This design comes from an exercise in tuning for small area on the open sky130 flow, not from production work.
RTL that was checked went through simulation tests only; none was proved equivalent to the original.
Not every run is shown, and edits may drop behaviour that the tests do not exercise.
Only the layout flow was run in runs 5 to 7, 9 and 10; the RTL was not checked for function there.

===== design.v =====
module spi_slave_interface (
    input  logic        clk,
    input  logic        rst,
    input  logic        sclk,
    input  logic        cs_n,
    input  logic        mosi,
    output logic        miso,
    output logic        wr_en,
    output logic        rd_pending,
    output logic        addr_valid,    
    output logic [31:0] frame,
    input  logic [15:0] rd_data
);
    localparam logic [1:0] IDLE = 2'd0, SHIFT_IN = 2'd1, SHIFT_OUT = 2'd2;
    logic [1:0]  state;
    logic [5:0]  bit_count;
    logic [31:0] shift_reg;
    logic [15:0] read_buffer;
    logic [1:0]  sclk_sync;
    wire sclk_rising  = (sclk_sync == 2'b01);
    wire sclk_falling = (sclk_sync == 2'b10);
    wire in_shift     = (state == SHIFT_IN);
    wire in_out       = (state == SHIFT_OUT);
    wire decode       = in_shift && bit_count[5];
    assign frame = shift_reg;
    assign addr_valid = in_shift && (bit_count == 6'd16);
    always_ff @(posedge clk or posedge rst) begin
        if (rst) begin
            sclk_sync     <= 2'b00;
            state         <= IDLE;
            bit_count     <= 6'd0;
            shift_reg[31] <= 1'b0;
            wr_en         <= 1'b0;
            rd_pending    <= 1'b0;
            read_buffer   <= 16'd0;
            miso          <= 1'b0;
        end else begin
            sclk_sync <= {sclk_sync[0], sclk};
            case (state)
                IDLE:      if (!cs_n) state <= SHIFT_IN;
                SHIFT_IN:  if (bit_count[5]) state <= SHIFT_OUT;
                SHIFT_OUT: if (cs_n) state <= IDLE;
                default:   state <= IDLE;
            endcase
            if (cs_n || !in_shift)
                bit_count <= 6'd0;
            else if (sclk_rising)
                bit_count <= bit_count + 6'd1;
            if (cs_n)
                shift_reg[31] <= 1'b0;
            else if (in_shift && sclk_rising)
                shift_reg[31] <= shift_reg[30];
            wr_en      <= decode && !shift_reg[31];
            rd_pending <= decode && shift_reg[31];
            if (rd_pending)
                read_buffer <= rd_data;
            else if (in_out && sclk_falling)
                read_buffer <= {read_buffer[14:0], 1'b0};
            miso <= in_out && shift_reg[31] && read_buffer[15];
        end
    end
    always_ff @(posedge clk) begin
        if (!cs_n && in_shift && sclk_rising)
            shift_reg[30:0] <= {shift_reg[29:0], mosi};
    end
endmodule
module parameter_register_file (
    input  logic        clk,
    input  logic        rst,
    input  logic        wr_en,
    input  logic        rd_pending,
    input  logic        addr_valid,
    input  logic [31:0] frame,
    output logic [15:0] rd_data,
    output logic [15:0] threshold,
    output logic [15:0] leak,
    output logic [15:0] reset_potential,
    output logic [15:0] refractory_cycles,
    output logic [2:0][15:0] weight_sum
);
    logic [14:0] a;
    assign a = frame[14:0];
    logic       sel_par, sel_w;
    logic [1:0] sel_i, sel_j;        
    always_ff @(posedge clk)
        if (addr_valid) begin
            sel_par <= (a[14:2] == 13'd0);
            sel_w   <= (a[14:4] == 11'h100) && (a[3:0] < 4'd12);
            sel_i   <= (a[3:0] < 4'd3) ? 2'd0 : (a[3:0] < 4'd6) ? 2'd1 : (a[3:0] < 4'd9) ? 2'd2 : 2'd3;
            sel_j   <= (a[14:2] == 13'd0) ? a[1:0] :
                       (a[3:0] == 4'd0 || a[3:0] == 4'd3 || a[3:0] == 4'd6 || a[3:0] == 4'd9) ? 2'd0 :
                       (a[3:0] == 4'd1 || a[3:0] == 4'd4 || a[3:0] == 4'd7 || a[3:0] == 4'd10) ? 2'd1 : 2'd2;
        end
    wire [15:0] wr_data = frame[15:0];
    always_ff @(posedge clk or posedge rst) begin
        if (rst) begin
            threshold         <= 16'd1000;
            leak              <= 16'd10;
            reset_potential   <= 16'd0;
            refractory_cycles <= 16'd10;
        end else if (wr_en && sel_par) begin
            case (sel_j)
                2'd0: threshold         <= wr_data;
                2'd1: leak              <= wr_data;
                2'd2: reset_potential   <= wr_data;
                2'd3: refractory_cycles <= wr_data;
            endcase
        end
    end
    logic [11:0][15:0] ring;
    logic [1:0] pi, pj;
    logic clearing, pending;
    logic [15:0] hold;
    wire at_sel = (pi == sel_i) && (pj == sel_j);
    wire put = pending && at_sel;
    always_ff @(posedge clk) begin
        for (int k = 0; k < 11; k++) ring[k] <= ring[k+1];
        ring[11] <= clearing ? 16'd0 : put ? hold : ring[0];
        if (wr_en && sel_w)
            hold <= wr_data;
        else if (!pending && at_sel)
            hold <= ring[0];
    end
    always_ff @(posedge clk or posedge rst) begin
        if (rst) begin
            pi <= 2'd0;
            pj <= 2'd0;
            clearing <= 1'b1;
            pending <= 1'b0;
        end else begin
            if (pj == 2'd2) begin
                pj <= 2'd0;
                pi <= pi + 2'd1;
                if (pi == 2'd3) clearing <= 1'b0;
            end else begin
                pj <= pj + 2'd1;
            end
            if (wr_en && sel_w)
                pending <= 1'b1;
            else if (put)
                pending <= 1'b0;
        end
    end
    wire [15:0] wsum_sel = weight_sum[sel_j];
    wire [15:0] wsum_new = wsum_sel + wr_data - hold;
    always_ff @(posedge clk or posedge rst) begin
        if (rst)
            weight_sum <= '0;
        else if (wr_en && sel_w)
            weight_sum[sel_j] <= wsum_new;
    end
    always_comb begin
        rd_data = 16'd0;
        if (sel_w)
            rd_data = hold;
        else if (sel_par)
            case (sel_j)
                2'd0: rd_data = threshold;
                2'd1: rd_data = leak;
                2'd2: rd_data = reset_potential;
                2'd3: rd_data = refractory_cycles;
            endcase
    end
endmodule
module lif_neuron (
    input  logic        clk,
    input  logic        rst,
    input  logic [15:0] input_current,
    input  logic [15:0] nleak,         
    input  logic [15:0] threshold,
    input  logic        tmin,          
    input  logic [15:0] reset_potential,
    input  logic [16:0] refractory_load,
    output logic        spike
);
    logic [15:0] p;
    logic [16:0] count;
    wire inr = |count;
    wire [15:0] s = p ^ input_current ^ nleak;
    wire [16:0] k = {(p & input_current) | (p & nleak) | (input_current & nleak), 1'b0};
    wire [16:0] se = {s[15], s};
    logic [17:0] c;
    logic [16:0] v;
    logic [17:0] g;
    wire [16:0] nt = {threshold[15], ~threshold};
    always_comb begin
        c[0] = 1'b1;
        g[0] = 1'b1;
        for (int b = 0; b < 17; b++) begin
            v[b] = se[b] ^ k[b] ^ c[b];
            c[b+1] = (se[b] & k[b]) | (se[b] & c[b]) | (k[b] & c[b]);
        end
        for (int b = 0; b < 17; b++) begin
            logic vb;
            vb = (b == 16) ? ~v[16] : v[b];
            g[b+1] = (vb & nt[b]) | (vb & g[b]) | (nt[b] & g[b]);
        end
    end
    wire under = v[16] & ~v[15];
    wire over  = ~v[16] & v[15];
    wire fire = g[17] | (under & tmin);
    wire [15:0] np = (under | over) ? {v[16], {15{~v[16]}}} : v[15:0];
    always_ff @(posedge clk or posedge rst) begin
        if (rst) begin
            p     <= 16'd0;
            count <= 17'd0;
            spike <= 1'b0;
        end else begin
            spike <= !inr && fire;
            if (!inr)
                p <= fire ? reset_potential : np;
            count <= ({17{!inr && fire}} & refractory_load) | (count - {16'd0, inr});
        end
    end
endmodule
module fully_connected_neural_network (
    input  logic        clk,
    input  logic        rst,
    input  logic [15:0] input_current,
    input  logic [15:0] threshold,
    input  logic [15:0] leak,
    input  logic [15:0] reset_potential,
    input  logic [15:0] refractory_cycles,
    input  logic [2:0][15:0] weight_sum,
    output logic [2:0]  spikes_layer_2
);
    logic s1;
    logic [2:0] s2;
    wire [16:0] rload = {refractory_cycles == 16'd0, refractory_cycles};
    wire [15:0] nleak = ~leak;
    wire        tmin  = (threshold == 16'h8000);
    lif_neuron n1 (
        .clk(clk), .rst(rst), .input_current(input_current),
        .threshold(threshold), .tmin(tmin), .nleak(nleak), .reset_potential(reset_potential),
        .refractory_load(rload), .spike(s1)
    );
    genvar j;
    generate
        for (j = 0; j < 3; j++) begin : l2
            lif_neuron n2 (
                .clk(clk), .rst(rst), .input_current(weight_sum[j] & {16{s1}}),
                .threshold(threshold), .tmin(tmin), .nleak(nleak), .reset_potential(reset_potential),
                .refractory_load(rload), .spike(s2[j])
            );
        end
    endgenerate
    always_ff @(posedge clk or posedge rst)
        if (rst) spikes_layer_2 <= 3'b0;
        else     spikes_layer_2 <= s2;
endmodule
module top (
    input  logic clk,
    input  logic rst,
    input  logic sclk,
    input  logic cs_n,
    input  logic mosi,
    output logic miso,
    input  logic signed [15:0] input_current,
    output logic [2:0] spikes
);
    logic wr_en, rd_pending, addr_valid;
    logic [31:0] frame;
    logic [15:0] rd_data, threshold, leak, reset_potential, refractory_cycles;
    logic [2:0][15:0] weight_sum;
    spi_slave_interface spi_inst (
        .clk(clk), .rst(rst), .sclk(sclk), .cs_n(cs_n), .mosi(mosi), .miso(miso),
        .wr_en(wr_en), .rd_pending(rd_pending), .addr_valid(addr_valid),
        .frame(frame), .rd_data(rd_data)
    );
    parameter_register_file reg_file (
        .clk(clk), .rst(rst), .wr_en(wr_en), .rd_pending(rd_pending),
        .addr_valid(addr_valid), .frame(frame), .rd_data(rd_data),
        .threshold(threshold), .leak(leak), .reset_potential(reset_potential),
        .refractory_cycles(refractory_cycles), .weight_sum(weight_sum)
    );
    fully_connected_neural_network nn_inst (
        .clk(clk), .rst(rst), .input_current(input_current), .threshold(threshold),
        .leak(leak), .reset_potential(reset_potential), .refractory_cycles(refractory_cycles),
        .weight_sum(weight_sum), .spikes_layer_2(spikes)
    );
endmodule

===== run.sh =====
#!/bin/bash
# synth_recipe.tcl (not shown) runs the flow's synth.tcl, then flattens the netlist and writes it again
# the make line also repeats each setting of config.mk as NAME=value (left out here)
make -C /OpenROAD-flow-scripts/flow DESIGN_CONFIG=/design/flow/config.mk WORK_HOME=/design/flow/orfs CLKGATE_MAP_FILE= SYNTH_SCRIPT=/design/flow/synth_recipe.tcl finish

===== config.mk =====
export PLATFORM = sky130hd
export DESIGN_NAME = top
export DESIGN_NICKNAME = top
export VERILOG_FILES = /design/flow/design.v
export SDC_FILE = /design/flow/constraint.sdc
export NUM_CORES = 4
export LEC_CHECK = 0
export CAP_MARGIN = 20
export CORE_MARGIN = 2
export CORE_UTILIZATION = 40
export SLEW_MARGIN = 20

===== constraint.sdc =====
create_clock -name core_clock -period 14.0 [get_ports {clk}]
set_input_delay 2.8000 -clock core_clock [delete_from_list [all_inputs] [get_ports {clk}]]
set_output_delay 2.8000 -clock core_clock [all_outputs]
set_load 0.01 [all_outputs]

==> results.yml, run 1 <==
finish:
  largest_reg_flops: 192
  clock_area_share_pct: 6.58
  buffer_area_share_pct: 1.70
  clkbuf_count: 79
  register_area_um2: 12600
  nFlopsAndLatches: 532
  multi_input_area_share_pct: 38.8
  final_cells: 3234
  buffers: 50
  nNetsFinal: 2548
cts:
  clock_sinks: 532
  cts_tree: "built"
  root_buffer: "clkbuf_16"
  postCtsSetupBuffers: 0
  cts_buffer_depth: 3
  cts_buffers: 54
  clk_latency_ns: 0.62
placement:
  dp.cells: 3133
  dpl-instance-area_um2: 26100
detailed_routing:
  via_count: 17300
  top_layer: "met4"
  drt_iter0_markers: 1508
  wl_met1_um: 29700
  wl_per_cell_um: 20.4
  routed_wirelength_um: 66000
global_routing:
  grt_max_degree: 80
  grt-ovfl-total: 0
  grt_pass1_wl_um: 103000
  track_usage_pct: 21.0
synth:
  syn_area_um2: 25000
  synth_top_cell_by_area: "dfrtp_1"
  synth_seq_cells: 532
  syn-num-nets: 2538
  synthTopCellsByCount: "inv_1 (301), dfrtp_1 (276), nand2_1 (234), dfxtp_1 (192), o21ai_0 (191)"
  ys.flop_type: "dfrtp_1"
sta:
  hold_viol: 0
  fin_skew_ns: 0.0159
  rsz0062_at_grt: "false"
  final-setup-viol-count: 0
critical_path:
  path_class: "in -> reg"
  cp.arrival_ns: 12.50
  startpoint_type: "input port"
die:
  die_area_um2: 64400
  io_pins: 25
  tap_cells: 837
  die_h_um: 254
status:
  status: "no timing/DRC/antenna violations"
[run 1: final timing paths]
check / start / end / slack, ns / depth (start not counted)
max: input_current[0] / nn_inst.n1.p[12] / 1.98 / 24
min in group asynchronous: rst / reg_file.weight_sum[4] / 2.65 / 2
max reg2reg: reg_file.leak[1] / nn_inst.n1.p[12] / 3.99 / 24
max in group asynchronous: rst / nn_inst.l2[0].n2.count[4] / 9.58 / 4
min: reg_file.ring[56] / reg_file.ring[40] / 0.32 / 0
min reg2reg: reg_file.ring[56] / reg_file.ring[40] / 0.32 / 0
[run 1: cell families (layout without fill, tap and decap cells)]
group | count (synthesis) | in the layout | synth area share (%)
mux | 60 | 60 | 2.47
simple gates | 550 | 550 | 10.4
fa+ha+maj | 176 | 176 | 13.0
xor+xnor | 90 | 90 | 3.16
flops | 532 | 532 | 50.6
buf+inv | 403 | 457 | 6.17
compound gates | 532 | 532 | 14.3
[run 1: cells in the final DEF, fill, tap and decap left out, types with 8 or more instances in the layout]
master / count
clkinv_2: 8
dfstp_2: 11
o21ai_0: 190
o311ai_1: 12
buf_4: 22
nor2_1: 131
inv_1: 300
nor4_1: 22
a221oi_2: 20
clkbuf_1: 13
clkbuf_8: 11
clkbuf_16: 55
mux2_2: 12
a22o_1: 38
nor2b_1: 30
a221oi_1: 16
ha_1: 35
o211ai_1: 27
nor3_1: 25
xnor2_1: 61
nand2b_1: 29
a22oi_1: 18
clkdlybuf4s50_1: 24
nand3_1: 17
and2_1: 13
edfxtp_1: 53
mux2i_1: 48
dfrtp_1: 276
nand2_1: 234
a222oi_1: 18
fa_1: 139
a21oi_1: 111
dfxtp_1: 192
xor2_1: 29
a211oi_1: 24
[run 1: critical path: stages]
cell             delay [ns]
clkdlybuf4s50_1        0.46
inv_1                  0.05
fa_1                   0.61
fa_1                   0.19
inv_1                  0.06
fa_1                   0.44
fa_1                   0.48
fa_1                   0.47
fa_1                   0.47
fa_1                   0.47
fa_1                   0.46
fa_1                   0.48
fa_1                   0.47
fa_1                   0.49
fa_1                   0.47
fa_1                   0.47
fa_1                   0.42
inv_1                  0.09
fa_1                   0.20
fa_1                   0.45
ha_1                   0.57
nor2_1                 0.99
a21oi_1                0.08
o311ai_0               0.36
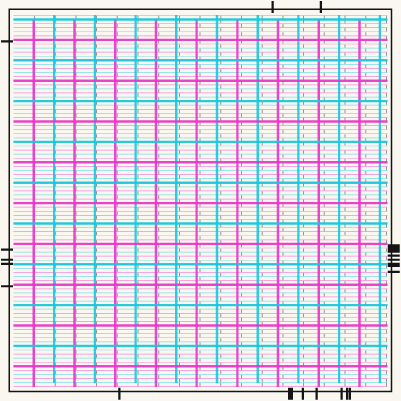
Fig. 1. Floorplan with the power grid (run 1).
(1.5 px per um) Pins as bars on the die edge. Tap cells in grey.
- VSS: magenta
- VDD: cyan
- tap cells: 837
- rows: 91
- met1 rails: 92
- met5 straps: 18
- signal pins: 25

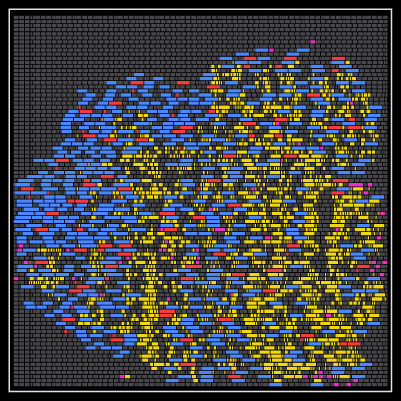
Fig. 2. Placed cells, one colour a class (run 1).
(1.5 px per um) Fill, decap, tap and diode cells in grey.
- remaining buffers and delay cells: magenta (cells 50; share of their area 1.8%)
- remaining logic cells: yellow (cells 1,715; share of their area 45%)
- registers: blue (cells 532; share of their area 47%)
- clock drivers and dummy loads: red (cells 100; share of their area 6.8%)
design area: 28,000 um^2
FP Rows: 91
core area: 61,700 um^2
fraction of area in registers: 45.1%
Core Util, Final: 45.4%

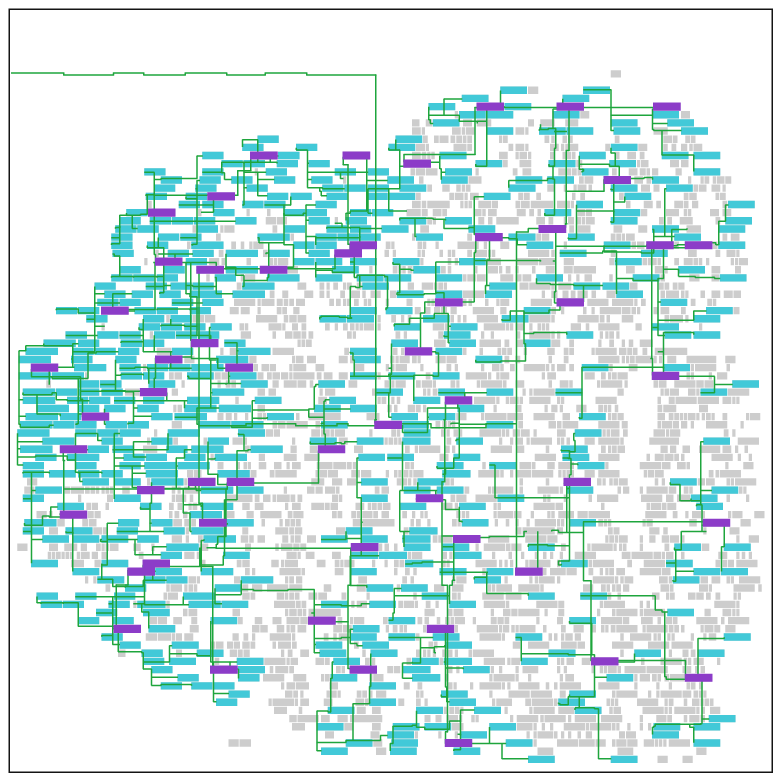
Fig. 3. Clock wires, drivers and flops (run 1).
(3 px per um)
- clock wires: green (length 6,670 um)
- flip-flops: cyan (count 532)
- clock-net drivers: purple (count 54)
- routed clock nets: 55

Fig. 4: run 1, CTS result over the die
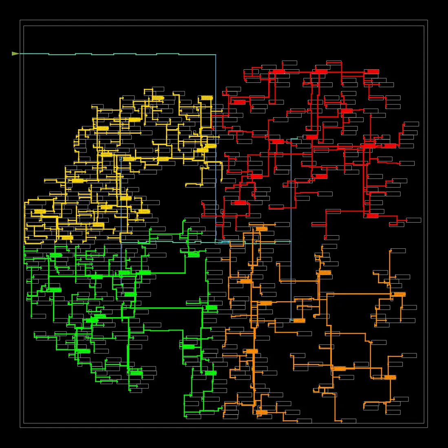

==> run 2, diff against run 1 <==
--- a/config.mk
+++ b/config.mk
@@ -8,4 +8,6 @@
 export CAP_MARGIN = 20
 export CORE_MARGIN = 2
 export CORE_UTILIZATION = 40
+export CTS_BUF_LIST = sky130_fd_sc_hd__clkbuf_4
+export CTS_CLUSTER_SIZE = 20
 export SLEW_MARGIN = 20
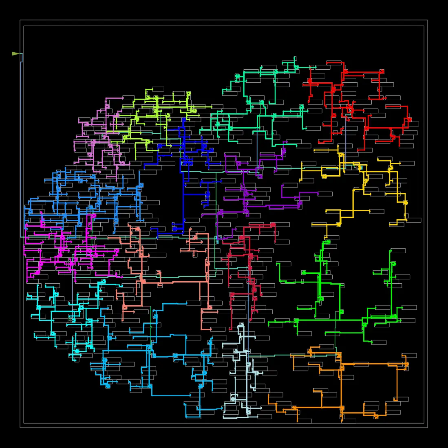
Fig. 5. CTS result over the die (run 2).
clk root buf: clkbuf_4
seq_cells: 532

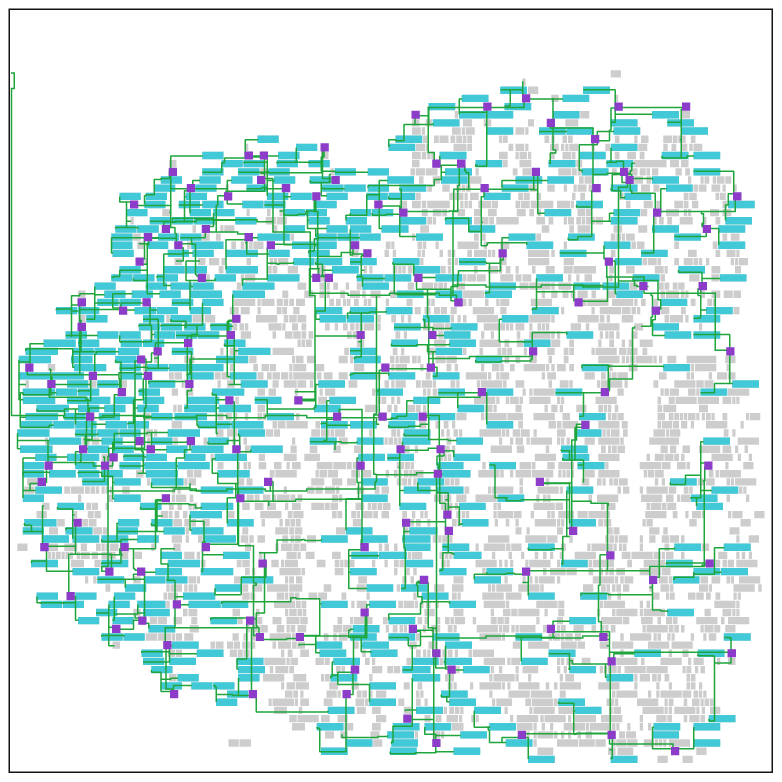
Fig. 6. Clock wires, drivers and flops (run 2).
(3 px per um)
- clock wires: green (length 7,880 um)
- flip-flops: cyan (count 532)
- clock-net drivers: purple (count 140)
- flops lie: spread over the die
- routed clock nets: 141
Worst Skew: 0.0689 ns
Clk Latency, worst-skew pair: 0.99 ns

==> results.yml, run 2 <==
die:
  rows: 91
  coreArea_um2: 61700
  die_area_um2: 64400
  io_pins: 25
sta:
  hold_viol: 0
  setup_tns_ns: 0
  period_minus_slack_ns: 11.60
  rsz0062_at_grt: "false"
  final-setup-viol-count: 0
critical_path:
  cp_slowest_cell: "nor2_1"
  reg2reg_from: "reg_file.leak[1]"
  path_class: "in -> reg"
  startpoint_type: "input port"
  cp.arrival_ns: 12.43
  crit_chain: "clkdlybuf4s50_1, inv_1, fa_1, fa_1, inv_1, fa_1, fa_1, fa_1, fa_1, fa_1, fa_1, fa_1, fa_1, fa_1, fa_1, fa_1, fa_1, inv_1, fa_1, fa_1, ha_1, nor2_1, a21oi_1, o311ai_0"
  crit_start: "input_current[0]"
  cp_num_buf_inv: 4
  cp_top_family: "adder cells"
  cp_common_cell: "fa_1"
  reg2reg_slack_ns: 4.10
synth:
  ys.flop_type: "dfrtp_1"
  synth_compound_area_share_pct: 14.3
  synth_top_family_by_area: "compound AO/OA/AOI/OAI gates"
  syn-num-nets: 2538
  synth.area.mux_share_pct: 2.47
  synth_top_cell_by_area: "dfrtp_1"
  synthAdderAreaFrac_pct: 13.0
  syn_area_um2: 25000
  yosysSeqAreaShare_pct: 50.6
  synth_xor_area_share_pct: 3.16
  synthTopCellsByCount: "inv_1 (301), dfrtp_1 (276), nand2_1 (234), dfxtp_1 (192), o21ai_0 (191)"
  synth-edff-count: 53
  synthSimpleGateAreaFrac_pct: 10.4
  synth_seq_cells: 532
finish:
  final_common_cell: "inv_1"
  nNetsFinal: 2633
  final_cell_mix: "inv_1 (300), dfrtp_1 (276), nand2_1 (234)"
  register_area_um2: 12600
  regMostFlops: "reg_file.ring"
  largest_reg_flops: 192
  top_regs: "reg_file.ring: 192 flops, nn_inst.l2.n2.count: 51 flops"
detailed_routing:
  routed_wirelength_um: 67100
  drt_iter0_markers: 1526
  wl_per_cell_um: 19.8
  via_count: 17900
global_routing:
  grt_pass1_wl_um: 105000
  grt_max_degree: 80
  grt-ovfl-total: 0
  track_usage_pct: 21.6
min_path:
  hp-start: "reg_file.ring[16]"
cts:
  clock_sinks: 532
status:
  status: "no timing/DRC/antenna violations"
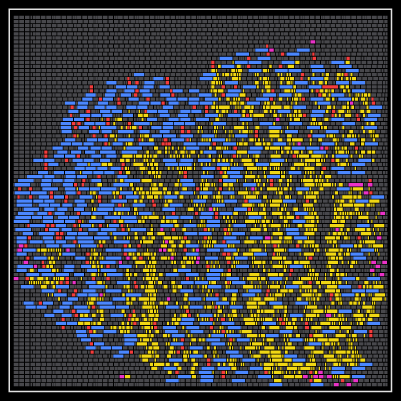
Fig. 7. Placed cells, one colour a class (run 2).
(1.5 px per um) Fill, decap, tap and diode cells in grey.
- registers: blue (cells 532; share of their area 47%)
- remaining buffers and delay cells: magenta (cells 49; share of their area 1.7%)
- clock drivers and dummy loads: red (cells 252; share of their area 6.7%)
- remaining logic cells: yellow (cells 1,715; share of their area 45%)
Core Util, Final: 45.3%
fraction of area in registers: 45.2%
design area: 28,000 um^2

run 2: cell counts after synthesis:
No cell type changed its count.
run 2: layer usage:
metal	track usage [%]	part of all wire, %	wire (um)
met5	0	0	0
met3	4.75	6.7	4520
met4	9.51	3.0	1990
met1	29.1	44	29800
met2	33.4	46	30800
run 2: cells by family after synthesis:
| family | after synthesis |
|---|---|
| compound gates | 532 |
| buf+inv | 403 |
| mux | 60 |
| flops | 532 |
| fa+ha+maj | 176 |
| simple gates | 550 |
| xor+xnor | 90 |
run 2: stage by stage:
stage,std cells,hold slack [ns],utilization (%),cell area (um^2)
final,3390,0.283,45.3,28000
after global routing,3390,0.298,45.3,28000
after CTS,3385,0.285,45.3,27900
after detailed placement,3133,0.312,42.3,26100
after global placement,3130,0.310,42.3,26100
after floorplan,2343,0.310,-,25000
run 2: path summary, 6_finish.rpt:
path / endpoint / depth (start not counted)
max: nn_inst.n1.p[13] / 24
min: reg_file.ring[0] / 0
max reg2reg: nn_inst.n1.p[13] / 24
min reg2reg: reg_file.ring[0] / 0
max in group asynchronous: nn_inst.n1.count[11] / 4
min in group asynchronous: reg_file.weight_sum[19] / 2
run 2: cell type report:
cell class	count	area share, %
multi-input cells	1408	38.8
clock inverters	46	0.922
inverters	307	4.15
well taps	837	3.74
diodes	5	0.0447
clock buffers	206	5.53
repair buffers	49	1.63
flip-flops and latches	532	45.2
run 2: worst register-to-register path, stage by stage, from the launching register on:
cell and delay, ns:
dfstp_2 0.70, inv_1 0.11, fa_1 0.45, inv_1 0.07
fa_1 0.16, inv_1 0.06, fa_1 0.44, fa_1 0.47
fa_1 0.48, fa_1 0.47, fa_1 0.47, fa_1 0.46
fa_1 0.48, fa_1 0.47, fa_1 0.49, fa_1 0.47
fa_1 0.47, fa_1 0.42, inv_1 0.09, fa_1 0.20
fa_1 0.45, ha_1 0.57, nor2_1 0.94, a21oi_1 0.07
o311ai_0 0.33
Fig. 8: run 2, routed metal, one colour a layer
(2 px per um)
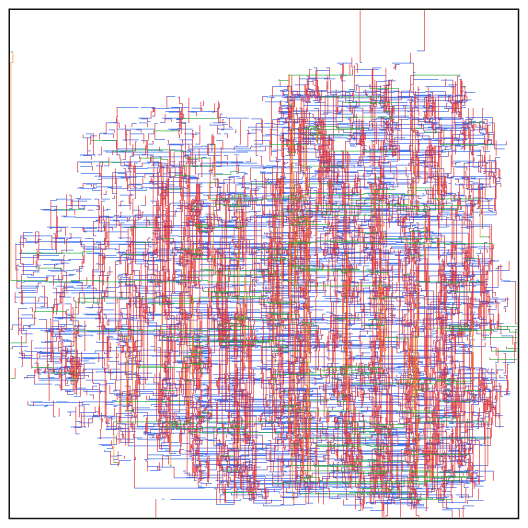

==> run 3, diff against run 2 <==
--- a/config.mk
+++ b/config.mk
@@ -7,7 +7,7 @@
 export LEC_CHECK = 0
 export CAP_MARGIN = 20
 export CORE_MARGIN = 2
-export CORE_UTILIZATION = 40
-export CTS_BUF_LIST = sky130_fd_sc_hd__clkbuf_4
-export CTS_CLUSTER_SIZE = 20
+export CORE_UTILIZATION = 65
+export CTS_BUF_LIST = sky130_fd_sc_hd__clkbuf_2 sky130_fd_sc_hd__clkbuf_4 sky130_fd_sc_hd__clkbuf_8
+export CTS_CLUSTER_SIZE = 30
 export SLEW_MARGIN = 20
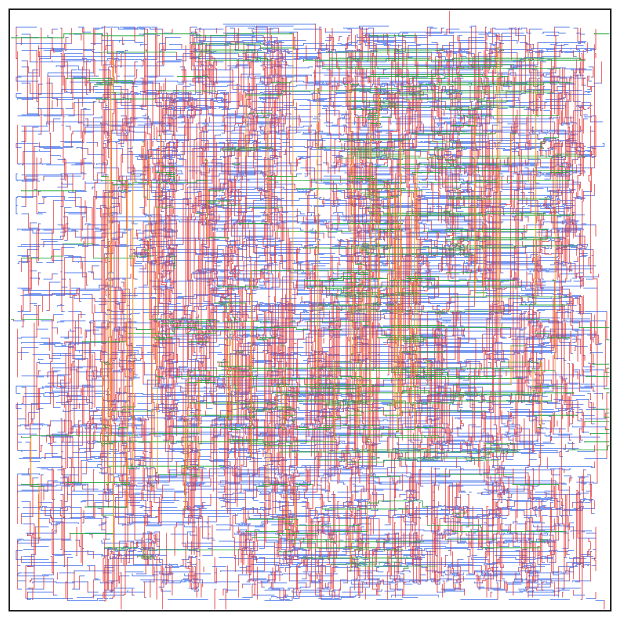
Fig. 9. Routed metal, one colour a layer (run 3).
(3 px per um)
- M4: orange (wire length 2,870 um)
- M3: green (wire length 5,880 um)
- M2: red (wire length 29.8 mm)
- M1: blue (wire length 28.0 mm)

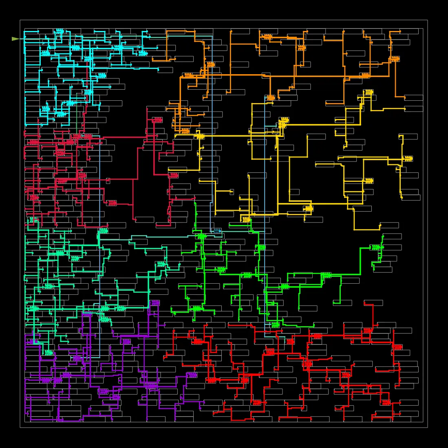
Fig. 10. CTS result over the die (run 3).
CTS sink cnt: 532
clk root buf: clkbuf_8
clock buffer count from CTS: 83
H-tree level count: 3

==> results.yml, run 3 <==
finish:
  diodes: 0
  largest_reg_flops: 192
  final_cell_mix: "inv_1 (300), dfrtp_1 (276), nand2_1 (234)"
  nNetsFinal: 2572
  regMostFlops: "reg_file.ring"
  fin_util_pct: 72.8
  stdcell_area_um2: 27500
  final_cells: 2950
critical_path:
  path_class: "in -> reg"
  startpoint_type: "input port"
  r2r_cells: 27
  cp.arrival_ns: 12.29
sta:
  period_minus_slack_ns: 11.81
  final-setup-viol-count: 0
  rsz0062_at_grt: "false"
  fin_skew_ns: 0.0553
  hold_viol: 0
  setup_tns_ns: 0
synth:
  yosysSeqAreaShare_pct: 50.6
  synth-edff-count: 53
  syn-num-nets: 2538
  synth_top_cell_by_area: "dfrtp_1"
  synthTopCellsByCount: "inv_1 (301), dfrtp_1 (276), nand2_1 (234), dfxtp_1 (192), o21ai_0 (191)"
  synth_seq_cells: 532
  ys.flop_type: "dfrtp_1"
die:
  die_h_um: 200
  coreArea_um2: 37800
  die_area_um2: 40000
  io_pins: 25
cts:
  cts_buffer_depth: 3
  postCtsSetupBuffers: 0
  cts_tree: "built"
  clk_latency_ns: 0.67
global_routing:
  grt-ovfl-total: 0
  grt_pass1_wl_um: 102000
  track_usage_pct: 34.7
  grt_max_degree: 143
detailed_routing:
  drt_iter0_markers: 1675
  via_count: 17900
  wl_per_cell_um: 22.6
  routed_wirelength_um: 66500
placement:
  dp.cells: 2803
status:
  status: "no timing/DRC/antenna violations"
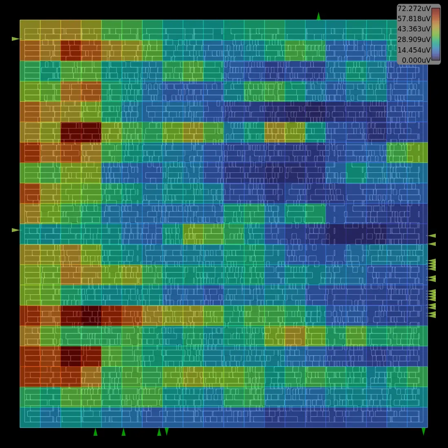
Fig. 11. Static IR drop (run 3).

run 3: area by class of cell:
class,count,area (um^2)
fillers,2696,10300
well taps,511,639
inverters,307,1160
multi-input cells,1408,10900
flip-flops and latches,532,12600
clock inverters,15,143
clock buffers,132,1660
repair buffers,45,402
run 3: logic make-up (layout without fill, tap and decap cells):
| group | after synthesis | in the layout | share of synthesized area, % |
|---|---|---|---|
| AOI/OAI and AO/OA | 532 | 532 | 14.3 |
| xor gates and xnor gates | 90 | 90 | 3.16 |
| adders and majority gates | 176 | 176 | 13.0 |
| buffers and inverters | 403 | 499 | 6.17 |
| DFF | 532 | 532 | 50.6 |
| muxes | 60 | 60 | 2.47 |
| and+or+nand+nor | 550 | 550 | 10.4 |
run 3: layer usage:
metal / global-route usage (%) / share of wire, % / up-vias
met4: 15.7 / 4.3 / 0
met1: 48.8 / 42 / 8903
met2: 52.4 / 45 / 827
li1: - / - / 7982
met3: 7.16 / 8.8 / 152
met5: 0 / 0 / -
run 3: critical path, stage by stage:
cell,delay (ns)
clkdlybuf4s50_1,0.45
inv_1,0.05
fa_1,0.61
fa_1,0.20
inv_1,0.05
fa_1,0.44
fa_1,0.47
fa_1,0.46
fa_1,0.46
fa_1,0.46
fa_1,0.47
fa_1,0.46
fa_1,0.46
fa_1,0.46
fa_1,0.46
fa_1,0.46
fa_1,0.42
inv_1,0.09
fa_1,0.22
nor2_1,0.08
a221o_1,0.29
a211o_1,0.27
o32a_1,0.34
a21o_1,0.16
buf_4,0.20
o21ai_1,0.80
o21ai_0,0.21
run 3: final timing paths:
check / endpoint / slack, ns / startpoint
worst max register to register: nn_inst.n1.count[16] / 4.08 / reg_file.leak[1]
worst max-delay path: nn_inst.n1.count[16] / 2.19 / input_current[0]
worst min-delay path: reg_file.ring[25] / 0.30 / reg_file.ring[41]
worst min register to register: reg_file.ring[25] / 0.30 / reg_file.ring[41]
max in group asynchronous: reg_file.weight_sum[20] / 8.83 / rst
min in group asynchronous: spi_inst.state[0] / 2.76 / rst
Fig. 12: run 3, placed cells, one colour a class
(2 px per um) Fill, decap, tap and diode cells in grey.
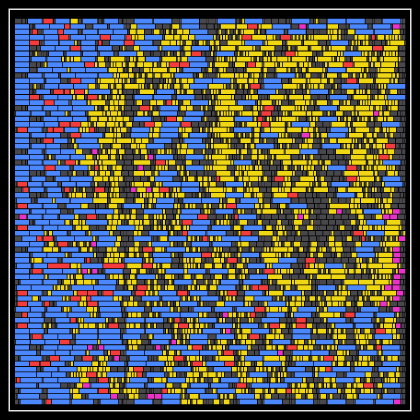

==> run 4, diff against run 3 <==
--- a/config.mk
+++ b/config.mk
@@ -8,6 +8,7 @@
 export CAP_MARGIN = 20
 export CORE_MARGIN = 2
 export CORE_UTILIZATION = 65
-export CTS_BUF_LIST = sky130_fd_sc_hd__clkbuf_2 sky130_fd_sc_hd__clkbuf_4 sky130_fd_sc_hd__clkbuf_8
-export CTS_CLUSTER_SIZE = 30
+export CTS_BUF_LIST = sky130_fd_sc_hd__clkbuf_16
+export CTS_CLUSTER_DIAMETER = 120
+export CTS_CLUSTER_SIZE = 25
 export SLEW_MARGIN = 20
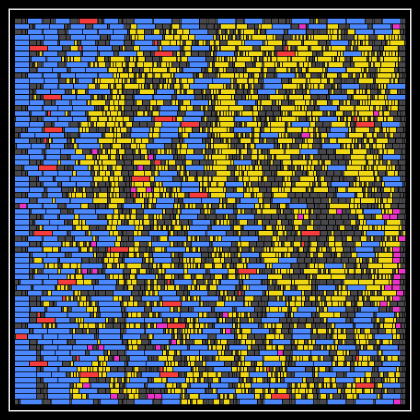
Fig. 13. Placed cells, one colour a class (run 4).
(2 px per um) Fill, decap, tap and diode cells in grey.
- registers: blue (cells 532; share of their area 49%)
- clock drivers and dummy loads: red (cells 45; share of their area 2.8%)
- remaining buffers and delay cells: magenta (cells 46; share of their area 1.6%)
- remaining logic cells: yellow (cells 1,715; share of their area 47%)

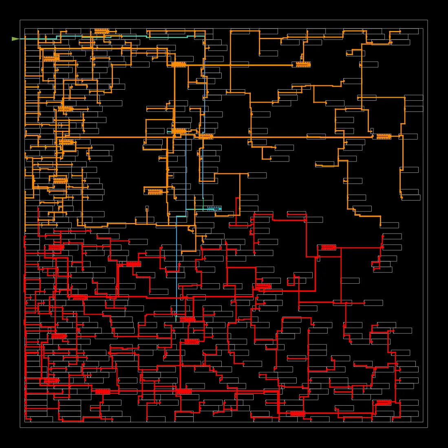
Fig. 14. CTS result over the die (run 4).
H-tree level count: 1
clk root buf: clkbuf_16

==> results.yml, run 4 <==
status:
  status: "no timing/DRC/antenna violations"
global_routing:
  grt_pass1_wl_um: 99900
  track_usage_pct: 33.8
  use_met3_pct: 6.15
  grt_util_met1_pct: 48.2
  grt_max_degree: 143
  grt_most_used_layer: "met2"
  met2_usage_pct: 52.3
sta:
  fin_skew_ns: 0.0300
  period_minus_slack_ns: 11.84
  hold_viol: 0
  rsz0062_at_grt: "false"
critical_path:
  path_class: "in -> reg"
  startpoint_type: "input port"
  cp_slowest_cell: "o21ai_1"
  cp_top_family: "adder cells"
die:
  die_area_um2: 40000
  coreArea_um2: 37800
  io_pins: 25
finish:
  nFillCells: 2800
  stdcell_area_um2: 26400
  largest_reg_flops: 192
  multi_input_area_um2: 10900
  final_cell_mix: "inv_1 (317), dfrtp_1 (276), nand2_1 (234)"
  regMostFlops: "reg_file.ring"
synth:
  synthTopCellsByCount: "inv_1 (301), dfrtp_1 (276), nand2_1 (234), dfxtp_1 (192), o21ai_0 (191)"
  syn-num-nets: 2538
  synthAdderAreaFrac_pct: 13.0
  ys.flop_type: "dfrtp_1"
  synth_compound_area_share_pct: 14.3
  synth-edff-count: 53
  synthSimpleGateAreaFrac_pct: 10.4
  synth_xor_area_share_pct: 3.16
  synth_top_cell_by_area: "dfrtp_1"
detailed_routing:
  met2WireLength_um: 29500
  wl_per_cell_um: 23.0
  top_layer: "met4"
  wl_met1_um: 27500
  met3_length_um: 5780
cts:
  cts_buffer_depth: 3
  cts_buffers: 25
  clock_sinks: 532
  postCtsSetupBuffers: 0
  clk_latency_ns: 0.61
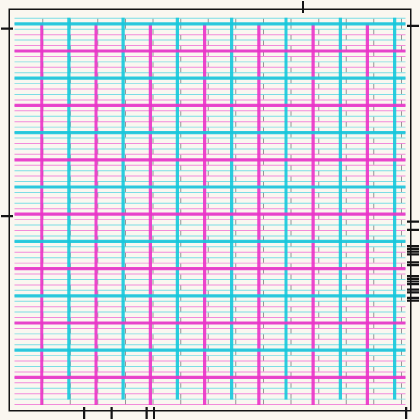
Fig. 15. Floorplan with the power grid (run 4).
(2 px per um) Pins as bars on the die edge. Tap cells in grey.
- VSS: magenta
- VDD: cyan
- met5 straps: 14
- signal pins: 25
- met1 rails: 72
- rows: 71

==> run 4: cell counts after synthesis <==
No cell type changed its count.
==> run 4: cell type report <==
| class | instances | area share, % |
|---|---|---|
| Tap cell | 511 | 2.42 |
| Inverter | 307 | 4.39 |
| Multi-Input combinational cell | 1408 | 41.1 |
| Timing Repair Buffer | 46 | 1.58 |
| Sequential cell | 532 | 47.8 |
| Clock inverter | 20 | 0.350 |
| Clock buffer | 25 | 2.37 |
==> run 4: final timing paths <==
kind / cells after the start / startpoint / slack, ns / endpoint
min reg2reg: 0 / reg_file.ring[28] / 0.32 / reg_file.ring[12]
min: 0 / reg_file.ring[28] / 0.32 / reg_file.ring[12]
max: 27 / input_current[0] / 2.16 / nn_inst.n1.count[8]
max in group asynchronous: 4 / rst / 8.80 / reg_file.weight_sum[32]
min in group asynchronous: 2 / rst / 2.82 / spi_inst.state[0]
max reg2reg: 27 / reg_file.leak[1] / 4.07 / nn_inst.n1.count[8]
==> run 4: cell families (layout without fill, tap and decap cells) <==
| family | after synthesis | in the layout |
|---|---|---|
| AND/OR/NAND/NOR | 550 | 550 |
| AO/OA/AOI/OAI | 532 | 532 |
| flip-flops | 532 | 532 |
| buffers and inverters | 403 | 398 |
| adder cells (fa/ha/maj) | 176 | 176 |
| XOR/XNOR | 90 | 90 |
| multiplexers | 60 | 60 |
==> run 4: through the flow <==
step           setup WS (ns)  std cells  utilization (%)
5_1_grt                 1.61       2849             70.0
2_1_floorplan           2.75       2343                -
6_report                2.16       2849             70.0
3_5_place_dp            1.41       2803             68.0
3_3_place_gp            1.54       2802             67.9
4_1_cts                 2.08       2848             69.9
==> run 4: worst register-to-register path, cell delays in order, from the launching register on <==
cell,delay (ns)
dfstp_2,0.76
inv_1,0.13
fa_1,0.47
inv_1,0.08
fa_1,0.16
inv_1,0.05
fa_1,0.44
fa_1,0.46
fa_1,0.46
fa_1,0.46
fa_1,0.46
fa_1,0.47
fa_1,0.46
fa_1,0.46
fa_1,0.46
fa_1,0.46
fa_1,0.46
fa_1,0.42
inv_1,0.09
fa_1,0.22
nor2_1,0.08
a221o_1,0.30
a211o_1,0.27
o32a_1,0.34
a21o_1,0.16
buf_4,0.19
o21ai_1,0.79
o21ai_0,0.21
Fig. 16: run 4, routed metal, one colour a layer
(3 px per um)
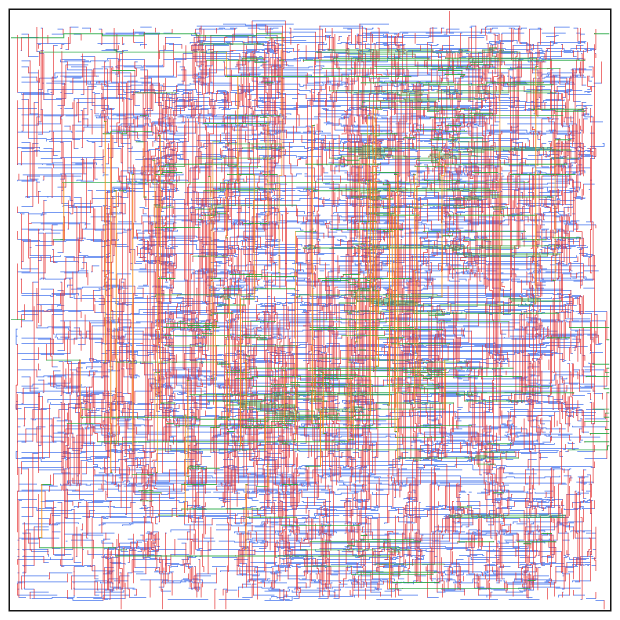

==> run 5, diff against run 4 <==
--- a/design.v
+++ b/design.v
@@ -8,13 +8,14 @@
     output logic        wr_en,
     output logic        rd_pending,
     output logic        addr_valid,    
-    output logic [31:0] frame,
+    output logic [15:0] frame,
     input  logic [15:0] rd_data
 );
     localparam logic [1:0] IDLE = 2'd0, SHIFT_IN = 2'd1, SHIFT_OUT = 2'd2;
     logic [1:0]  state;
     logic [5:0]  bit_count;
-    logic [31:0] shift_reg;
+    logic [15:0] shift_reg;
+    logic        rw;           
     logic [15:0] read_buffer;
     logic [1:0]  sclk_sync;
     wire sclk_rising  = (sclk_sync == 2'b01);
@@ -29,7 +30,7 @@
             sclk_sync     <= 2'b00;
             state         <= IDLE;
             bit_count     <= 6'd0;
-            shift_reg[31] <= 1'b0;
+            rw          <= 1'b0;
             wr_en         <= 1'b0;
             rd_pending    <= 1'b0;
             read_buffer   <= 16'd0;
@@ -47,21 +48,21 @@
             else if (sclk_rising)
                 bit_count <= bit_count + 6'd1;
             if (cs_n)
-                shift_reg[31] <= 1'b0;
-            else if (in_shift && sclk_rising)
-                shift_reg[31] <= shift_reg[30];
-            wr_en      <= decode && !shift_reg[31];
-            rd_pending <= decode && shift_reg[31];
+                rw <= 1'b0;
+            else if (addr_valid)
+                rw <= shift_reg[15];
+            wr_en      <= decode && !rw;
+            rd_pending <= decode && rw;
             if (rd_pending)
                 read_buffer <= rd_data;
             else if (in_out && sclk_falling)
                 read_buffer <= {read_buffer[14:0], 1'b0};
-            miso <= in_out && shift_reg[31] && read_buffer[15];
+            miso <= in_out && rw && read_buffer[15];
         end
     end
     always_ff @(posedge clk) begin
         if (!cs_n && in_shift && sclk_rising)
-            shift_reg[30:0] <= {shift_reg[29:0], mosi};
+            shift_reg <= {shift_reg[14:0], mosi};
     end
 endmodule
 module parameter_register_file (
@@ -70,7 +71,7 @@
     input  logic        wr_en,
     input  logic        rd_pending,
     input  logic        addr_valid,
-    input  logic [31:0] frame,
+    input  logic [15:0] frame,
     output logic [15:0] rd_data,
     output logic [15:0] threshold,
     output logic [15:0] leak,
@@ -259,7 +260,7 @@
     output logic [2:0] spikes
 );
     logic wr_en, rd_pending, addr_valid;
-    logic [31:0] frame;
+    logic [15:0] frame;
     logic [15:0] rd_data, threshold, leak, reset_potential, refractory_cycles;
     logic [2:0][15:0] weight_sum;
     spi_slave_interface spi_inst (
==> flow/run.sh (new file) <==
#!/bin/bash
# Own flow: the standard ORFS flow, except that synthesis maps the
# combinational logic with an area-oriented ABC script (flow/abc_area.script
# in place of ORFS's abc_speed.script). Synthesis itself is the standard one
# (synth_recipe.tcl: -nofsm -noshare, flattened, renamed), so the registers,
# their names and cell types are unchanged; every step after synthesis is
# standard.sh's own.
set -euo pipefail
W=$(pwd)

# a copy of ORFS's scripts with the ABC script swapped
rm -rf "$W/scripts_area"
mkdir -p "$W/scripts_area"
cp -r "$FLOW_HOME/scripts/." "$W/scripts_area/"
cp "$W/flow/abc_area.script" "$W/scripts_area/abc_speed.script"

# synthesis (make reads SCRIPTS_DIR from the environment)
SCRIPTS_DIR="$W/scripts_area" bash "$W/standard.sh" synth > "$W/synth.log" 2>&1

# floorplan to final layout, the standard way, from that netlist
bash "$W/standard.sh" finish > "$W/layout.log" 2>&1

test -f "$W/out/final.def"
==> flow/abc_area.script (new file) <==
&get -n
&st
&syn2
&dch -f
&nf -p -a -R 1000
&st
&syn2
&dch -f
&nf -p -a -R 1000
&st
&dch -f
&nf -p -a -R 1000
&put
topo
stime -c
==> standard.sh (new file) <==
#!/bin/bash
# synth_recipe.tcl (not shown) runs the flow's synth.tcl, then flattens the netlist and writes it again
# the make line also repeats each setting of config.mk as NAME=value (left out here)
make -C /OpenROAD-flow-scripts/flow DESIGN_CONFIG=/design/flow/config.mk WORK_HOME=/design/flow/orfs CLKGATE_MAP_FILE= SYNTH_SCRIPT=/design/flow/synth_recipe.tcl "${@:-finish}"
==> config.mk (replaced) <==
export PLATFORM = sky130hd
export DESIGN_NAME = top
export DESIGN_NICKNAME = top
export VERILOG_FILES = /design/flow/design.v
export SDC_FILE = /design/flow/constraint.sdc
export NUM_CORES = 4
export LEC_CHECK = 0
export CAP_MARGIN = 20
export CORE_MARGIN = 2
export CORE_UTILIZATION = 40
export SLEW_MARGIN = 20
removed: run.sh
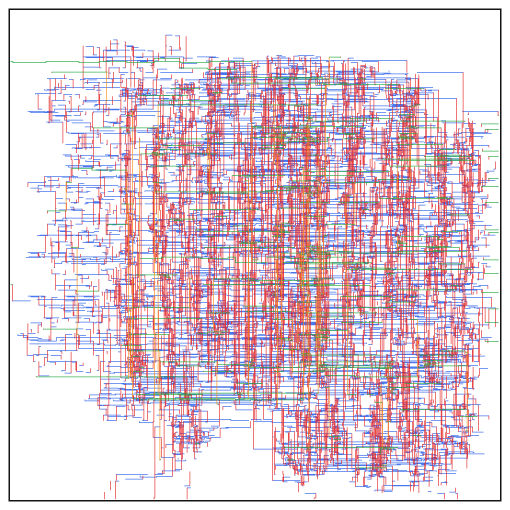
Fig. 17. Routed metal, one colour a layer (run 5).
(2 px per um)
- M2: red (wire length 28.4 mm)
- M3: green (wire length 4,370 um)
- M1: blue (wire length 27.8 mm)
- M4: orange (wire length 2,440 um)
via count: 16,900
WL final: 63,000 um

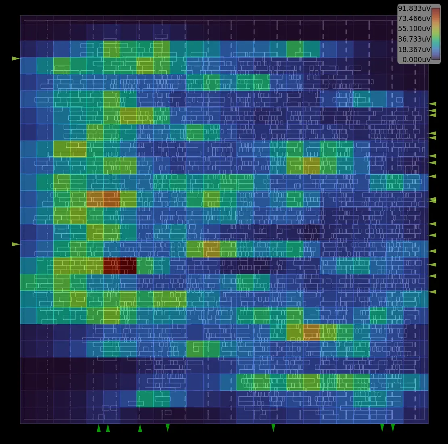
Fig. 18. Static IR drop (run 5).

==> results.yml, run 5 <==
status:
  status: "no timing/DRC/antenna violations"
synth:
  yosysSeqAreaShare_pct: 52.5
  synthSimpleGateAreaFrac_pct: 10.4
  synth_top_family_by_area: "compound AO/OA/AOI/OAI gates"
  synth_compound_area_share_pct: 15.3
  syn_area_um2: 23200
  synth-edff-count: 38
detailed_routing:
  wl_per_cell_um: 20.3
  drt_iter0_markers: 1385
sta:
  rsz0062_at_grt: "false"
  final-setup-viol-count: 0
  hold_viol: 0
  setup_slack_ns: 2.11
finish:
  nFillCells: 5339
  regMostFlops: "reg_file.ring"
  largest_reg_flops: 192
  final_cell_mix: "nand2_1 (331), clkinv_1 (282), dfrtp_1 (276)"
min_path:
  hp-start: "reg_file.ring[127]"
  hold_depth: 0
global_routing:
  grt_max_degree: 79
cts:
  clock_sinks: 517
  cts_buffers: 54
  root_buffer: "clkbuf_16"
  cts_buffer_depth: 3
  clk_latency_ns: 0.63
placement:
  dp.cells: 3005
  dp_slack_ns: 1.41
critical_path:
  r2r_cells: 29
  r2r-end: "nn_inst.n1.p[6]"
  cp_top_family: "adder cells"
  cp_slowest_cell: "fa_1"
  path_class: "in -> reg"
  reg2reg_slack_ns: 4.22
die:
  io_pins: 25
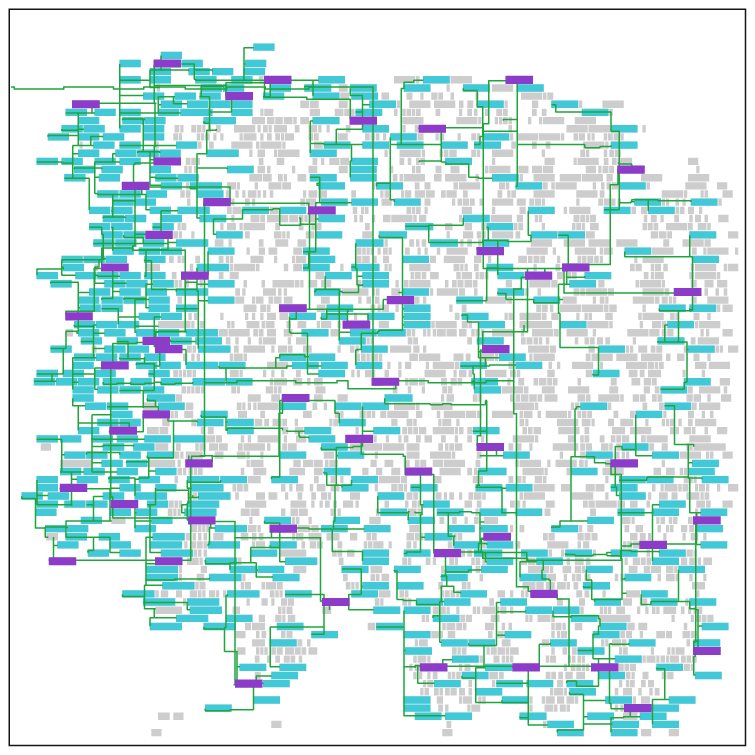
Fig. 19. Clock wires, drivers and flops (run 5).
(3 px per um)
- clock-net drivers: purple (count 54)
- flip-flops: cyan (count 517)
- clock wires: green (length 6,650 um)
- routed clock nets: 55

==> run 5: changes by cell type after synthesis, sizes merged, moves of 41 or more <==
cell    change
o22ai      +67
clkinv    +282
a21oi      +41
clkbuf     -83
nand2      +97
inv       -306
nor2       -63
==> run 5: worst max-delay path by stage <==
stage	to	start	cells past startpoint
floorplan	nn_inst.n1.p[0]	input_current[0]	26
global placement	nn_inst.n1.count[5]	input_current[0]	28
detailed placement	nn_inst.n1.count[7]	input_current[0]	28
CTS	nn_inst.n1.count[7]	input_current[0]	28
global route	nn_inst.n1.p[6]	input_current[0]	29
finish	nn_inst.n1.p[6]	input_current[0]	29
==> run 5: worst reg2reg max path: cells and delay by family, from the launching register on <==
kind,cells,cell delay [ns]
XOR/XNOR,2,0.41
AO/OA/AOI/OAI,5,1.04
buffers and inverters,6,0.92
flip-flops,1,0.66
adder cells (fa/ha/maj),16,6.60
==> run 5: area by class of cell <==
cell class                 count  area (um^2)  share of cell area [%]
sequential                   517        12200                    45.8
multi-input combinational   1390        10000                    37.6
clock buffer                  73         1620                    6.08
inverter                     283         1070                    4.02
tap                          765          957                    3.60
timing repair buffer          50          439                    1.65
clock inverter                29          329                    1.24
antenna                        2         5.00                  0.0188
==> run 5: stage by stage <==
step / area (um^2) / hold WS [ns]
2_1_floorplan: 23200 / 0.310
3_3_place_gp: 24700 / 0.310
3_5_place_dp: 24700 / 0.312
4_1_cts: 26600 / 0.315
5_1_grt: 26600 / 0.318
6_report: 26600 / 0.316
==> run 5: per-layer routing <==
layer	track usage (%)	vias up	part of all wire, %
met4	8.64	0	3.9
met5	0	-	0
met3	3.56	121	6.9
met1	29.5	8464	44
li1	-	7722	-
met2	33.9	592	45
==> run 5: kinds of logic (layout without fill, tap and decap cells) <==
| group | after synthesis | in the layout |
|---|---|---|
| buffers and inverters | 283 | 435 |
| XOR/XNOR | 59 | 59 |
| multiplexers | 22 | 22 |
| other | 0 | 2 |
| adder cells (fa/ha/maj) | 179 | 179 |
| flip-flops | 517 | 517 |
| AO/OA/AOI/OAI | 581 | 581 |
| AND/OR/NAND/NOR | 549 | 549 |
Fig. 20: run 5, CTS result over the die
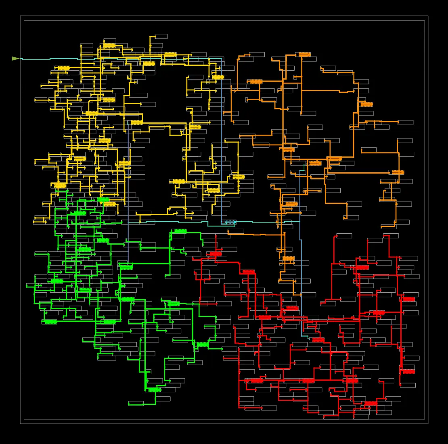

==> run 6, diff against run 5 <==
--- a/config.mk
+++ b/config.mk
@@ -7,5 +7,8 @@
 export LEC_CHECK = 0
 export CAP_MARGIN = 20
 export CORE_MARGIN = 2
-export CORE_UTILIZATION = 40
+export CORE_UTILIZATION = 65
+export CTS_BUF_LIST = sky130_fd_sc_hd__clkbuf_16
+export CTS_CLUSTER_DIAMETER = 120
+export CTS_CLUSTER_SIZE = 25
 export SLEW_MARGIN = 20
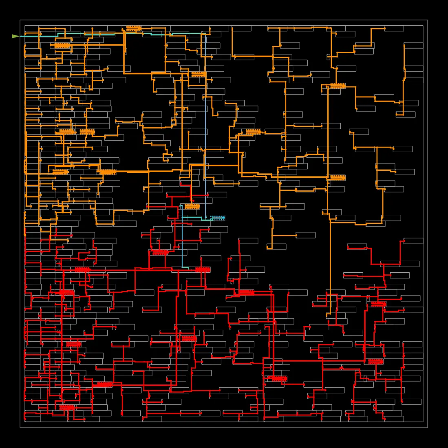
Fig. 21. CTS result over the die (run 6).
seq_cells: 517
clock buffer count from CTS: 24

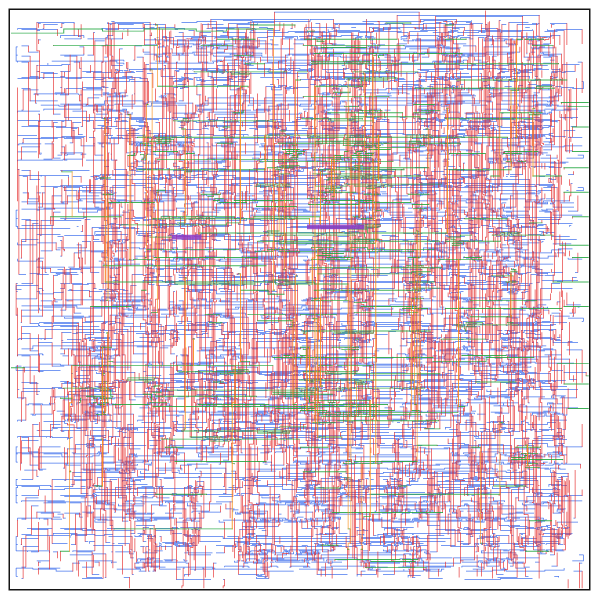
Fig. 22. Routed metal, one colour a layer (run 6).
(3 px per um)
- M5: purple (wire length 25.8 um)
- M4: orange (wire length 2,230 um)
- M2: red (wire length 28.4 mm)
- M3: green (wire length 4,950 um)
- M1: blue (wire length 25.1 mm)
routed len/inst: 22.1 um
via count: 17,000
GRT Total Usage: 33.4%

==> results.yml, run 6 <==
finish:
  final_common_cell: "nand2_1"
  top_regs: "reg_file.ring: 192 flops, nn_inst.l2.n2.count: 51 flops"
  final_cell_mix: "nand2_1 (330), clkinv_1 (282), dfrtp_1 (276)"
  nFillCells: 2626
  multi_input_area_um2: 10000
  largest_reg_flops: 192
  regMostFlops: "reg_file.ring"
synth:
  ys.flop_type: "dfrtp_1"
  synthTopCellsByCount: "nand2_1 (331), clkinv_1 (283), dfrtp_1 (276), dfxtp_1 (192), o21ai_0 (192)"
die:
  die_area_um2: 37300
global_routing:
  grt_pass1_wl_um: 94400
sta:
  timing.hold.ws_ns: 0.322
  fin_skew_ns: 0.0211
  setup_tns_ns: 0
  rsz0062_at_grt: "false"
  hold_viol: 0
status:
  status: "no timing/DRC/antenna violations"
critical_path:
  cp.arrival_ns: 12.30
  cp_top_family: "adder cells"
  cp_slowest_cell: "fa_1"
  path_class: "in -> reg"
detailed_routing:
  routed_wirelength_um: 60700
  drt_iter0_markers: 1386
cts:
  cts_tree: "built"
  cts_buffer_depth: 3
placement:
  dpl-instance-area_um2: 24300
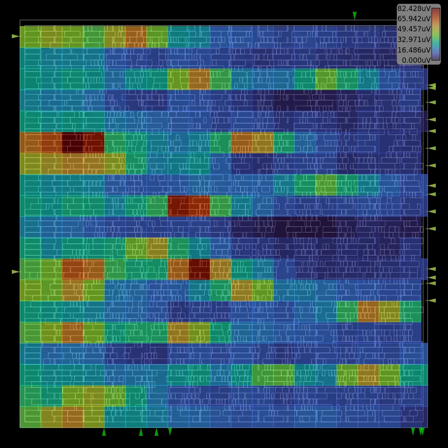
Fig. 23. Static IR drop (run 6).

==> run 6: cell counts after synthesis <==
Identical to the previous run, type by type.
==> run 6: final timing paths <==
path	start	endpoint	slack, ns	cells after the start
min in group asynchronous	rst	spi_inst.bit_count[4]	2.83	2
worst max-delay path	input_current[0]	nn_inst.n1.p[7]	2.18	27
worst min-delay path	reg_file.ring[116]	reg_file.ring[100]	0.32	0
max in group asynchronous	rst	reg_file.weight_sum[40]	9.77	3
worst max register to register	reg_file.leak[1]	nn_inst.n1.p[7]	4.29	27
worst min register to register	reg_file.ring[116]	reg_file.ring[100]	0.32	0
==> run 6: per-layer routing <==
layer	global-route usage, %	part of all wire [%]	up-vias
met4	11.6	3.7	4
met2	53.7	47	718
met3	5.16	8.1	155
met5	0	0.041	-
li1	-	-	7634
met1	46.8	41	8456
==> run 6: cells by family (layout without fill, tap and decap cells) <==
kind of cell / Yosys count / count (layout) / synth area share, %
mux: 22 / 22 / 0.975
compound gates: 581 / 581 / 15.3
simple gates: 549 / 549 / 10.4
buf+inv: 283 / 374 / 4.57
xor+xnor: 59 / 59 / 2.23
fa+ha+maj: 179 / 179 / 14.1
flops: 517 / 517 / 52.5
==> run 6: worst register-to-register path: cells and delay by family (launching register included) <==
| kind | cells | cell delay [ns] |
|---|---|---|
| adder cells (fa/ha/maj) | 17 | 7.07 |
| flip-flops | 1 | 0.67 |
| AO/OA/AOI/OAI | 3 | 0.83 |
| XOR/XNOR | 2 | 0.39 |
| buffers and inverters | 5 | 0.68 |
==> run 6: cell type report <==
cell class,count,area share (%)
repair buffers,48,1.73
flip-flops and latches,517,48.7
well taps,461,2.31
multi-input cells,1390,40.1
clock buffers,25,2.50
inverters,283,4.28
clock inverters,18,0.290
==> run 6: stage by stage <==
step / std cells
finish: 2742
global route: 2742
global placement: 2697
detailed placement: 2697
floorplan: 2190
CTS: 2740
Fig. 24: run 6, placed cells, one colour a class
(2 px per um) Fill, decap, tap and diode cells in grey.
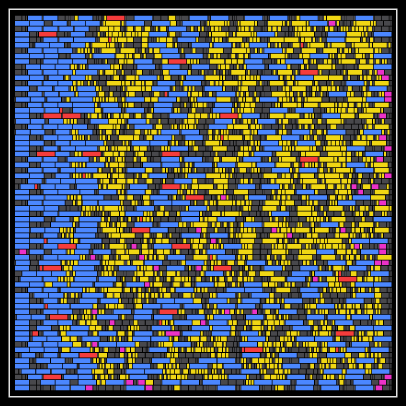

==> run 7, diff against run 6 <==
--- a/config.mk
+++ b/config.mk
@@ -9,6 +9,6 @@
 export CORE_MARGIN = 2
 export CORE_UTILIZATION = 65
 export CTS_BUF_LIST = sky130_fd_sc_hd__clkbuf_16
-export CTS_CLUSTER_DIAMETER = 120
-export CTS_CLUSTER_SIZE = 25
+export CTS_CLUSTER_DIAMETER = 100
+export CTS_CLUSTER_SIZE = 20
 export SLEW_MARGIN = 20
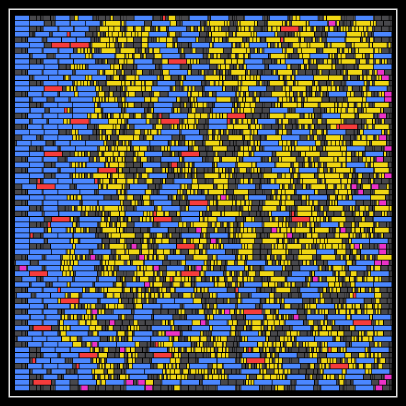
Fig. 25. Placed cells, one colour a class (run 7).
(2 px per um) Fill, decap, tap and diode cells in grey.
- registers: blue (cells 517; share of their area 50%)
- remaining buffers and delay cells: magenta (cells 48; share of their area 1.8%)
- remaining logic cells: yellow (cells 1,673; share of their area 45%)
- clock drivers and dummy loads: red (cells 52; share of their area 3.3%)

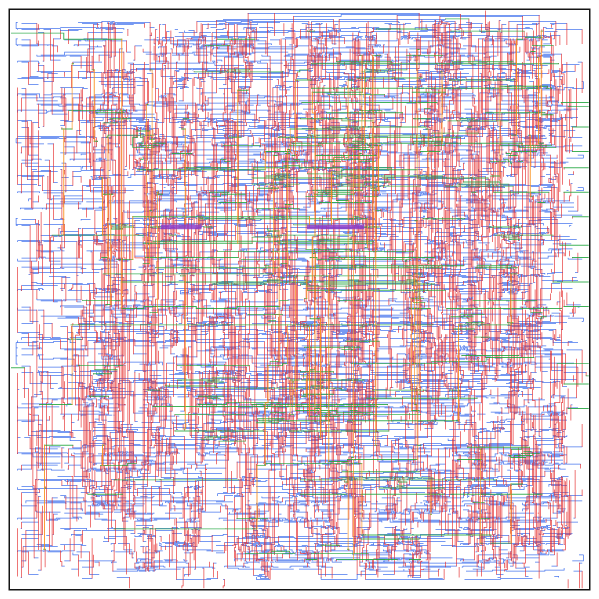
Fig. 26. Routed metal, one colour a layer (run 7).
(3 px per um)
- M1: blue (wire length 25.1 mm)
- M3: green (wire length 4,850 um)
- M4: orange (wire length 2,250 um)
- M2: red (wire length 28.8 mm)
- M5: purple (wire length 29.4 um)
routed len/inst: 22.2 um
via count: 16,900

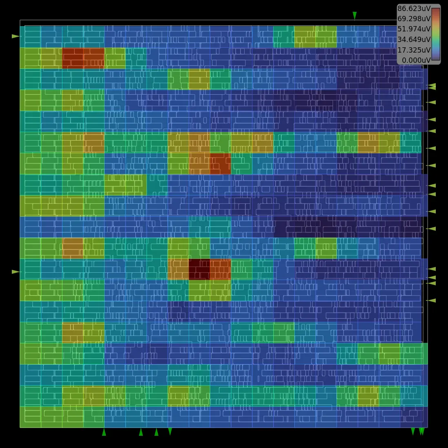
Fig. 27. Static IR drop (run 7).

==> results.yml, run 7 <==
detailed_routing:
  vias_per_cell: 6.16
  drtAntennaViolNets: 0
  routed_wirelength_um: 61000
  drt_iter0_markers: 1388
synth:
  ys.flop_type: "dfrtp_1"
  synth_seq_cells: 517
  syn_area_um2: 23200
  synth_top_cell_by_area: "dfrtp_1"
  ys_warn_count: 4
  synth-edff-count: 38
  syn-num-nets: 2385
finish:
  drive_gt1_share_pct: 3.45
  final_common_cell: "nand2_1"
  nFillCells: 2614
  top_regs: "reg_file.ring: 192 flops, nn_inst.l2.n2.count: 51 flops"
  fin_util_pct: 70.9
  final_cell_mix: "nand2_1 (330), clkinv_1 (282), dfrtp_1 (276)"
  final_cells: 2751
  nNetsFinal: 2464
  regMostFlops: "reg_file.ring"
  largest_reg_flops: 192
min_path:
  hp-start: "reg_file.ring[142]"
  hp-class: "reg -> reg"
global_routing:
  grt-ovfl-total: 0
  track_usage_pct: 33.6
  grt_pass1_wl_um: 95000
  grt_max_degree: 168
die:
  rows: 69
  io_pins: 25
  coreArea_um2: 35400
  die_h_um: 193
cts:
  hold_buffers: 0
  cts_buffers: 29
  postCtsSetupBuffers: 0
  clk_latency_ns: 0.60
  cts_tree: "built"
  htree_levels: 1
  cts_buffer_depth: 3
  root_buffer: "clkbuf_16"
status:
  status: "no timing/DRC/antenna violations"
critical_path:
  cp_common_cell: "fa_1"
  end_kind: "flip-flop"
  reg2reg_from: "reg_file.leak[1]"
  crit_start: "input_current[0]"
  path_class: "in -> reg"
  startpoint_type: "input port"
  max_stage_delay_ns: 0.62
  cp.arrival_ns: 12.31
sta:
  setup_tns_ns: 0
  rsz0062_at_grt: "false"
  period_minus_slack_ns: 11.81
  hold_viol: 0
placement:
  dp.cells: 2697
==> run 7: path summary, 6_finish.rpt <==
check	cells past startpoint	endpoint	slack, ns
max in group asynchronous	3	reg_file.leak[5]	9.76
min	0	reg_file.ring[126]	0.32
max reg2reg	27	nn_inst.n1.p[7]	4.26
max	27	nn_inst.n1.p[7]	2.19
min in group asynchronous	2	spi_inst.bit_count[4]	2.79
min reg2reg	0	reg_file.ring[126]	0.32
==> run 7: kinds of logic (layout without fill, tap and decap cells) <==
group	count (synthesis)	in the layout	synth area share, %
AO/OA/AOI/OAI	581	581	15.3
AND/OR/NAND/NOR	549	549	10.4
flip-flops	517	517	52.5
buffers and inverters	283	383	4.57
adder cells (fa/ha/maj)	179	179	14.1
XOR/XNOR	59	59	2.23
multiplexers	22	22	0.975
==> run 7: final cells by class <==
type	instances	area [um^2]	area share [%]
clock inverters	23	92.6	0.369
repair buffers	48	433	1.72
flip-flops and latches	517	12200	48.5
multi-input cells	1390	10000	40.0
inverters	283	1070	4.26
clock buffers	29	726	2.89
well taps	461	577	2.30
==> run 7: per-stage QoR <==
stage	setup WS (ns)	cell area [um^2]	hold slack, ns
global placement	1.60	24300	0.311
floorplan	1.67	23200	0.310
CTS	2.06	25100	0.321
finish	2.19	25100	0.317
global route	1.80	25100	0.326
detailed placement	1.44	24300	0.312
==> run 7: worst max-delay path, delay by kind of cell <==
family / cells / cell delay, ns
fa+ha+maj: 17 / 7.26
buf+inv: 5 / 1.03
xor+xnor: 2 / 0.39
compound gates: 3 / 0.82
==> run 7: metal layers <==
metal  track usage [%]  vias up  part of all wire, %
met5                 0        -                0.048
met4              11.4        4                  3.7
met3              5.48      162                  8.0
met2              54.4      686                   47
met1              46.9     8431                   41
li1                  -     7654                    -
Fig. 28: run 7, clock wires, drivers and flops
(3 px per um)
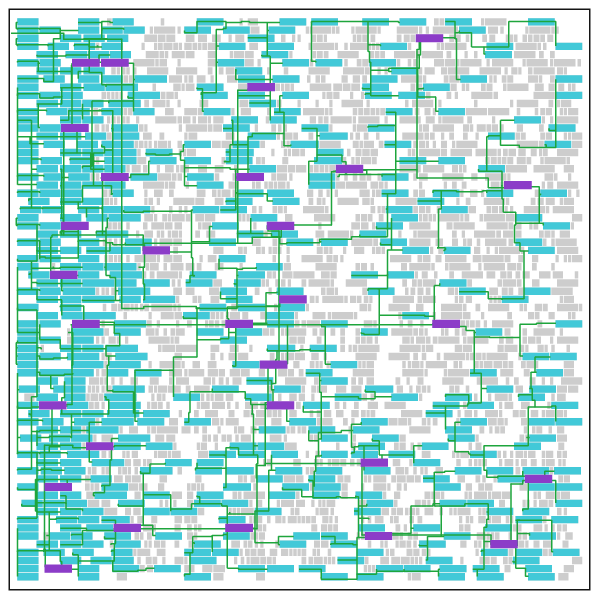

==> run 8, diff against run 7 <==
--- a/design.v
+++ b/design.v
@@ -73,8 +73,8 @@
     input  logic        addr_valid,
     input  logic [15:0] frame,
     output logic [15:0] rd_data,
-    output logic [15:0] threshold,
-    output logic [15:0] leak,
+    output logic [15:0] nthreshold,      
+    output logic [15:0] nleak,           
     output logic [15:0] reset_potential,
     output logic [15:0] refractory_cycles,
     output logic [2:0][15:0] weight_sum
@@ -95,14 +95,14 @@
     wire [15:0] wr_data = frame[15:0];
     always_ff @(posedge clk or posedge rst) begin
         if (rst) begin
-            threshold         <= 16'd1000;
-            leak              <= 16'd10;
+            nthreshold        <= 16'd1000 ^ 16'h7fff;
+            nleak             <= ~16'd10;
             reset_potential   <= 16'd0;
             refractory_cycles <= 16'd10;
         end else if (wr_en && sel_par) begin
             case (sel_j)
-                2'd0: threshold         <= wr_data;
-                2'd1: leak              <= wr_data;
+                2'd0: nthreshold        <= wr_data ^ 16'h7fff;
+                2'd1: nleak             <= ~wr_data;
                 2'd2: reset_potential   <= wr_data;
                 2'd3: refractory_cycles <= wr_data;
             endcase
@@ -156,8 +156,8 @@
             rd_data = hold;
         else if (sel_par)
             case (sel_j)
-                2'd0: rd_data = threshold;
-                2'd1: rd_data = leak;
+                2'd0: rd_data = nthreshold ^ 16'h7fff;
+                2'd1: rd_data = ~nleak;
                 2'd2: rd_data = reset_potential;
                 2'd3: rd_data = refractory_cycles;
             endcase
@@ -168,7 +168,7 @@
     input  logic        rst,
     input  logic [15:0] input_current,
     input  logic [15:0] nleak,         
-    input  logic [15:0] threshold,
+    input  logic [15:0] nthreshold,    
     input  logic        tmin,          
     input  logic [15:0] reset_potential,
     input  logic [16:0] refractory_load,
@@ -183,7 +183,7 @@
     logic [17:0] c;
     logic [16:0] v;
     logic [17:0] g;
-    wire [16:0] nt = {threshold[15], ~threshold};
+    wire [16:0] nt = {nthreshold[15], nthreshold[15] ^ 1'b1, nthreshold[14:0]};
     always_comb begin
         c[0] = 1'b1;
         g[0] = 1'b1;
@@ -218,8 +218,8 @@
     input  logic        clk,
     input  logic        rst,
     input  logic [15:0] input_current,
-    input  logic [15:0] threshold,
-    input  logic [15:0] leak,
+    input  logic [15:0] nthreshold,
+    input  logic [15:0] nleak,
     input  logic [15:0] reset_potential,
     input  logic [15:0] refractory_cycles,
     input  logic [2:0][15:0] weight_sum,
@@ -228,11 +228,10 @@
     logic s1;
     logic [2:0] s2;
     wire [16:0] rload = {refractory_cycles == 16'd0, refractory_cycles};
-    wire [15:0] nleak = ~leak;
-    wire        tmin  = (threshold == 16'h8000);
+    wire        tmin  = &nthreshold;     
     lif_neuron n1 (
         .clk(clk), .rst(rst), .input_current(input_current),
-        .threshold(threshold), .tmin(tmin), .nleak(nleak), .reset_potential(reset_potential),
+        .nthreshold(nthreshold), .tmin(tmin), .nleak(nleak), .reset_potential(reset_potential),
         .refractory_load(rload), .spike(s1)
     );
     genvar j;
@@ -240,7 +239,7 @@
         for (j = 0; j < 3; j++) begin : l2
             lif_neuron n2 (
                 .clk(clk), .rst(rst), .input_current(weight_sum[j] & {16{s1}}),
-                .threshold(threshold), .tmin(tmin), .nleak(nleak), .reset_potential(reset_potential),
+                .nthreshold(nthreshold), .tmin(tmin), .nleak(nleak), .reset_potential(reset_potential),
                 .refractory_load(rload), .spike(s2[j])
             );
         end
@@ -261,7 +260,7 @@
 );
     logic wr_en, rd_pending, addr_valid;
     logic [15:0] frame;
-    logic [15:0] rd_data, threshold, leak, reset_potential, refractory_cycles;
+    logic [15:0] rd_data, nthreshold, nleak, reset_potential, refractory_cycles;
     logic [2:0][15:0] weight_sum;
     spi_slave_interface spi_inst (
         .clk(clk), .rst(rst), .sclk(sclk), .cs_n(cs_n), .mosi(mosi), .miso(miso),
@@ -271,12 +270,12 @@
     parameter_register_file reg_file (
         .clk(clk), .rst(rst), .wr_en(wr_en), .rd_pending(rd_pending),
         .addr_valid(addr_valid), .frame(frame), .rd_data(rd_data),
-        .threshold(threshold), .leak(leak), .reset_potential(reset_potential),
+        .nthreshold(nthreshold), .nleak(nleak), .reset_potential(reset_potential),
         .refractory_cycles(refractory_cycles), .weight_sum(weight_sum)
     );
     fully_connected_neural_network nn_inst (
-        .clk(clk), .rst(rst), .input_current(input_current), .threshold(threshold),
-        .leak(leak), .reset_potential(reset_potential), .refractory_cycles(refractory_cycles),
+        .clk(clk), .rst(rst), .input_current(input_current), .nthreshold(nthreshold),
+        .nleak(nleak), .reset_potential(reset_potential), .refractory_cycles(refractory_cycles),
         .weight_sum(weight_sum), .spikes_layer_2(spikes)
     );
 endmodule
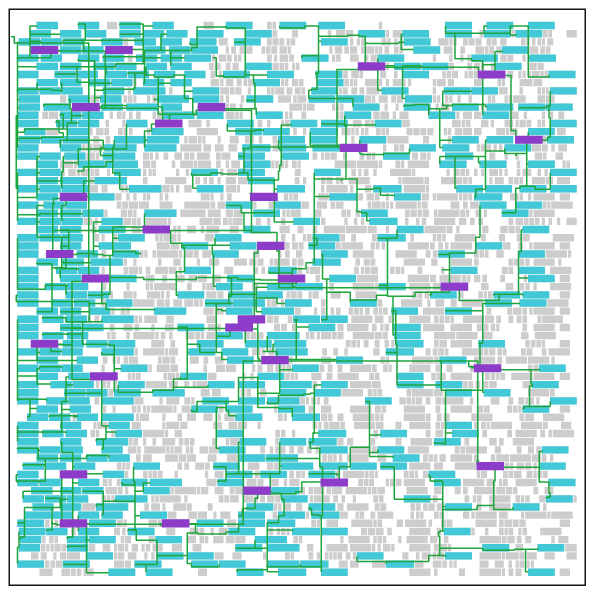
Fig. 29. Clock wires, drivers and flops (run 8).
(3 px per um)
- clock-net drivers: purple (count 29)
- clock wires: green (length 5,230 um)
- flip-flops: cyan (count 517)
- routed clock nets: 30
Worst Skew: 0.0198 ns

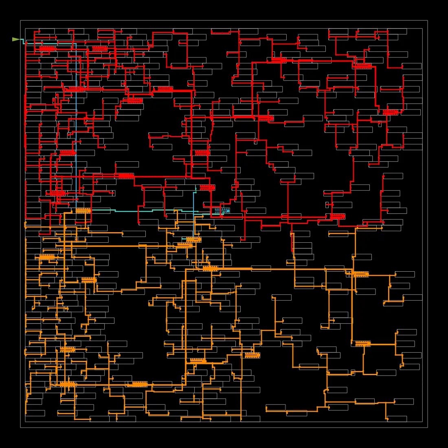
Fig. 30. CTS result over the die (run 8).
clock buffer count from CTS: 29
CTS sink cnt: 517

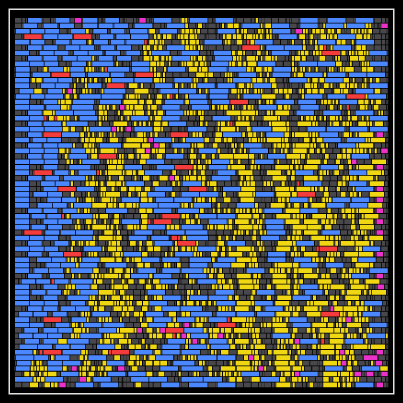
Fig. 31. Placed cells, one colour a class (run 8).
(2 px per um) Fill, decap, tap and diode cells in grey.
- clock drivers and dummy loads: red (cells 51; share of their area 3.4%)
- remaining buffers and delay cells: magenta (cells 49; share of their area 1.8%)
- remaining logic cells: yellow (cells 1,568; share of their area 44%)
- registers: blue (cells 517; share of their area 50%)
fraction of area in registers: 49.3%
FP Rows: 68
Core Util, Final: 71.6%
core area: 34,500 um^2

==> results.yml, run 8 <==
status:
  status: "no timing/DRC/antenna violations"
sta:
  period_minus_slack_ns: 11.74
  final-setup-viol-count: 0
  hold_viol: 0
  setup_tns_ns: 0
  rsz0062_at_grt: "false"
cts:
  cts_buffer_depth: 3
  cts_tree: "built"
  hold_buffers: 0
  postCtsSetupBuffers: 0
  htree_levels: 1
  root_buffer: "clkbuf_16"
detailed_routing:
  routed_wirelength_um: 56300
  vias_per_cell: 6.17
  via_count: 16300
  drt_iter0_markers: 1460
  wl_per_cell_um: 21.3
finish:
  final_cell_mix: "nand2_1 (332), dfrtp_1 (260), o21ai_0 (228)"
  nNetsFinal: 2360
  final_common_cell: "nand2_1"
  final_cells: 2640
  drive_gt1_share_pct: 4.26
  top_regs: "reg_file.ring: 192 flops, nn_inst.l2.n2.count: 51 flops"
  diodes: 0
  regMostFlops: "reg_file.ring"
  largest_reg_flops: 192
critical_path:
  path_class: "in -> reg"
  end_kind: "flip-flop"
  max_stage_delay_ns: 0.85
  cp_top_family: "adder cells"
  startpoint_type: "input port"
synth:
  synth-edff-count: 38
  synthTopCellsByCount: "nand2_1 (332), dfrtp_1 (261), o21ai_0 (229), dfxtp_1 (192), a21oi_1 (166)"
  ys.flop_type: "dfrtp_1"
  syn_area_um2: 22900
  synth_top_cell_by_area: "dfrtp_1"
  yosysSeqAreaShare_pct: 53.4
  ys_warn_count: 4
min_path:
  hp-class: "reg -> reg"
global_routing:
  track_usage_pct: 31.7
  grt_max_degree: 165
  grt-ovfl-total: 0
die:
  io_pins: 25
  die_area_um2: 36700
  die_h_um: 192
placement:
  dp.cells: 2589
  dpl-instance-area_um2: 23900
## run 8: changes by cell type after synthesis, sizes merged, moves of 7 or more
| cell | delta |
|---|---|
| o22ai | -40 |
| a22oi | -7 |
| nor4 | -8 |
| dfrtp | -15 |
| dfstp | +15 |
| clkinv | -146 |
| a21oi | +14 |
| o21ai | +37 |
| and2 | +31 |
| nand3 | +7 |
## run 8: path summary, 6_finish.rpt
check,from,end,slack [ns],depth (start not counted)
max,input_current[1],nn_inst.n1.count[3],2.26,28
min,reg_file.ring[39],reg_file.ring[23],0.31,0
max reg2reg,reg_file.nleak[1],nn_inst.n1.count[3],4.21,27
min reg2reg,reg_file.ring[39],reg_file.ring[23],0.31,0
max in group asynchronous,rst,spi_inst.read_buffer[11],9.86,3
min in group asynchronous,rst,nn_inst.n1.p[15],2.74,2
## run 8: cell type report
| type | count | area, um^2 |
|---|---|---|
| flip-flops and latches | 517 | 12200 |
| multi-input cells | 1431 | 10200 |
| fillers | 2509 | 9800 |
| clock buffers | 29 | 726 |
| well taps | 455 | 569 |
| inverters | 137 | 522 |
| repair buffers | 49 | 438 |
| clock inverters | 22 | 88.8 |
## run 8: metal layers
| metal | track usage (%) | vias up | part of all wire, % |
|---|---|---|---|
| li1 | - | 7440 | - |
| met1 | 46.6 | 8118 | 43 |
| met2 | 49.5 | 654 | 46 |
| met3 | 5.75 | 81 | 9.3 |
| met4 | 7.51 | 0 | 2.1 |
| met5 | 0 | - | 0 |
## run 8: kinds of logic (layout without fill, tap and decap cells)
logic type                 after synthesis  after routing  share of synthesized area, %
buffers and inverters                  137            237                          2.25
adders and majority gates              174            174                          14.1
xor gates and xnor gates                61             61                          2.34
and+or+nand+nor                        585            585                          11.5
muxes                                   21             21                         0.942
AOI/OAI and AO/OA                      590            590                          15.5
DFF                                    517            517                          53.4
## run 8: per-stage QoR
stage                     hold WS [ns]  worst slack (ns)
after global placement           0.311              1.78
after floorplan                  0.310              1.82
after global routing             0.321              1.81
after detailed placement         0.312              1.64
final                            0.314              2.26
after CTS                        0.318              2.22
Fig. 32: run 8, floorplan with the power grid
(2 px per um) Pins as bars on the die edge. Tap cells in grey.
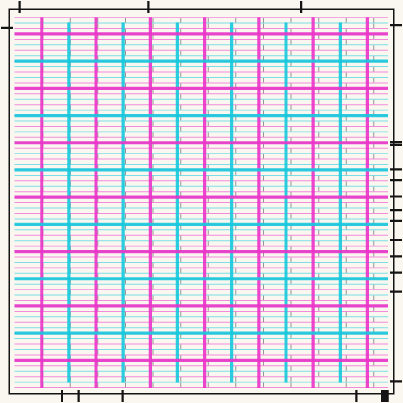

==> run 9, diff against run 8 <==
--- a/design.v
+++ b/design.v
@@ -108,18 +108,32 @@
             endcase
         end
     end
-    logic [11:0][15:0] ring;
+    wire [15:0] wsum_sel = weight_sum[sel_j];
+    logic [8:0][15:0] ring;
     logic [1:0] pi, pj;
     logic clearing, pending;
+    logic acc_go, acc_on, negate;
     logic [15:0] hold;
+    wire last   = (pi == 2'd2) && (pj == 2'd2);
+    wire i3     = (sel_i == 2'd3);
     wire at_sel = (pi == sel_i) && (pj == sel_j);
-    wire put = pending && at_sel;
+    wire put    = pending && at_sel;
+    wire upd    = wr_en && sel_w;
+    wire acc_start = acc_go && !acc_on && last;
+    wire acc_take  = acc_on && (pj == sel_j);
+    wire [15:0] f_a = (upd || acc_start) ? wsum_sel : 16'd0;
+    wire [15:0] f_b = upd ? wr_data : acc_take ? ring[0] : 16'd0;
+    wire [15:0] f_c = acc_start ? 16'd0 : hold;
+    wire [15:0] f   = f_a + f_b - f_c;
     always_ff @(posedge clk) begin
-        for (int k = 0; k < 11; k++) ring[k] <= ring[k+1];
-        ring[11] <= clearing ? 16'd0 : put ? hold : ring[0];
-        if (wr_en && sel_w)
+        for (int k = 0; k < 8; k++) ring[k] <= ring[k+1];
+        ring[8] <= clearing ? 16'd0 : put ? hold : ring[0];
+        if (upd && !i3)
             hold <= wr_data;
-        else if (!pending && at_sel)
+        else if (i3) begin
+            if (acc_start || acc_take || negate)
+                hold <= f;
+        end else if (!pending && at_sel)
             hold <= ring[0];
     end
     always_ff @(posedge clk or posedge rst) begin
@@ -128,27 +142,34 @@
             pj <= 2'd0;
             clearing <= 1'b1;
             pending <= 1'b0;
+            acc_go <= 1'b0;
+            acc_on <= 1'b0;
+            negate <= 1'b0;
         end else begin
             if (pj == 2'd2) begin
                 pj <= 2'd0;
-                pi <= pi + 2'd1;
-                if (pi == 2'd3) clearing <= 1'b0;
+                pi <= (pi == 2'd2) ? 2'd0 : pi + 2'd1;
+                if (pi == 2'd2) clearing <= 1'b0;
             end else begin
                 pj <= pj + 2'd1;
             end
-            if (wr_en && sel_w)
+            if (upd && !i3)
                 pending <= 1'b1;
             else if (put)
                 pending <= 1'b0;
-        end
-    end
-    wire [15:0] wsum_sel = weight_sum[sel_j];
-    wire [15:0] wsum_new = wsum_sel + wr_data - hold;
+            acc_go <= addr_valid || (acc_go && !acc_start);
+            if (acc_start)
+                acc_on <= 1'b1;
+            else if (last)
+                acc_on <= 1'b0;
+            negate <= acc_take;
+        end
+    end
     always_ff @(posedge clk or posedge rst) begin
         if (rst)
             weight_sum <= '0;
-        else if (wr_en && sel_w)
-            weight_sum[sel_j] <= wsum_new;
+        else if (upd)
+            weight_sum[sel_j] <= f;
     end
     always_comb begin
         rd_data = 16'd0;
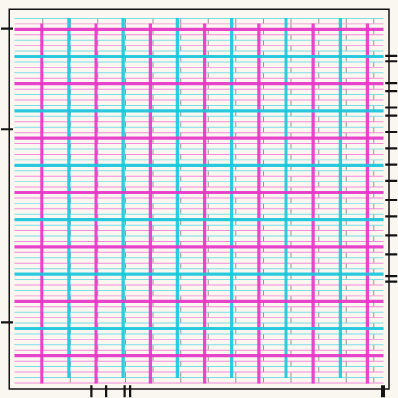
Fig. 33. Floorplan with the power grid (run 9).
(2 px per um) Pins as bars on the die edge. Tap cells in grey.
- VSS: magenta
- VDD: cyan
- met5 straps: 13
- rows: 67
- signal pins: 25
- tap cells: 448
- met1 rails: 68
core area: 33,600 um^2
Die Span Y: 189 um

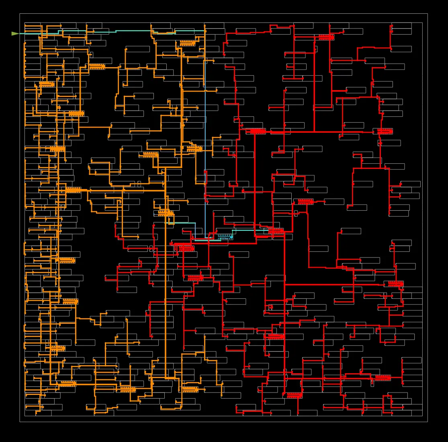
Fig. 34. CTS result over the die (run 9).
CTS sink cnt: 472
seq_cells: 472
clock buffer count from CTS: 27

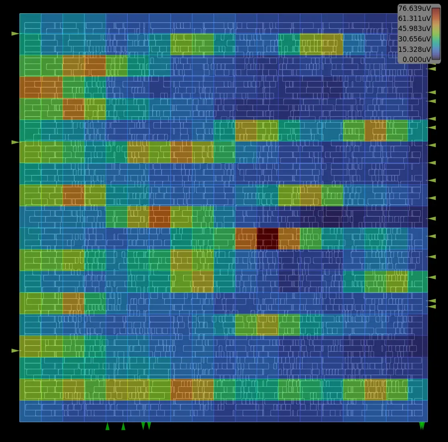
Fig. 35. Static IR drop (run 9).

==> results.yml, run 9 <==
finish:
  final_cell_mix: "nand2_1 (351), dfrtp_1 (264), o21ai_0 (209)"
  final_common_cell: "nand2_1"
  regMostFlops: "reg_file.ring"
  final_cells: 2628
  largest_reg_flops: 144
  nFillCells: 2502
critical_path:
  r2r_cells: 28
  end_kind: "flip-flop"
  startpoint_type: "input port"
  reg2reg_from: "reg_file.nleak[1]"
  cp_slowest_cell: "fa_1"
  cp.arrival_ns: 12.05
min_path:
  hold_depth: 0
  hp-start: "reg_file.ring[62]"
  hp-class: "reg -> reg"
detailed_routing:
  drt_iter0_markers: 1425
  routed_wirelength_um: 58500
  via_count: 16800
  vias_per_cell: 6.40
  drtAntennaViolNets: 0
synth:
  synthAdderAreaFrac_pct: 14.4
  synth.area.mux_share_pct: 2.18
  syn_area_um2: 22300
  synth-edff-count: 38
  yosysSeqAreaShare_pct: 50.8
  synthTopCellsByCount: "nand2_1 (351), dfrtp_1 (264), o21ai_0 (210), a21oi_1 (159), dfxtp_1 (144)"
  synth_seq_cells: 472
  syn-num-nets: 2270
  synth_compound_area_share_pct: 16.0
sta:
  period_minus_slack_ns: 11.57
  fin_skew_ns: 0.0173
  hold_viol: 0
cts:
  clk_latency_ns: 0.59
  htree_levels: 1
  cts_tree: "built"
  postCtsSetupBuffers: 0
placement:
  dpl-instance-area_um2: 23300
global_routing:
  grt_pass1_wl_um: 94100
  grt-ovfl-total: 0
  grt_max_degree: 115
die:
  rows: 67
  die_area_um2: 35800
status:
  status: "no timing/DRC/antenna violations"
-- run 9: final timing paths --
| check | to | slack, ns |
|---|---|---|
| max in group asynchronous | nn_inst.n1.p[4] | 9.12 |
| setup reg to reg | nn_inst.n1.count[8] | 4.37 |
| min in group asynchronous | spi_inst.bit_count[5] | 2.73 |
| hold reg to reg | reg_file.ring[46] | 0.32 |
| hold / removal | reg_file.ring[46] | 0.32 |
| setup / recovery | nn_inst.n1.count[8] | 2.43 |
-- run 9: stage by stage --
step	setup WS [ns]	utilization, %	hold slack (ns)
2_1_floorplan	1.57	-	0.310
3_3_place_gp	1.73	69.4	0.311
3_5_place_dp	1.61	69.4	0.312
4_1_cts	2.19	71.7	0.321
5_1_grt	1.93	71.8	0.325
6_report	2.43	71.8	0.321
-- run 9: kinds of logic (layout without fill, tap and decap cells) --
kind of cell	count (synthesis)	after routing
mux	45	45
compound gates	587	587
fa+ha+maj	173	173
simple gates	634	634
xor+xnor	60	60
buf+inv	105	209
flops	472	472
-- run 9: per-layer routing --
layer | part of all wire, % | vias to the layer above | wire length (um) | GRT usage, %
met2 | 45 | 810 | 26300 | 51.8
met4 | 4.1 | 2 | 2430 | 12.7
met1 | 42 | 8355 | 24600 | 48.2
met5 | 0.021 | - | 12 | 0
met3 | 8.8 | 135 | 5120 | 6.15
li1 | - | 7510 | - | -
-- run 9: layout make-up --
| cell class | instances | share of cell area, % |
|---|---|---|
| Clock inverter | 22 | 0.430 |
| Multi-Input combinational cell | 1499 | 44.0 |
| Sequential cell | 472 | 46.9 |
| Tap cell | 448 | 2.32 |
| Timing Repair Buffer | 55 | 1.96 |
| Inverter | 105 | 1.66 |
| Clock buffer | 27 | 2.80 |
-- run 9: critical path, delay by kind of cell --
kind                     cells  cell delay [ns]
adder cells (fa/ha/maj)     17             6.86
XOR/XNOR                     2             0.38
AND/OR/NAND/NOR              1             0.18
AO/OA/AOI/OAI                3             0.67
buffers and inverters        6             1.17
Fig. 36: run 9, routed metal, one colour a layer
(3 px per um)
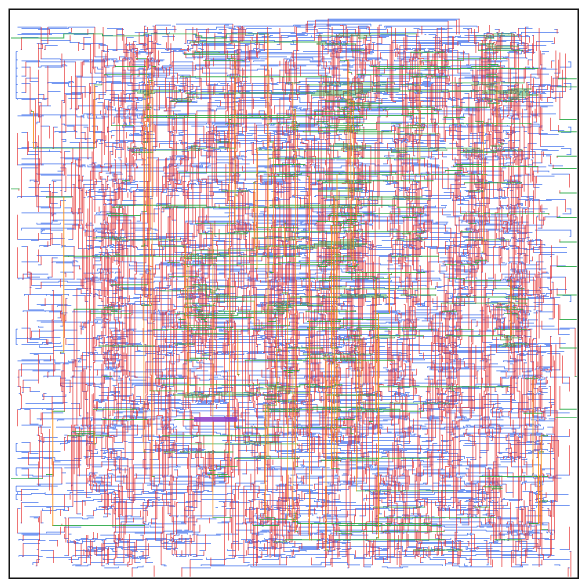

==> run 10, diff against run 9 <==
==> flow/run.sh (replaced) <==
#!/bin/bash
# Own flow: the standard ORFS flow with three changes that only affect
# how the cells are chosen:
#  - synthesis maps the combinational logic with an area-oriented ABC script
#    (flow/abc_area.script in place of ORFS's abc_speed.script). Synthesis is
#    otherwise the standard one (synth_recipe.tcl: -nofsm -noshare, flattened,
#    renamed), so the registers, their names and cell types are unchanged;
#  - every input and output port still gets its own buffer, but a buf_1;
#  - clock tree: clkbuf_16 sink clusters of at most 20 flip-flops, without
#    dummy loads.
# Every step after synthesis is standard.sh's own.
set -euo pipefail
W=$(pwd)

# a copy of ORFS's scripts with the ABC script swapped
rm -rf "$W/scripts_area"
mkdir -p "$W/scripts_area"
cp -r "$FLOW_HOME/scripts/." "$W/scripts_area/"
cp "$W/flow/abc_area.script" "$W/scripts_area/abc_speed.script"

# synthesis (make reads SCRIPTS_DIR from the environment)
SCRIPTS_DIR="$W/scripts_area" bash "$W/standard.sh" synth > "$W/synth.log" 2>&1

# floorplan to final layout, the standard way, from that netlist
bash "$W/standard.sh" \
  "BUFFER_PORTS_ARGS=-buffer_cell sky130_fd_sc_hd__buf_1" \
  "CTS_ARGS=-sink_clustering_enable -repair_clock_nets -sink_clustering_size 20 -sink_clustering_max_diameter 100 -buf_list sky130_fd_sc_hd__clkbuf_16 -dont_use_dummy_load" \
  finish > "$W/layout.log" 2>&1

test -f "$W/out/final.def"
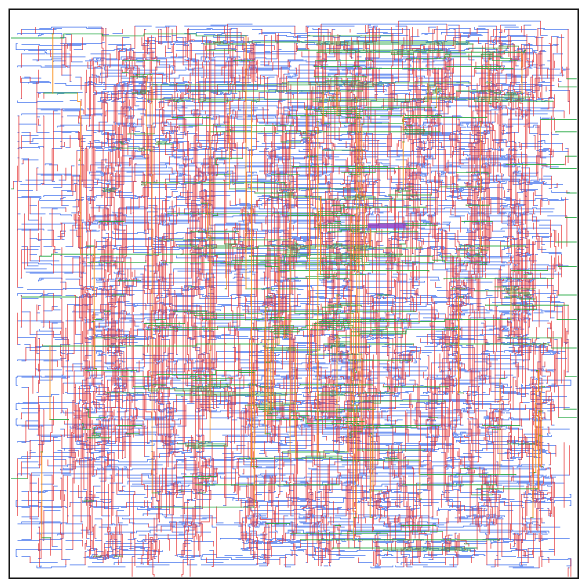
Fig. 37. Routed metal, one colour a layer (run 10).
(3 px per um)
- M3: green (wire length 5,190 um)
- M2: red (wire length 25.8 mm)
- M4: orange (wire length 2,150 um)
- M1: blue (wire length 24.3 mm)
- M5: purple (wire length 11.0 um)

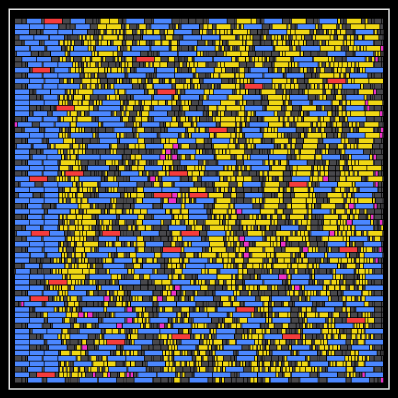
Fig. 38. Placed cells, one colour a class (run 10).
(2 px per um) Fill, decap, tap and diode cells in grey.
- registers: blue (cells 472; share of their area 49%)
- remaining logic cells: yellow (cells 1,604; share of their area 47%)
- remaining buffers and delay cells: magenta (cells 54; share of their area 1.4%)
- clock-net drivers: red (cells 27; share of their area 2.9%)

==> results.yml, run 10 <==
status:
  status: "no timing/DRC/antenna violations"
finish:
  top_regs: "reg_file.ring: 144 flops, nn_inst.l2.n2.count: 51 flops"
  drive_gt1_share_pct: 4.22
  final_cell_mix: "nand2_1 (351), dfrtp_1 (264), o21ai_0 (209)"
  final_common_cell: "nand2_1"
  diodes: 0
synth:
  syn-num-nets: 2270
  ys.flop_type: "dfrtp_1"
  synth_top_cell_by_area: "dfrtp_1"
  synth_seq_cells: 472
  ys_warn_count: 4
min_path:
  hp-class: "reg -> reg"
sta:
  fin_skew_ns: 0.0337
  timing.hold.ws_ns: 0.311
placement:
  dp_slack_ns: 2.06
critical_path:
  cp_common_cell: "fa_1"
  cp.arrival_ns: 11.78
global_routing:
  grt_pass1_wl_um: 92900
  grt-ovfl-total: 0
  grt_max_degree: 134
cts:
  htree_levels: 1
  cts_buffers: 27
  clock_sinks: 472
  hold_buffers: 0
die:
  die_area_um2: 35800
  coreArea_um2: 33600
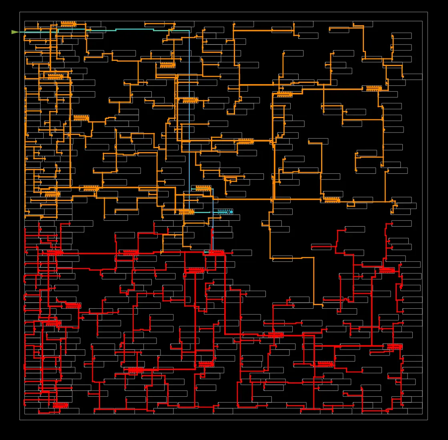
Fig. 39. CTS result over the die (run 10).

[run 10: cell types whose count changed in the layout (fill, tap and decap cells not counted)]
| cell | before | now |
|---|---|---|
| buf_4 | 31 | 28 |
| buf_6 | 0 | 2 |
| buf_1 | 0 | 24 |
| nand3_1 | 31 | 32 |
| inv_16 | 1 | 0 |
| inv_6 | 1 | 0 |
| inv_1 | 20 | 0 |
| clkdlybuf4s50_1 | 24 | 0 |
| nor2_1 | 99 | 100 |
| nor2_2 | 5 | 4 |
| nand3_2 | 1 | 0 |
[run 10: layout make-up]
cell class	count	area (um^2)	area share (%)
flip-flops and latches	472	11300	47.4
repair buffers	54	323	1.35
inverters	105	402	1.68
clock buffers	27	676	2.83
multi-input cells	1499	10600	44.4
well taps	448	561	2.35
[run 10: worst max-delay path, delay by kind of cell]
kind	cells	cell delay [ns]
AOI/OAI and AO/OA	4	0.77
xor gates and xnor gates	2	0.38
adders and majority gates	17	6.85
buffers and inverters	7	0.98
[run 10: kinds of logic (layout without fill, tap and decap cells)]
family                   Yosys count  after routing  synth area share [%]
AO/OA/AOI/OAI                    587            587                  16.0
XOR/XNOR                          60             60                  2.36
adder cells (fa/ha/maj)          173            173                  14.4
buffers and inverters            105            186                  1.77
flip-flops                       472            472                  50.8
multiplexers                      45             45                  2.18
AND/OR/NAND/NOR                  634            634                  12.5
[run 10: metal layers]
| metal | wire [um] | vias up | track usage [%] | share of wire [%] |
|---|---|---|---|---|
| met5 | 11 | - | 0 | 0.019 |
| met4 | 2150 | 2 | 10.7 | 3.7 |
| met3 | 5190 | 132 | 6.01 | 9.0 |
| met2 | 25800 | 715 | 51.5 | 45 |
| met1 | 24300 | 8304 | 48.0 | 42 |
| li1 | - | 7476 | - | - |
[run 10: worst paths after layout]
check / start / to / slack [ns] / cells past startpoint
setup / recovery: input_current[1] / nn_inst.n1.p[11] / 2.66 / 30
hold / removal: reg_file.ring[47] / reg_file.ring[31] / 0.31 / 0
setup reg to reg: reg_file.nleak[1] / nn_inst.n1.p[11] / 4.22 / 29
hold reg to reg: reg_file.ring[47] / reg_file.ring[31] / 0.31 / 0
max in group asynchronous: rst / nn_inst.l2[0].n2.p[1] / 10.25 / 3
min in group asynchronous: rst / spi_inst.bit_count[5] / 2.49 / 2
Fig. 40: run 10, clock wires, drivers and flops
(4 px per um)
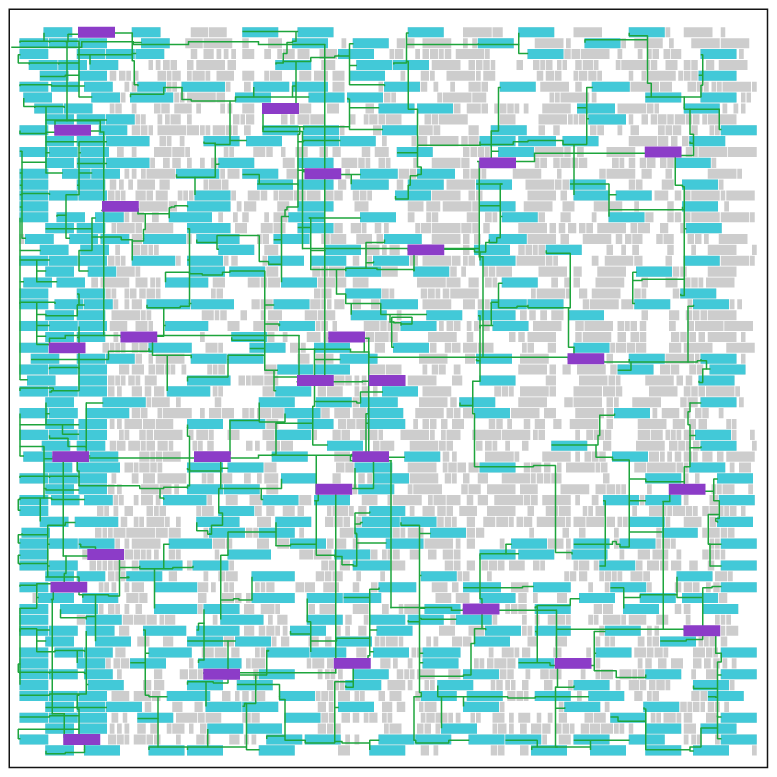

==> run 11, diff against run 10 <==
--- a/design.v
+++ b/design.v
@@ -11,42 +11,42 @@
     output logic [15:0] frame,
     input  logic [15:0] rd_data
 );
-    localparam logic [1:0] IDLE = 2'd0, SHIFT_IN = 2'd1, SHIFT_OUT = 2'd2;
-    logic [1:0]  state;
-    logic [5:0]  bit_count;
+    localparam logic [5:0] SHIFT_OUT = 6'd33, IDLE = 6'd34;
+    logic [5:0]  state;
     logic [15:0] shift_reg;
     logic        rw;           
     logic [15:0] read_buffer;
+    logic        rb_loaded;    
     logic [1:0]  sclk_sync;
     wire sclk_rising  = (sclk_sync == 2'b01);
     wire sclk_falling = (sclk_sync == 2'b10);
-    wire in_shift     = (state == SHIFT_IN);
-    wire in_out       = (state == SHIFT_OUT);
-    wire decode       = in_shift && bit_count[5];
+    wire decode       = state[5] && (state[1:0] == 2'd0);
+    wire in_shift     = !state[5] || decode;
+    wire in_out       = state[5] && state[0];
     assign frame = shift_reg;
-    assign addr_valid = in_shift && (bit_count == 6'd16);
+    assign addr_valid = (state == 6'd16);
     always_ff @(posedge clk or posedge rst) begin
         if (rst) begin
-            sclk_sync     <= 2'b00;
-            state         <= IDLE;
-            bit_count     <= 6'd0;
-            rw          <= 1'b0;
-            wr_en         <= 1'b0;
-            rd_pending    <= 1'b0;
-            read_buffer   <= 16'd0;
-            miso          <= 1'b0;
+            sclk_sync  <= 2'b00;
+            state      <= IDLE;
+            rw         <= 1'b0;
+            wr_en      <= 1'b0;
+            rd_pending <= 1'b0;
+            rb_loaded  <= 1'b0;
+            miso       <= 1'b0;
         end else begin
             sclk_sync <= {sclk_sync[0], sclk};
-            case (state)
-                IDLE:      if (!cs_n) state <= SHIFT_IN;
-                SHIFT_IN:  if (bit_count[5]) state <= SHIFT_OUT;
-                SHIFT_OUT: if (cs_n) state <= IDLE;
-                default:   state <= IDLE;
-            endcase
-            if (cs_n || !in_shift)
-                bit_count <= 6'd0;
+            if (state[5]) begin
+                if (decode)
+                    state <= SHIFT_OUT;
+                else if (cs_n)
+                    state <= IDLE;
+                else if (state[1])
+                    state <= 6'd0;
+            end else if (cs_n)
+                state <= 6'd0;
             else if (sclk_rising)
-                bit_count <= bit_count + 6'd1;
+                state <= state + 6'd1;
             if (cs_n)
                 rw <= 1'b0;
             else if (addr_valid)
@@ -54,13 +54,17 @@
             wr_en      <= decode && !rw;
             rd_pending <= decode && rw;
             if (rd_pending)
-                read_buffer <= rd_data;
-            else if (in_out && sclk_falling)
-                read_buffer <= {read_buffer[14:0], 1'b0};
-            miso <= in_out && rw && read_buffer[15];
+                rb_loaded <= 1'b1;
+            miso <= in_out && rw && rb_loaded && read_buffer[15];
         end
     end
     always_ff @(posedge clk) begin
+        if (rd_pending)
+            read_buffer <= rd_data;
+        else if (in_out && sclk_falling)
+            read_buffer <= {read_buffer[14:0], 1'b0};
+    end
+    always_ff @(posedge clk) begin
         if (!cs_n && in_shift && sclk_rising)
             shift_reg <= {shift_reg[14:0], mosi};
     end
==> config.mk (replaced) <==
export PLATFORM = sky130hd
export DESIGN_NAME = top
export DESIGN_NICKNAME = top
export VERILOG_FILES = /design/flow/design.v
export SDC_FILE = /design/flow/constraint.sdc
export NUM_CORES = 4
export LEC_CHECK = 0
export CAP_MARGIN = 20
export CORE_MARGIN = 2
export CORE_UTILIZATION = 75
export SLEW_MARGIN = 20
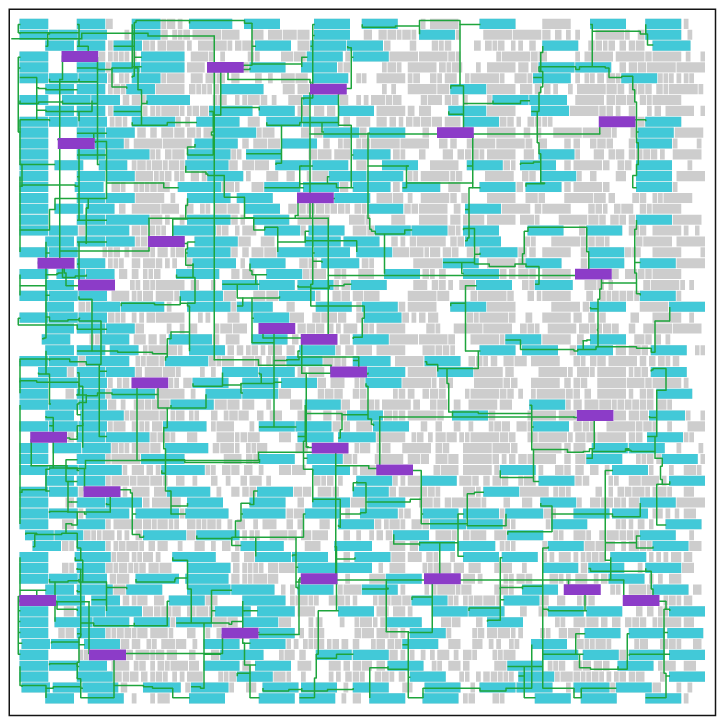
Fig. 41. Clock wires, drivers and flops (run 11).
(4 px per um)
- clock-net drivers: purple (count 27)
- flip-flops: cyan (count 471)
- clock wires: green (length 4,720 um)
- flops lie: spread over the die
Clk Latency, worst-skew pair: 0.56 ns
Worst Skew: 0.0320 ns

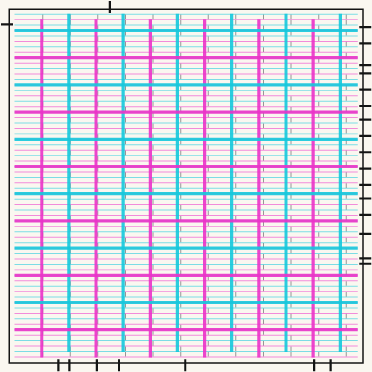
Fig. 42. Floorplan with the power grid (run 11).
(2 px per um) Pins as bars on the die edge. Tap cells in grey.
- VSS: magenta
- VDD: cyan
- met4 straps: 12
- tap cells: 390

==> results.yml, run 11 <==
status:
  status: "no timing/DRC/antenna violations"
min_path:
  hp-start: "reg_file.ring[126]"
detailed_routing:
  top_layer: "met4"
  routed_wirelength_um: 58600
  wl_met1_um: 22800
  met2WireLength_um: 26700
  vias_per_cell: 6.82
  drt_iter0_markers: 2312
  via_count: 17200
sta:
  hold_viol: 0
  final-setup-viol-count: 0
  setup_tns_ns: 0
cts:
  postCtsSetupBuffers: 0
  clock_sinks: 471
  root_buffer: "clkbuf_16"
  hold_buffers: 0
finish:
  register_area_um2: 11400
  diodes: 0
  final_common_cell: "nand2_1"
  fin_util_pct: 80.6
critical_path:
  cp.arrival_ns: 12.04
  reg2reg_slack_ns: 4.05
synth:
  synth_compound_area_share_pct: 15.6
  ys.flop_type: "dfrtp_1"
  ys_warn_count: 4
  synth_seq_cells: 471
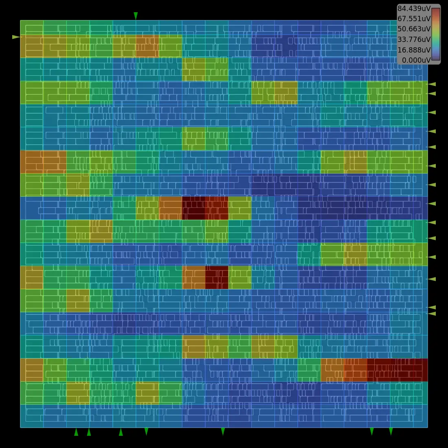
Fig. 43. Static IR drop (run 11).

run 11: cell count changes in the layout (fill, tap and decap cells not counted), moves of 12 or more:
| cell | previous run | this run |
|---|---|---|
| dfrtp_1 | 264 | 245 |
| a32oi_1 | 16 | 1 |
| edfxtp_1 | 38 | 54 |
| o21ai_0 | 209 | 221 |
| a21oi_1 | 159 | 140 |
| nor2_1 | 100 | 119 |
run 11: through the flow:
step           worst slack [ns]  cell area [um^2]  cells  hold slack, ns
2_1_floorplan              2.52             22200   2065           0.310
3_3_place_gp               2.04             23000   2503           0.312
3_5_place_dp               1.87             23000   2503           0.312
4_1_cts                    2.42             23700   2530           0.306
5_1_grt                    1.96             23700   2530           0.309
6_report                   2.45             23700   2530           0.299
run 11: cells by family after synthesis:
group | after synthesis
mux | 45
flops | 471
compound gates | 575
xor+xnor | 62
buf+inv | 104
simple gates | 635
fa+ha+maj | 173
run 11: routing by layer:
metal	global-route usage (%)	vias to the layer above
met5	0	-
met4	15.0	0
met3	7.39	225
met2	60.4	1119
met1	54.5	8507
li1	-	7393
run 11: cell type report:
type	instances	share of cell area, %
Timing Repair Buffer	48	1.14
Tap cell	390	2.06
Inverter	104	1.68
Clock buffer	27	2.85
Sequential cell	471	48.0
Multi-Input combinational cell	1490	44.3
run 11: worst max-delay path: stages:
cell,delay (ns)
buf_1,0.08
clkinv_1,0.08
fa_1,0.55
fa_1,0.18
clkinv_1,0.08
fa_1,0.46
fa_1,0.47
fa_1,0.48
fa_1,0.46
fa_1,0.47
fa_1,0.46
fa_1,0.47
fa_1,0.47
fa_1,0.47
fa_1,0.47
fa_1,0.46
fa_1,0.43
clkinv_1,0.07
fa_1,0.19
fa_1,0.19
xor2_1,0.08
xnor2_1,0.34
ha_1,0.23
a21oi_1,0.06
o21a_1,0.34
nor2_1,0.87
a22oi_1,0.20
o21ai_0,0.13
run 11: worst max path at each step:
stage | from | cells past startpoint | to
after floorplan | input_current[1] | 25 | nn_inst.n1.p[0]
after global placement | input_current[1] | 28 | nn_inst.n1.count[14]
after CTS | input_current[1] | 28 | nn_inst.n1.count[14]
after global routing | input_current[1] | 28 | nn_inst.n1.count[8]
final | input_current[1] | 28 | nn_inst.n1.count[14]
after detailed placement | input_current[1] | 28 | nn_inst.n1.count[14]
Fig. 44: run 11, CTS result over the die
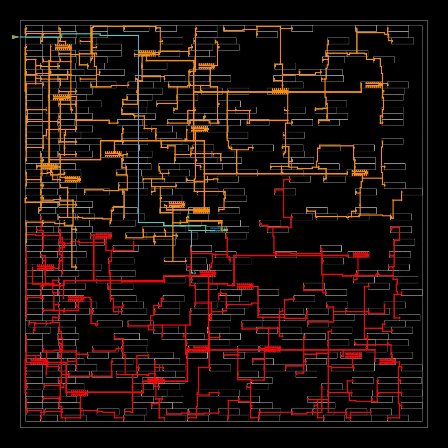

==> run 12, diff against run 11 <==
--- a/config.mk
+++ b/config.mk
@@ -7,5 +7,8 @@
 export LEC_CHECK = 0
 export CAP_MARGIN = 20
 export CORE_MARGIN = 2
-export CORE_UTILIZATION = 75
+export CORE_UTILIZATION = 65
+export CTS_BUF_LIST = sky130_fd_sc_hd__clkbuf_16
+export CTS_CLUSTER_DIAMETER = 100
+export CTS_CLUSTER_SIZE = 20
 export SLEW_MARGIN = 20
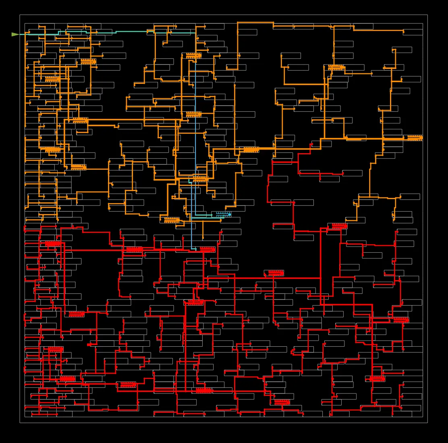
Fig. 45. CTS result over the die (run 12).
CTS sink cnt: 471
seq_cells: 471

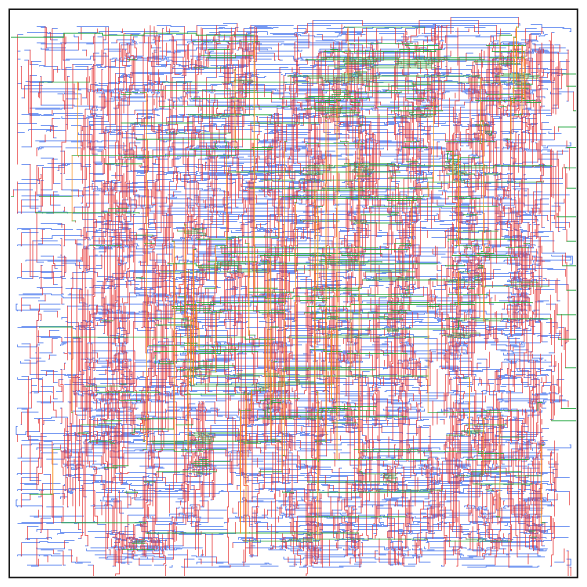
Fig. 46. Routed metal, one colour a layer (run 12).
(3 px per um)
- M3: green (wire length 5,370 um)
- M4: orange (wire length 2,080 um)
- M2: red (wire length 26.1 mm)
- M1: blue (wire length 24.1 mm)

==> results.yml, run 12 <==
die:
  rows: 67
  io_pins: 25
  coreArea_um2: 33600
sta:
  setup_slack_ns: 2.33
  final-setup-viol-count: 0
  period_minus_slack_ns: 11.67
  fin_skew_ns: 0.0471
  timing.hold.ws_ns: 0.303
min_path:
  hp-start: "reg_file.ring[25]"
  hold_depth: 0
detailed_routing:
  vias_per_cell: 6.41
  wl_per_cell_um: 22.3
  routed_wirelength_um: 57700
finish:
  top_regs: "reg_file.ring: 144 flops, nn_inst.l2.n2.count: 51 flops"
  largest_reg_flops: 144
cts:
  hold_buffers: 0
  postCtsSetupBuffers: 0
  clk_latency_ns: 0.59
  root_buffer: "clkbuf_16"
critical_path:
  crit_end: "nn_inst.n1.count[8]"
  reg2reg_slack_ns: 3.94
  crit_start: "input_current[1]"
  path_class: "in -> reg"
  cp_top_family: "adder cells"
synth:
  synth_seq_cells: 471
  synthTopCellsByCount: "nand2_1 (343), dfrtp_1 (245), o21ai_0 (222), dfxtp_1 (144), a21oi_1 (140)"
  ys_warn_count: 4
  syn-num-nets: 2259
  synth_top_cell_by_area: "dfrtp_1"
status:
  status: "no timing/DRC/antenna violations"
placement:
  dp_slack_ns: 1.70
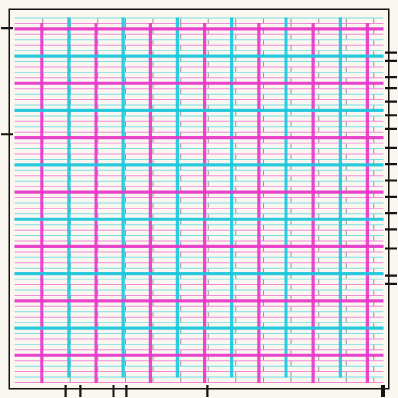
Fig. 47. Floorplan with the power grid (run 12).
(2 px per um) Pins as bars on the die edge. Tap cells in grey.
- VSS: magenta
- VDD: cyan
- met1 rails: 68
- met4 straps: 13
- signal pins: 25
- tap cells: 448
- met5 straps: 13

## run 12: cell count changes in the layout (fill, tap and decap cells not counted)
| cell | before | now |
|---|---|---|
| buf_8 | 0 | 1 |
| nor2_1 | 119 | 118 |
| nand2_1 | 343 | 342 |
| nand2_2 | 0 | 1 |
| nor2_2 | 1 | 2 |
| diode_2 | 0 | 1 |
| buf_4 | 24 | 26 |
## run 12: cell type report
| cell class | instances | area (um^2) | area share, % |
|---|---|---|---|
| multi-input combinational | 1490 | 10500 | 44.1 |
| inverter | 104 | 398 | 1.67 |
| tap | 448 | 561 | 2.35 |
| clock buffer | 27 | 676 | 2.84 |
| antenna | 1 | 2.50 | 0.0105 |
| sequential | 471 | 11400 | 47.8 |
| timing repair buffer | 51 | 300 | 1.26 |
## run 12: logic make-up (layout without fill, tap and decap cells)
| family | after synthesis | count (layout) | share of synthesized area, % |
|---|---|---|---|
| flops | 471 | 471 | 51.1 |
| other cells | 0 | 1 | 0 |
| fa+ha+maj | 173 | 173 | 14.4 |
| xor+xnor | 62 | 62 | 2.44 |
| buf+inv | 104 | 182 | 1.76 |
| mux | 45 | 45 | 2.18 |
| simple gates | 635 | 635 | 12.5 |
| compound gates | 575 | 575 | 15.6 |
## run 12: worst register-to-register path: stages, from the launching register on
cell and delay (ns):
dfrtp_1 0.54, clkinv_1 0.26, fa_1 0.57, fa_1 0.19, clkinv_1 0.11, fa_1 0.47, fa_1 0.47, fa_1 0.47
fa_1 0.47, fa_1 0.48, fa_1 0.47, fa_1 0.47, fa_1 0.46, fa_1 0.48, fa_1 0.47, fa_1 0.46
fa_1 0.43, clkinv_1 0.07, fa_1 0.20, fa_1 0.20, xor2_1 0.16, xnor2_1 0.22, ha_1 0.22, a21oi_1 0.06
o21a_1 0.35, nor2_1 0.94, a22oi_1 0.22, o21ai_0 0.13
## run 12: metal layers
metal  wire length (um)  up-vias  track usage, %
met5                  0        -               0
met4               2080        0            11.7
met3               5370      132            5.15
met2              26100      789            51.3
met1              24100     8292            48.2
li1                   -     7401               -

==> gallery <==
Static IR drop.
Plate I
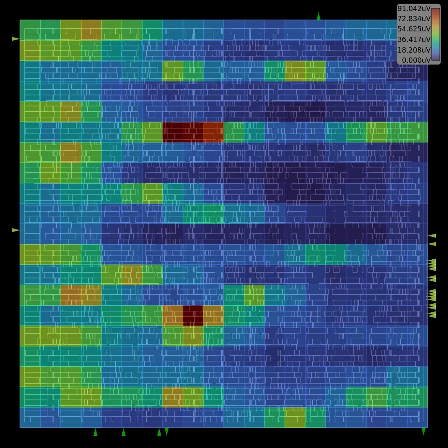
Plate II
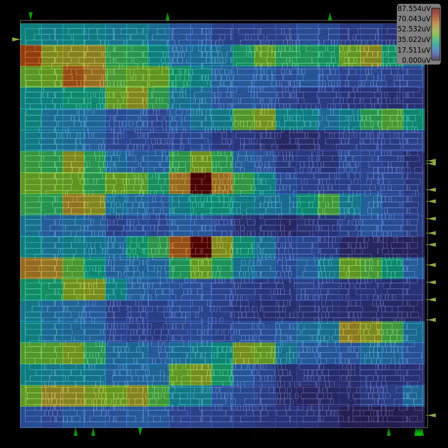
Plate III
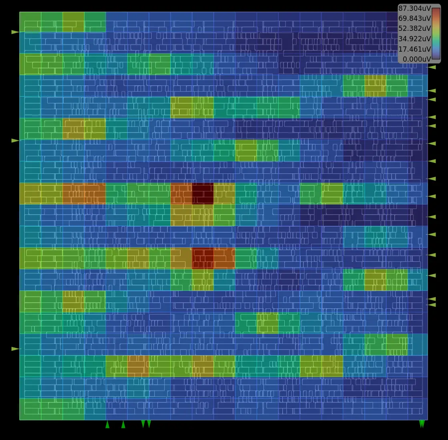
Plate IV
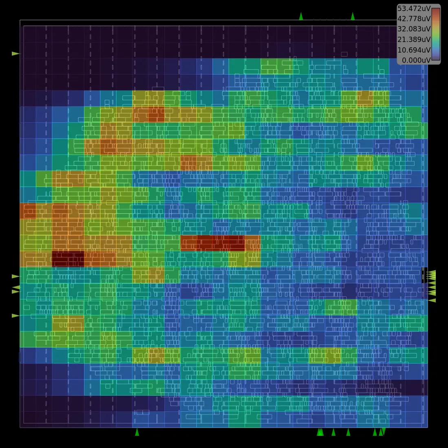
For run 4, see Plate I.
For run 8, see Plate II.
For run 2, see Plate IV.
For run 10, see Plate III.


==> notes/layouts.md <==
Pictures saved along the way, in no particular order.

Clock wires, drivers and flops.
shot_01.png
(3 px per um)
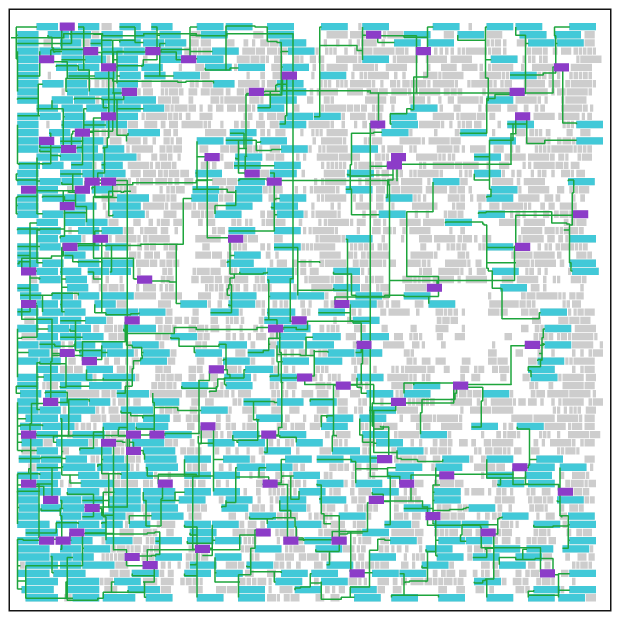
shot_02.png
(4 px per um)
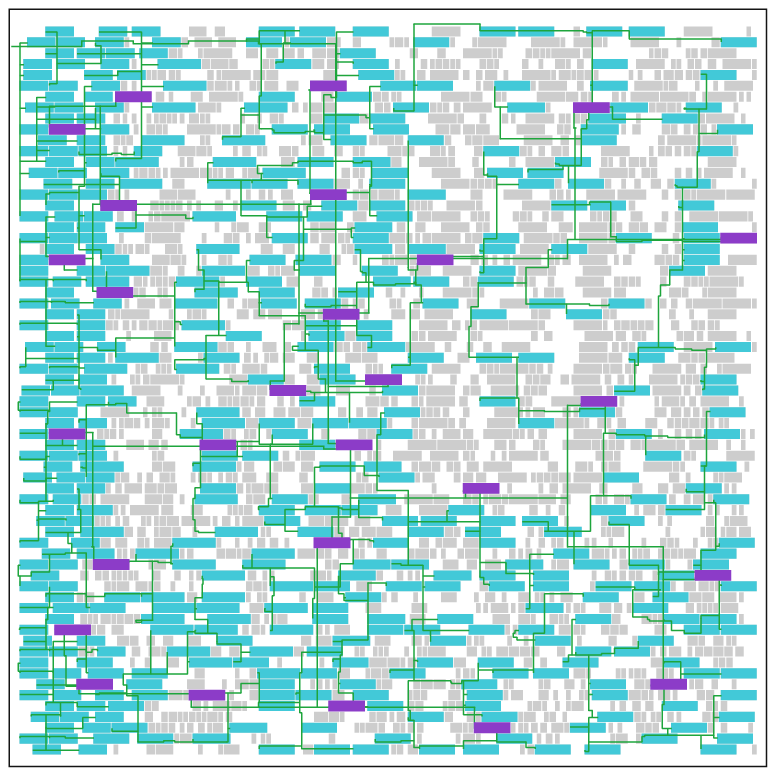
shot_03.png
(3 px per um)
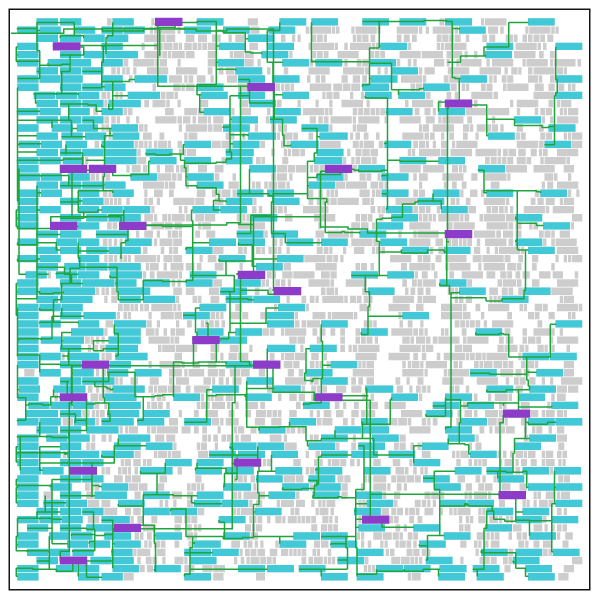
| from | picture |
|---|---|
| run 3 | shot_01.png |
| run 6 | shot_03.png |
| run 12 | shot_02.png |

Key to shot_03.png:
- clock-net drivers: purple (count 24)
- flip-flops: cyan (count 517)
- clock wires: green (length 5,310 um)
- flops lie: spread over the die
- routed clock nets: 25

[static timing again, ports no longer ideal]
The results above use ideal ports. As a check the final layouts listed here were re-extracted and re-timed, cells and wires unchanged.
Step 1 (the two cells are an assumption about what drives the block):
set clk [get_ports {clk}]
set_driving_cell -lib_cell sky130_fd_sc_hd__clkbuf_16 $clk
set_driving_cell -lib_cell sky130_fd_sc_hd__buf_2 [delete_from_list [all_inputs] $clk]
Step 2, shift: input delay + t, output delay - t, t = (earliest + latest rising clock arrival at the registers) / 2. This alone moves slack from input paths to output paths.
a / b / c = ideal ports / drivers / drivers and shift; a / b = the first two.
| run | shift t [ns] | slack for setup (ns) | worst hold slack (ns) | worst setup path after step 2 |
|---|---|---|---|---|
| run 1 | 0.667 | 1.984 / 2.006 / 1.339 | 0.323 / 0.323 / 0.323 | input to register |
| run 2 | 1.004 | 2.398 / 2.418 / 1.415 | 0.283 / 0.283 / 0.283 | input to register |
| run 3 | 0.695 | 2.191 / 2.217 / 1.523 | 0.299 / 0.299 / 0.299 | input to register |
| run 4 | 0.640 | 2.160 / 2.188 / 1.548 | 0.316 / 0.316 / 0.316 | input to register |
| run 5 | 0.667 | 2.108 / 2.140 / 1.473 | 0.316 / 0.316 / 0.316 | input to register |
| run 6 | 0.611 | 2.184 / 2.206 / 1.594 | 0.322 / 0.322 / 0.322 | input to register |
| run 7 | 0.640 | 2.193 / 2.217 / 1.577 | 0.317 / 0.317 / 0.317 | input to register |
| run 8 | 0.625 | 2.256 / 2.281 / 1.656 | 0.314 / 0.314 / 0.314 | input to register |
| run 9 | 0.641 | 2.431 / 2.462 / 1.820 | 0.321 / 0.321 / 0.321 | input to register |
| run 10 | 0.603 | 2.664 / 2.693 / 2.090 | 0.311 / 0.311 / 0.311 | input to register |
| run 11 | 0.605 | 2.448 / 2.480 / 1.874 | 0.299 / 0.299 / 0.299 | input to register |
| run 12 | 0.615 | 2.328 / 2.354 / 1.739 | 0.303 / 0.303 / 0.303 | input to register |
After both steps setup and hold are still met in every run listed. For run 2, which loses most, drivers alone change the setup slack by +0.020 ns; drivers and shift together by -0.983 ns.
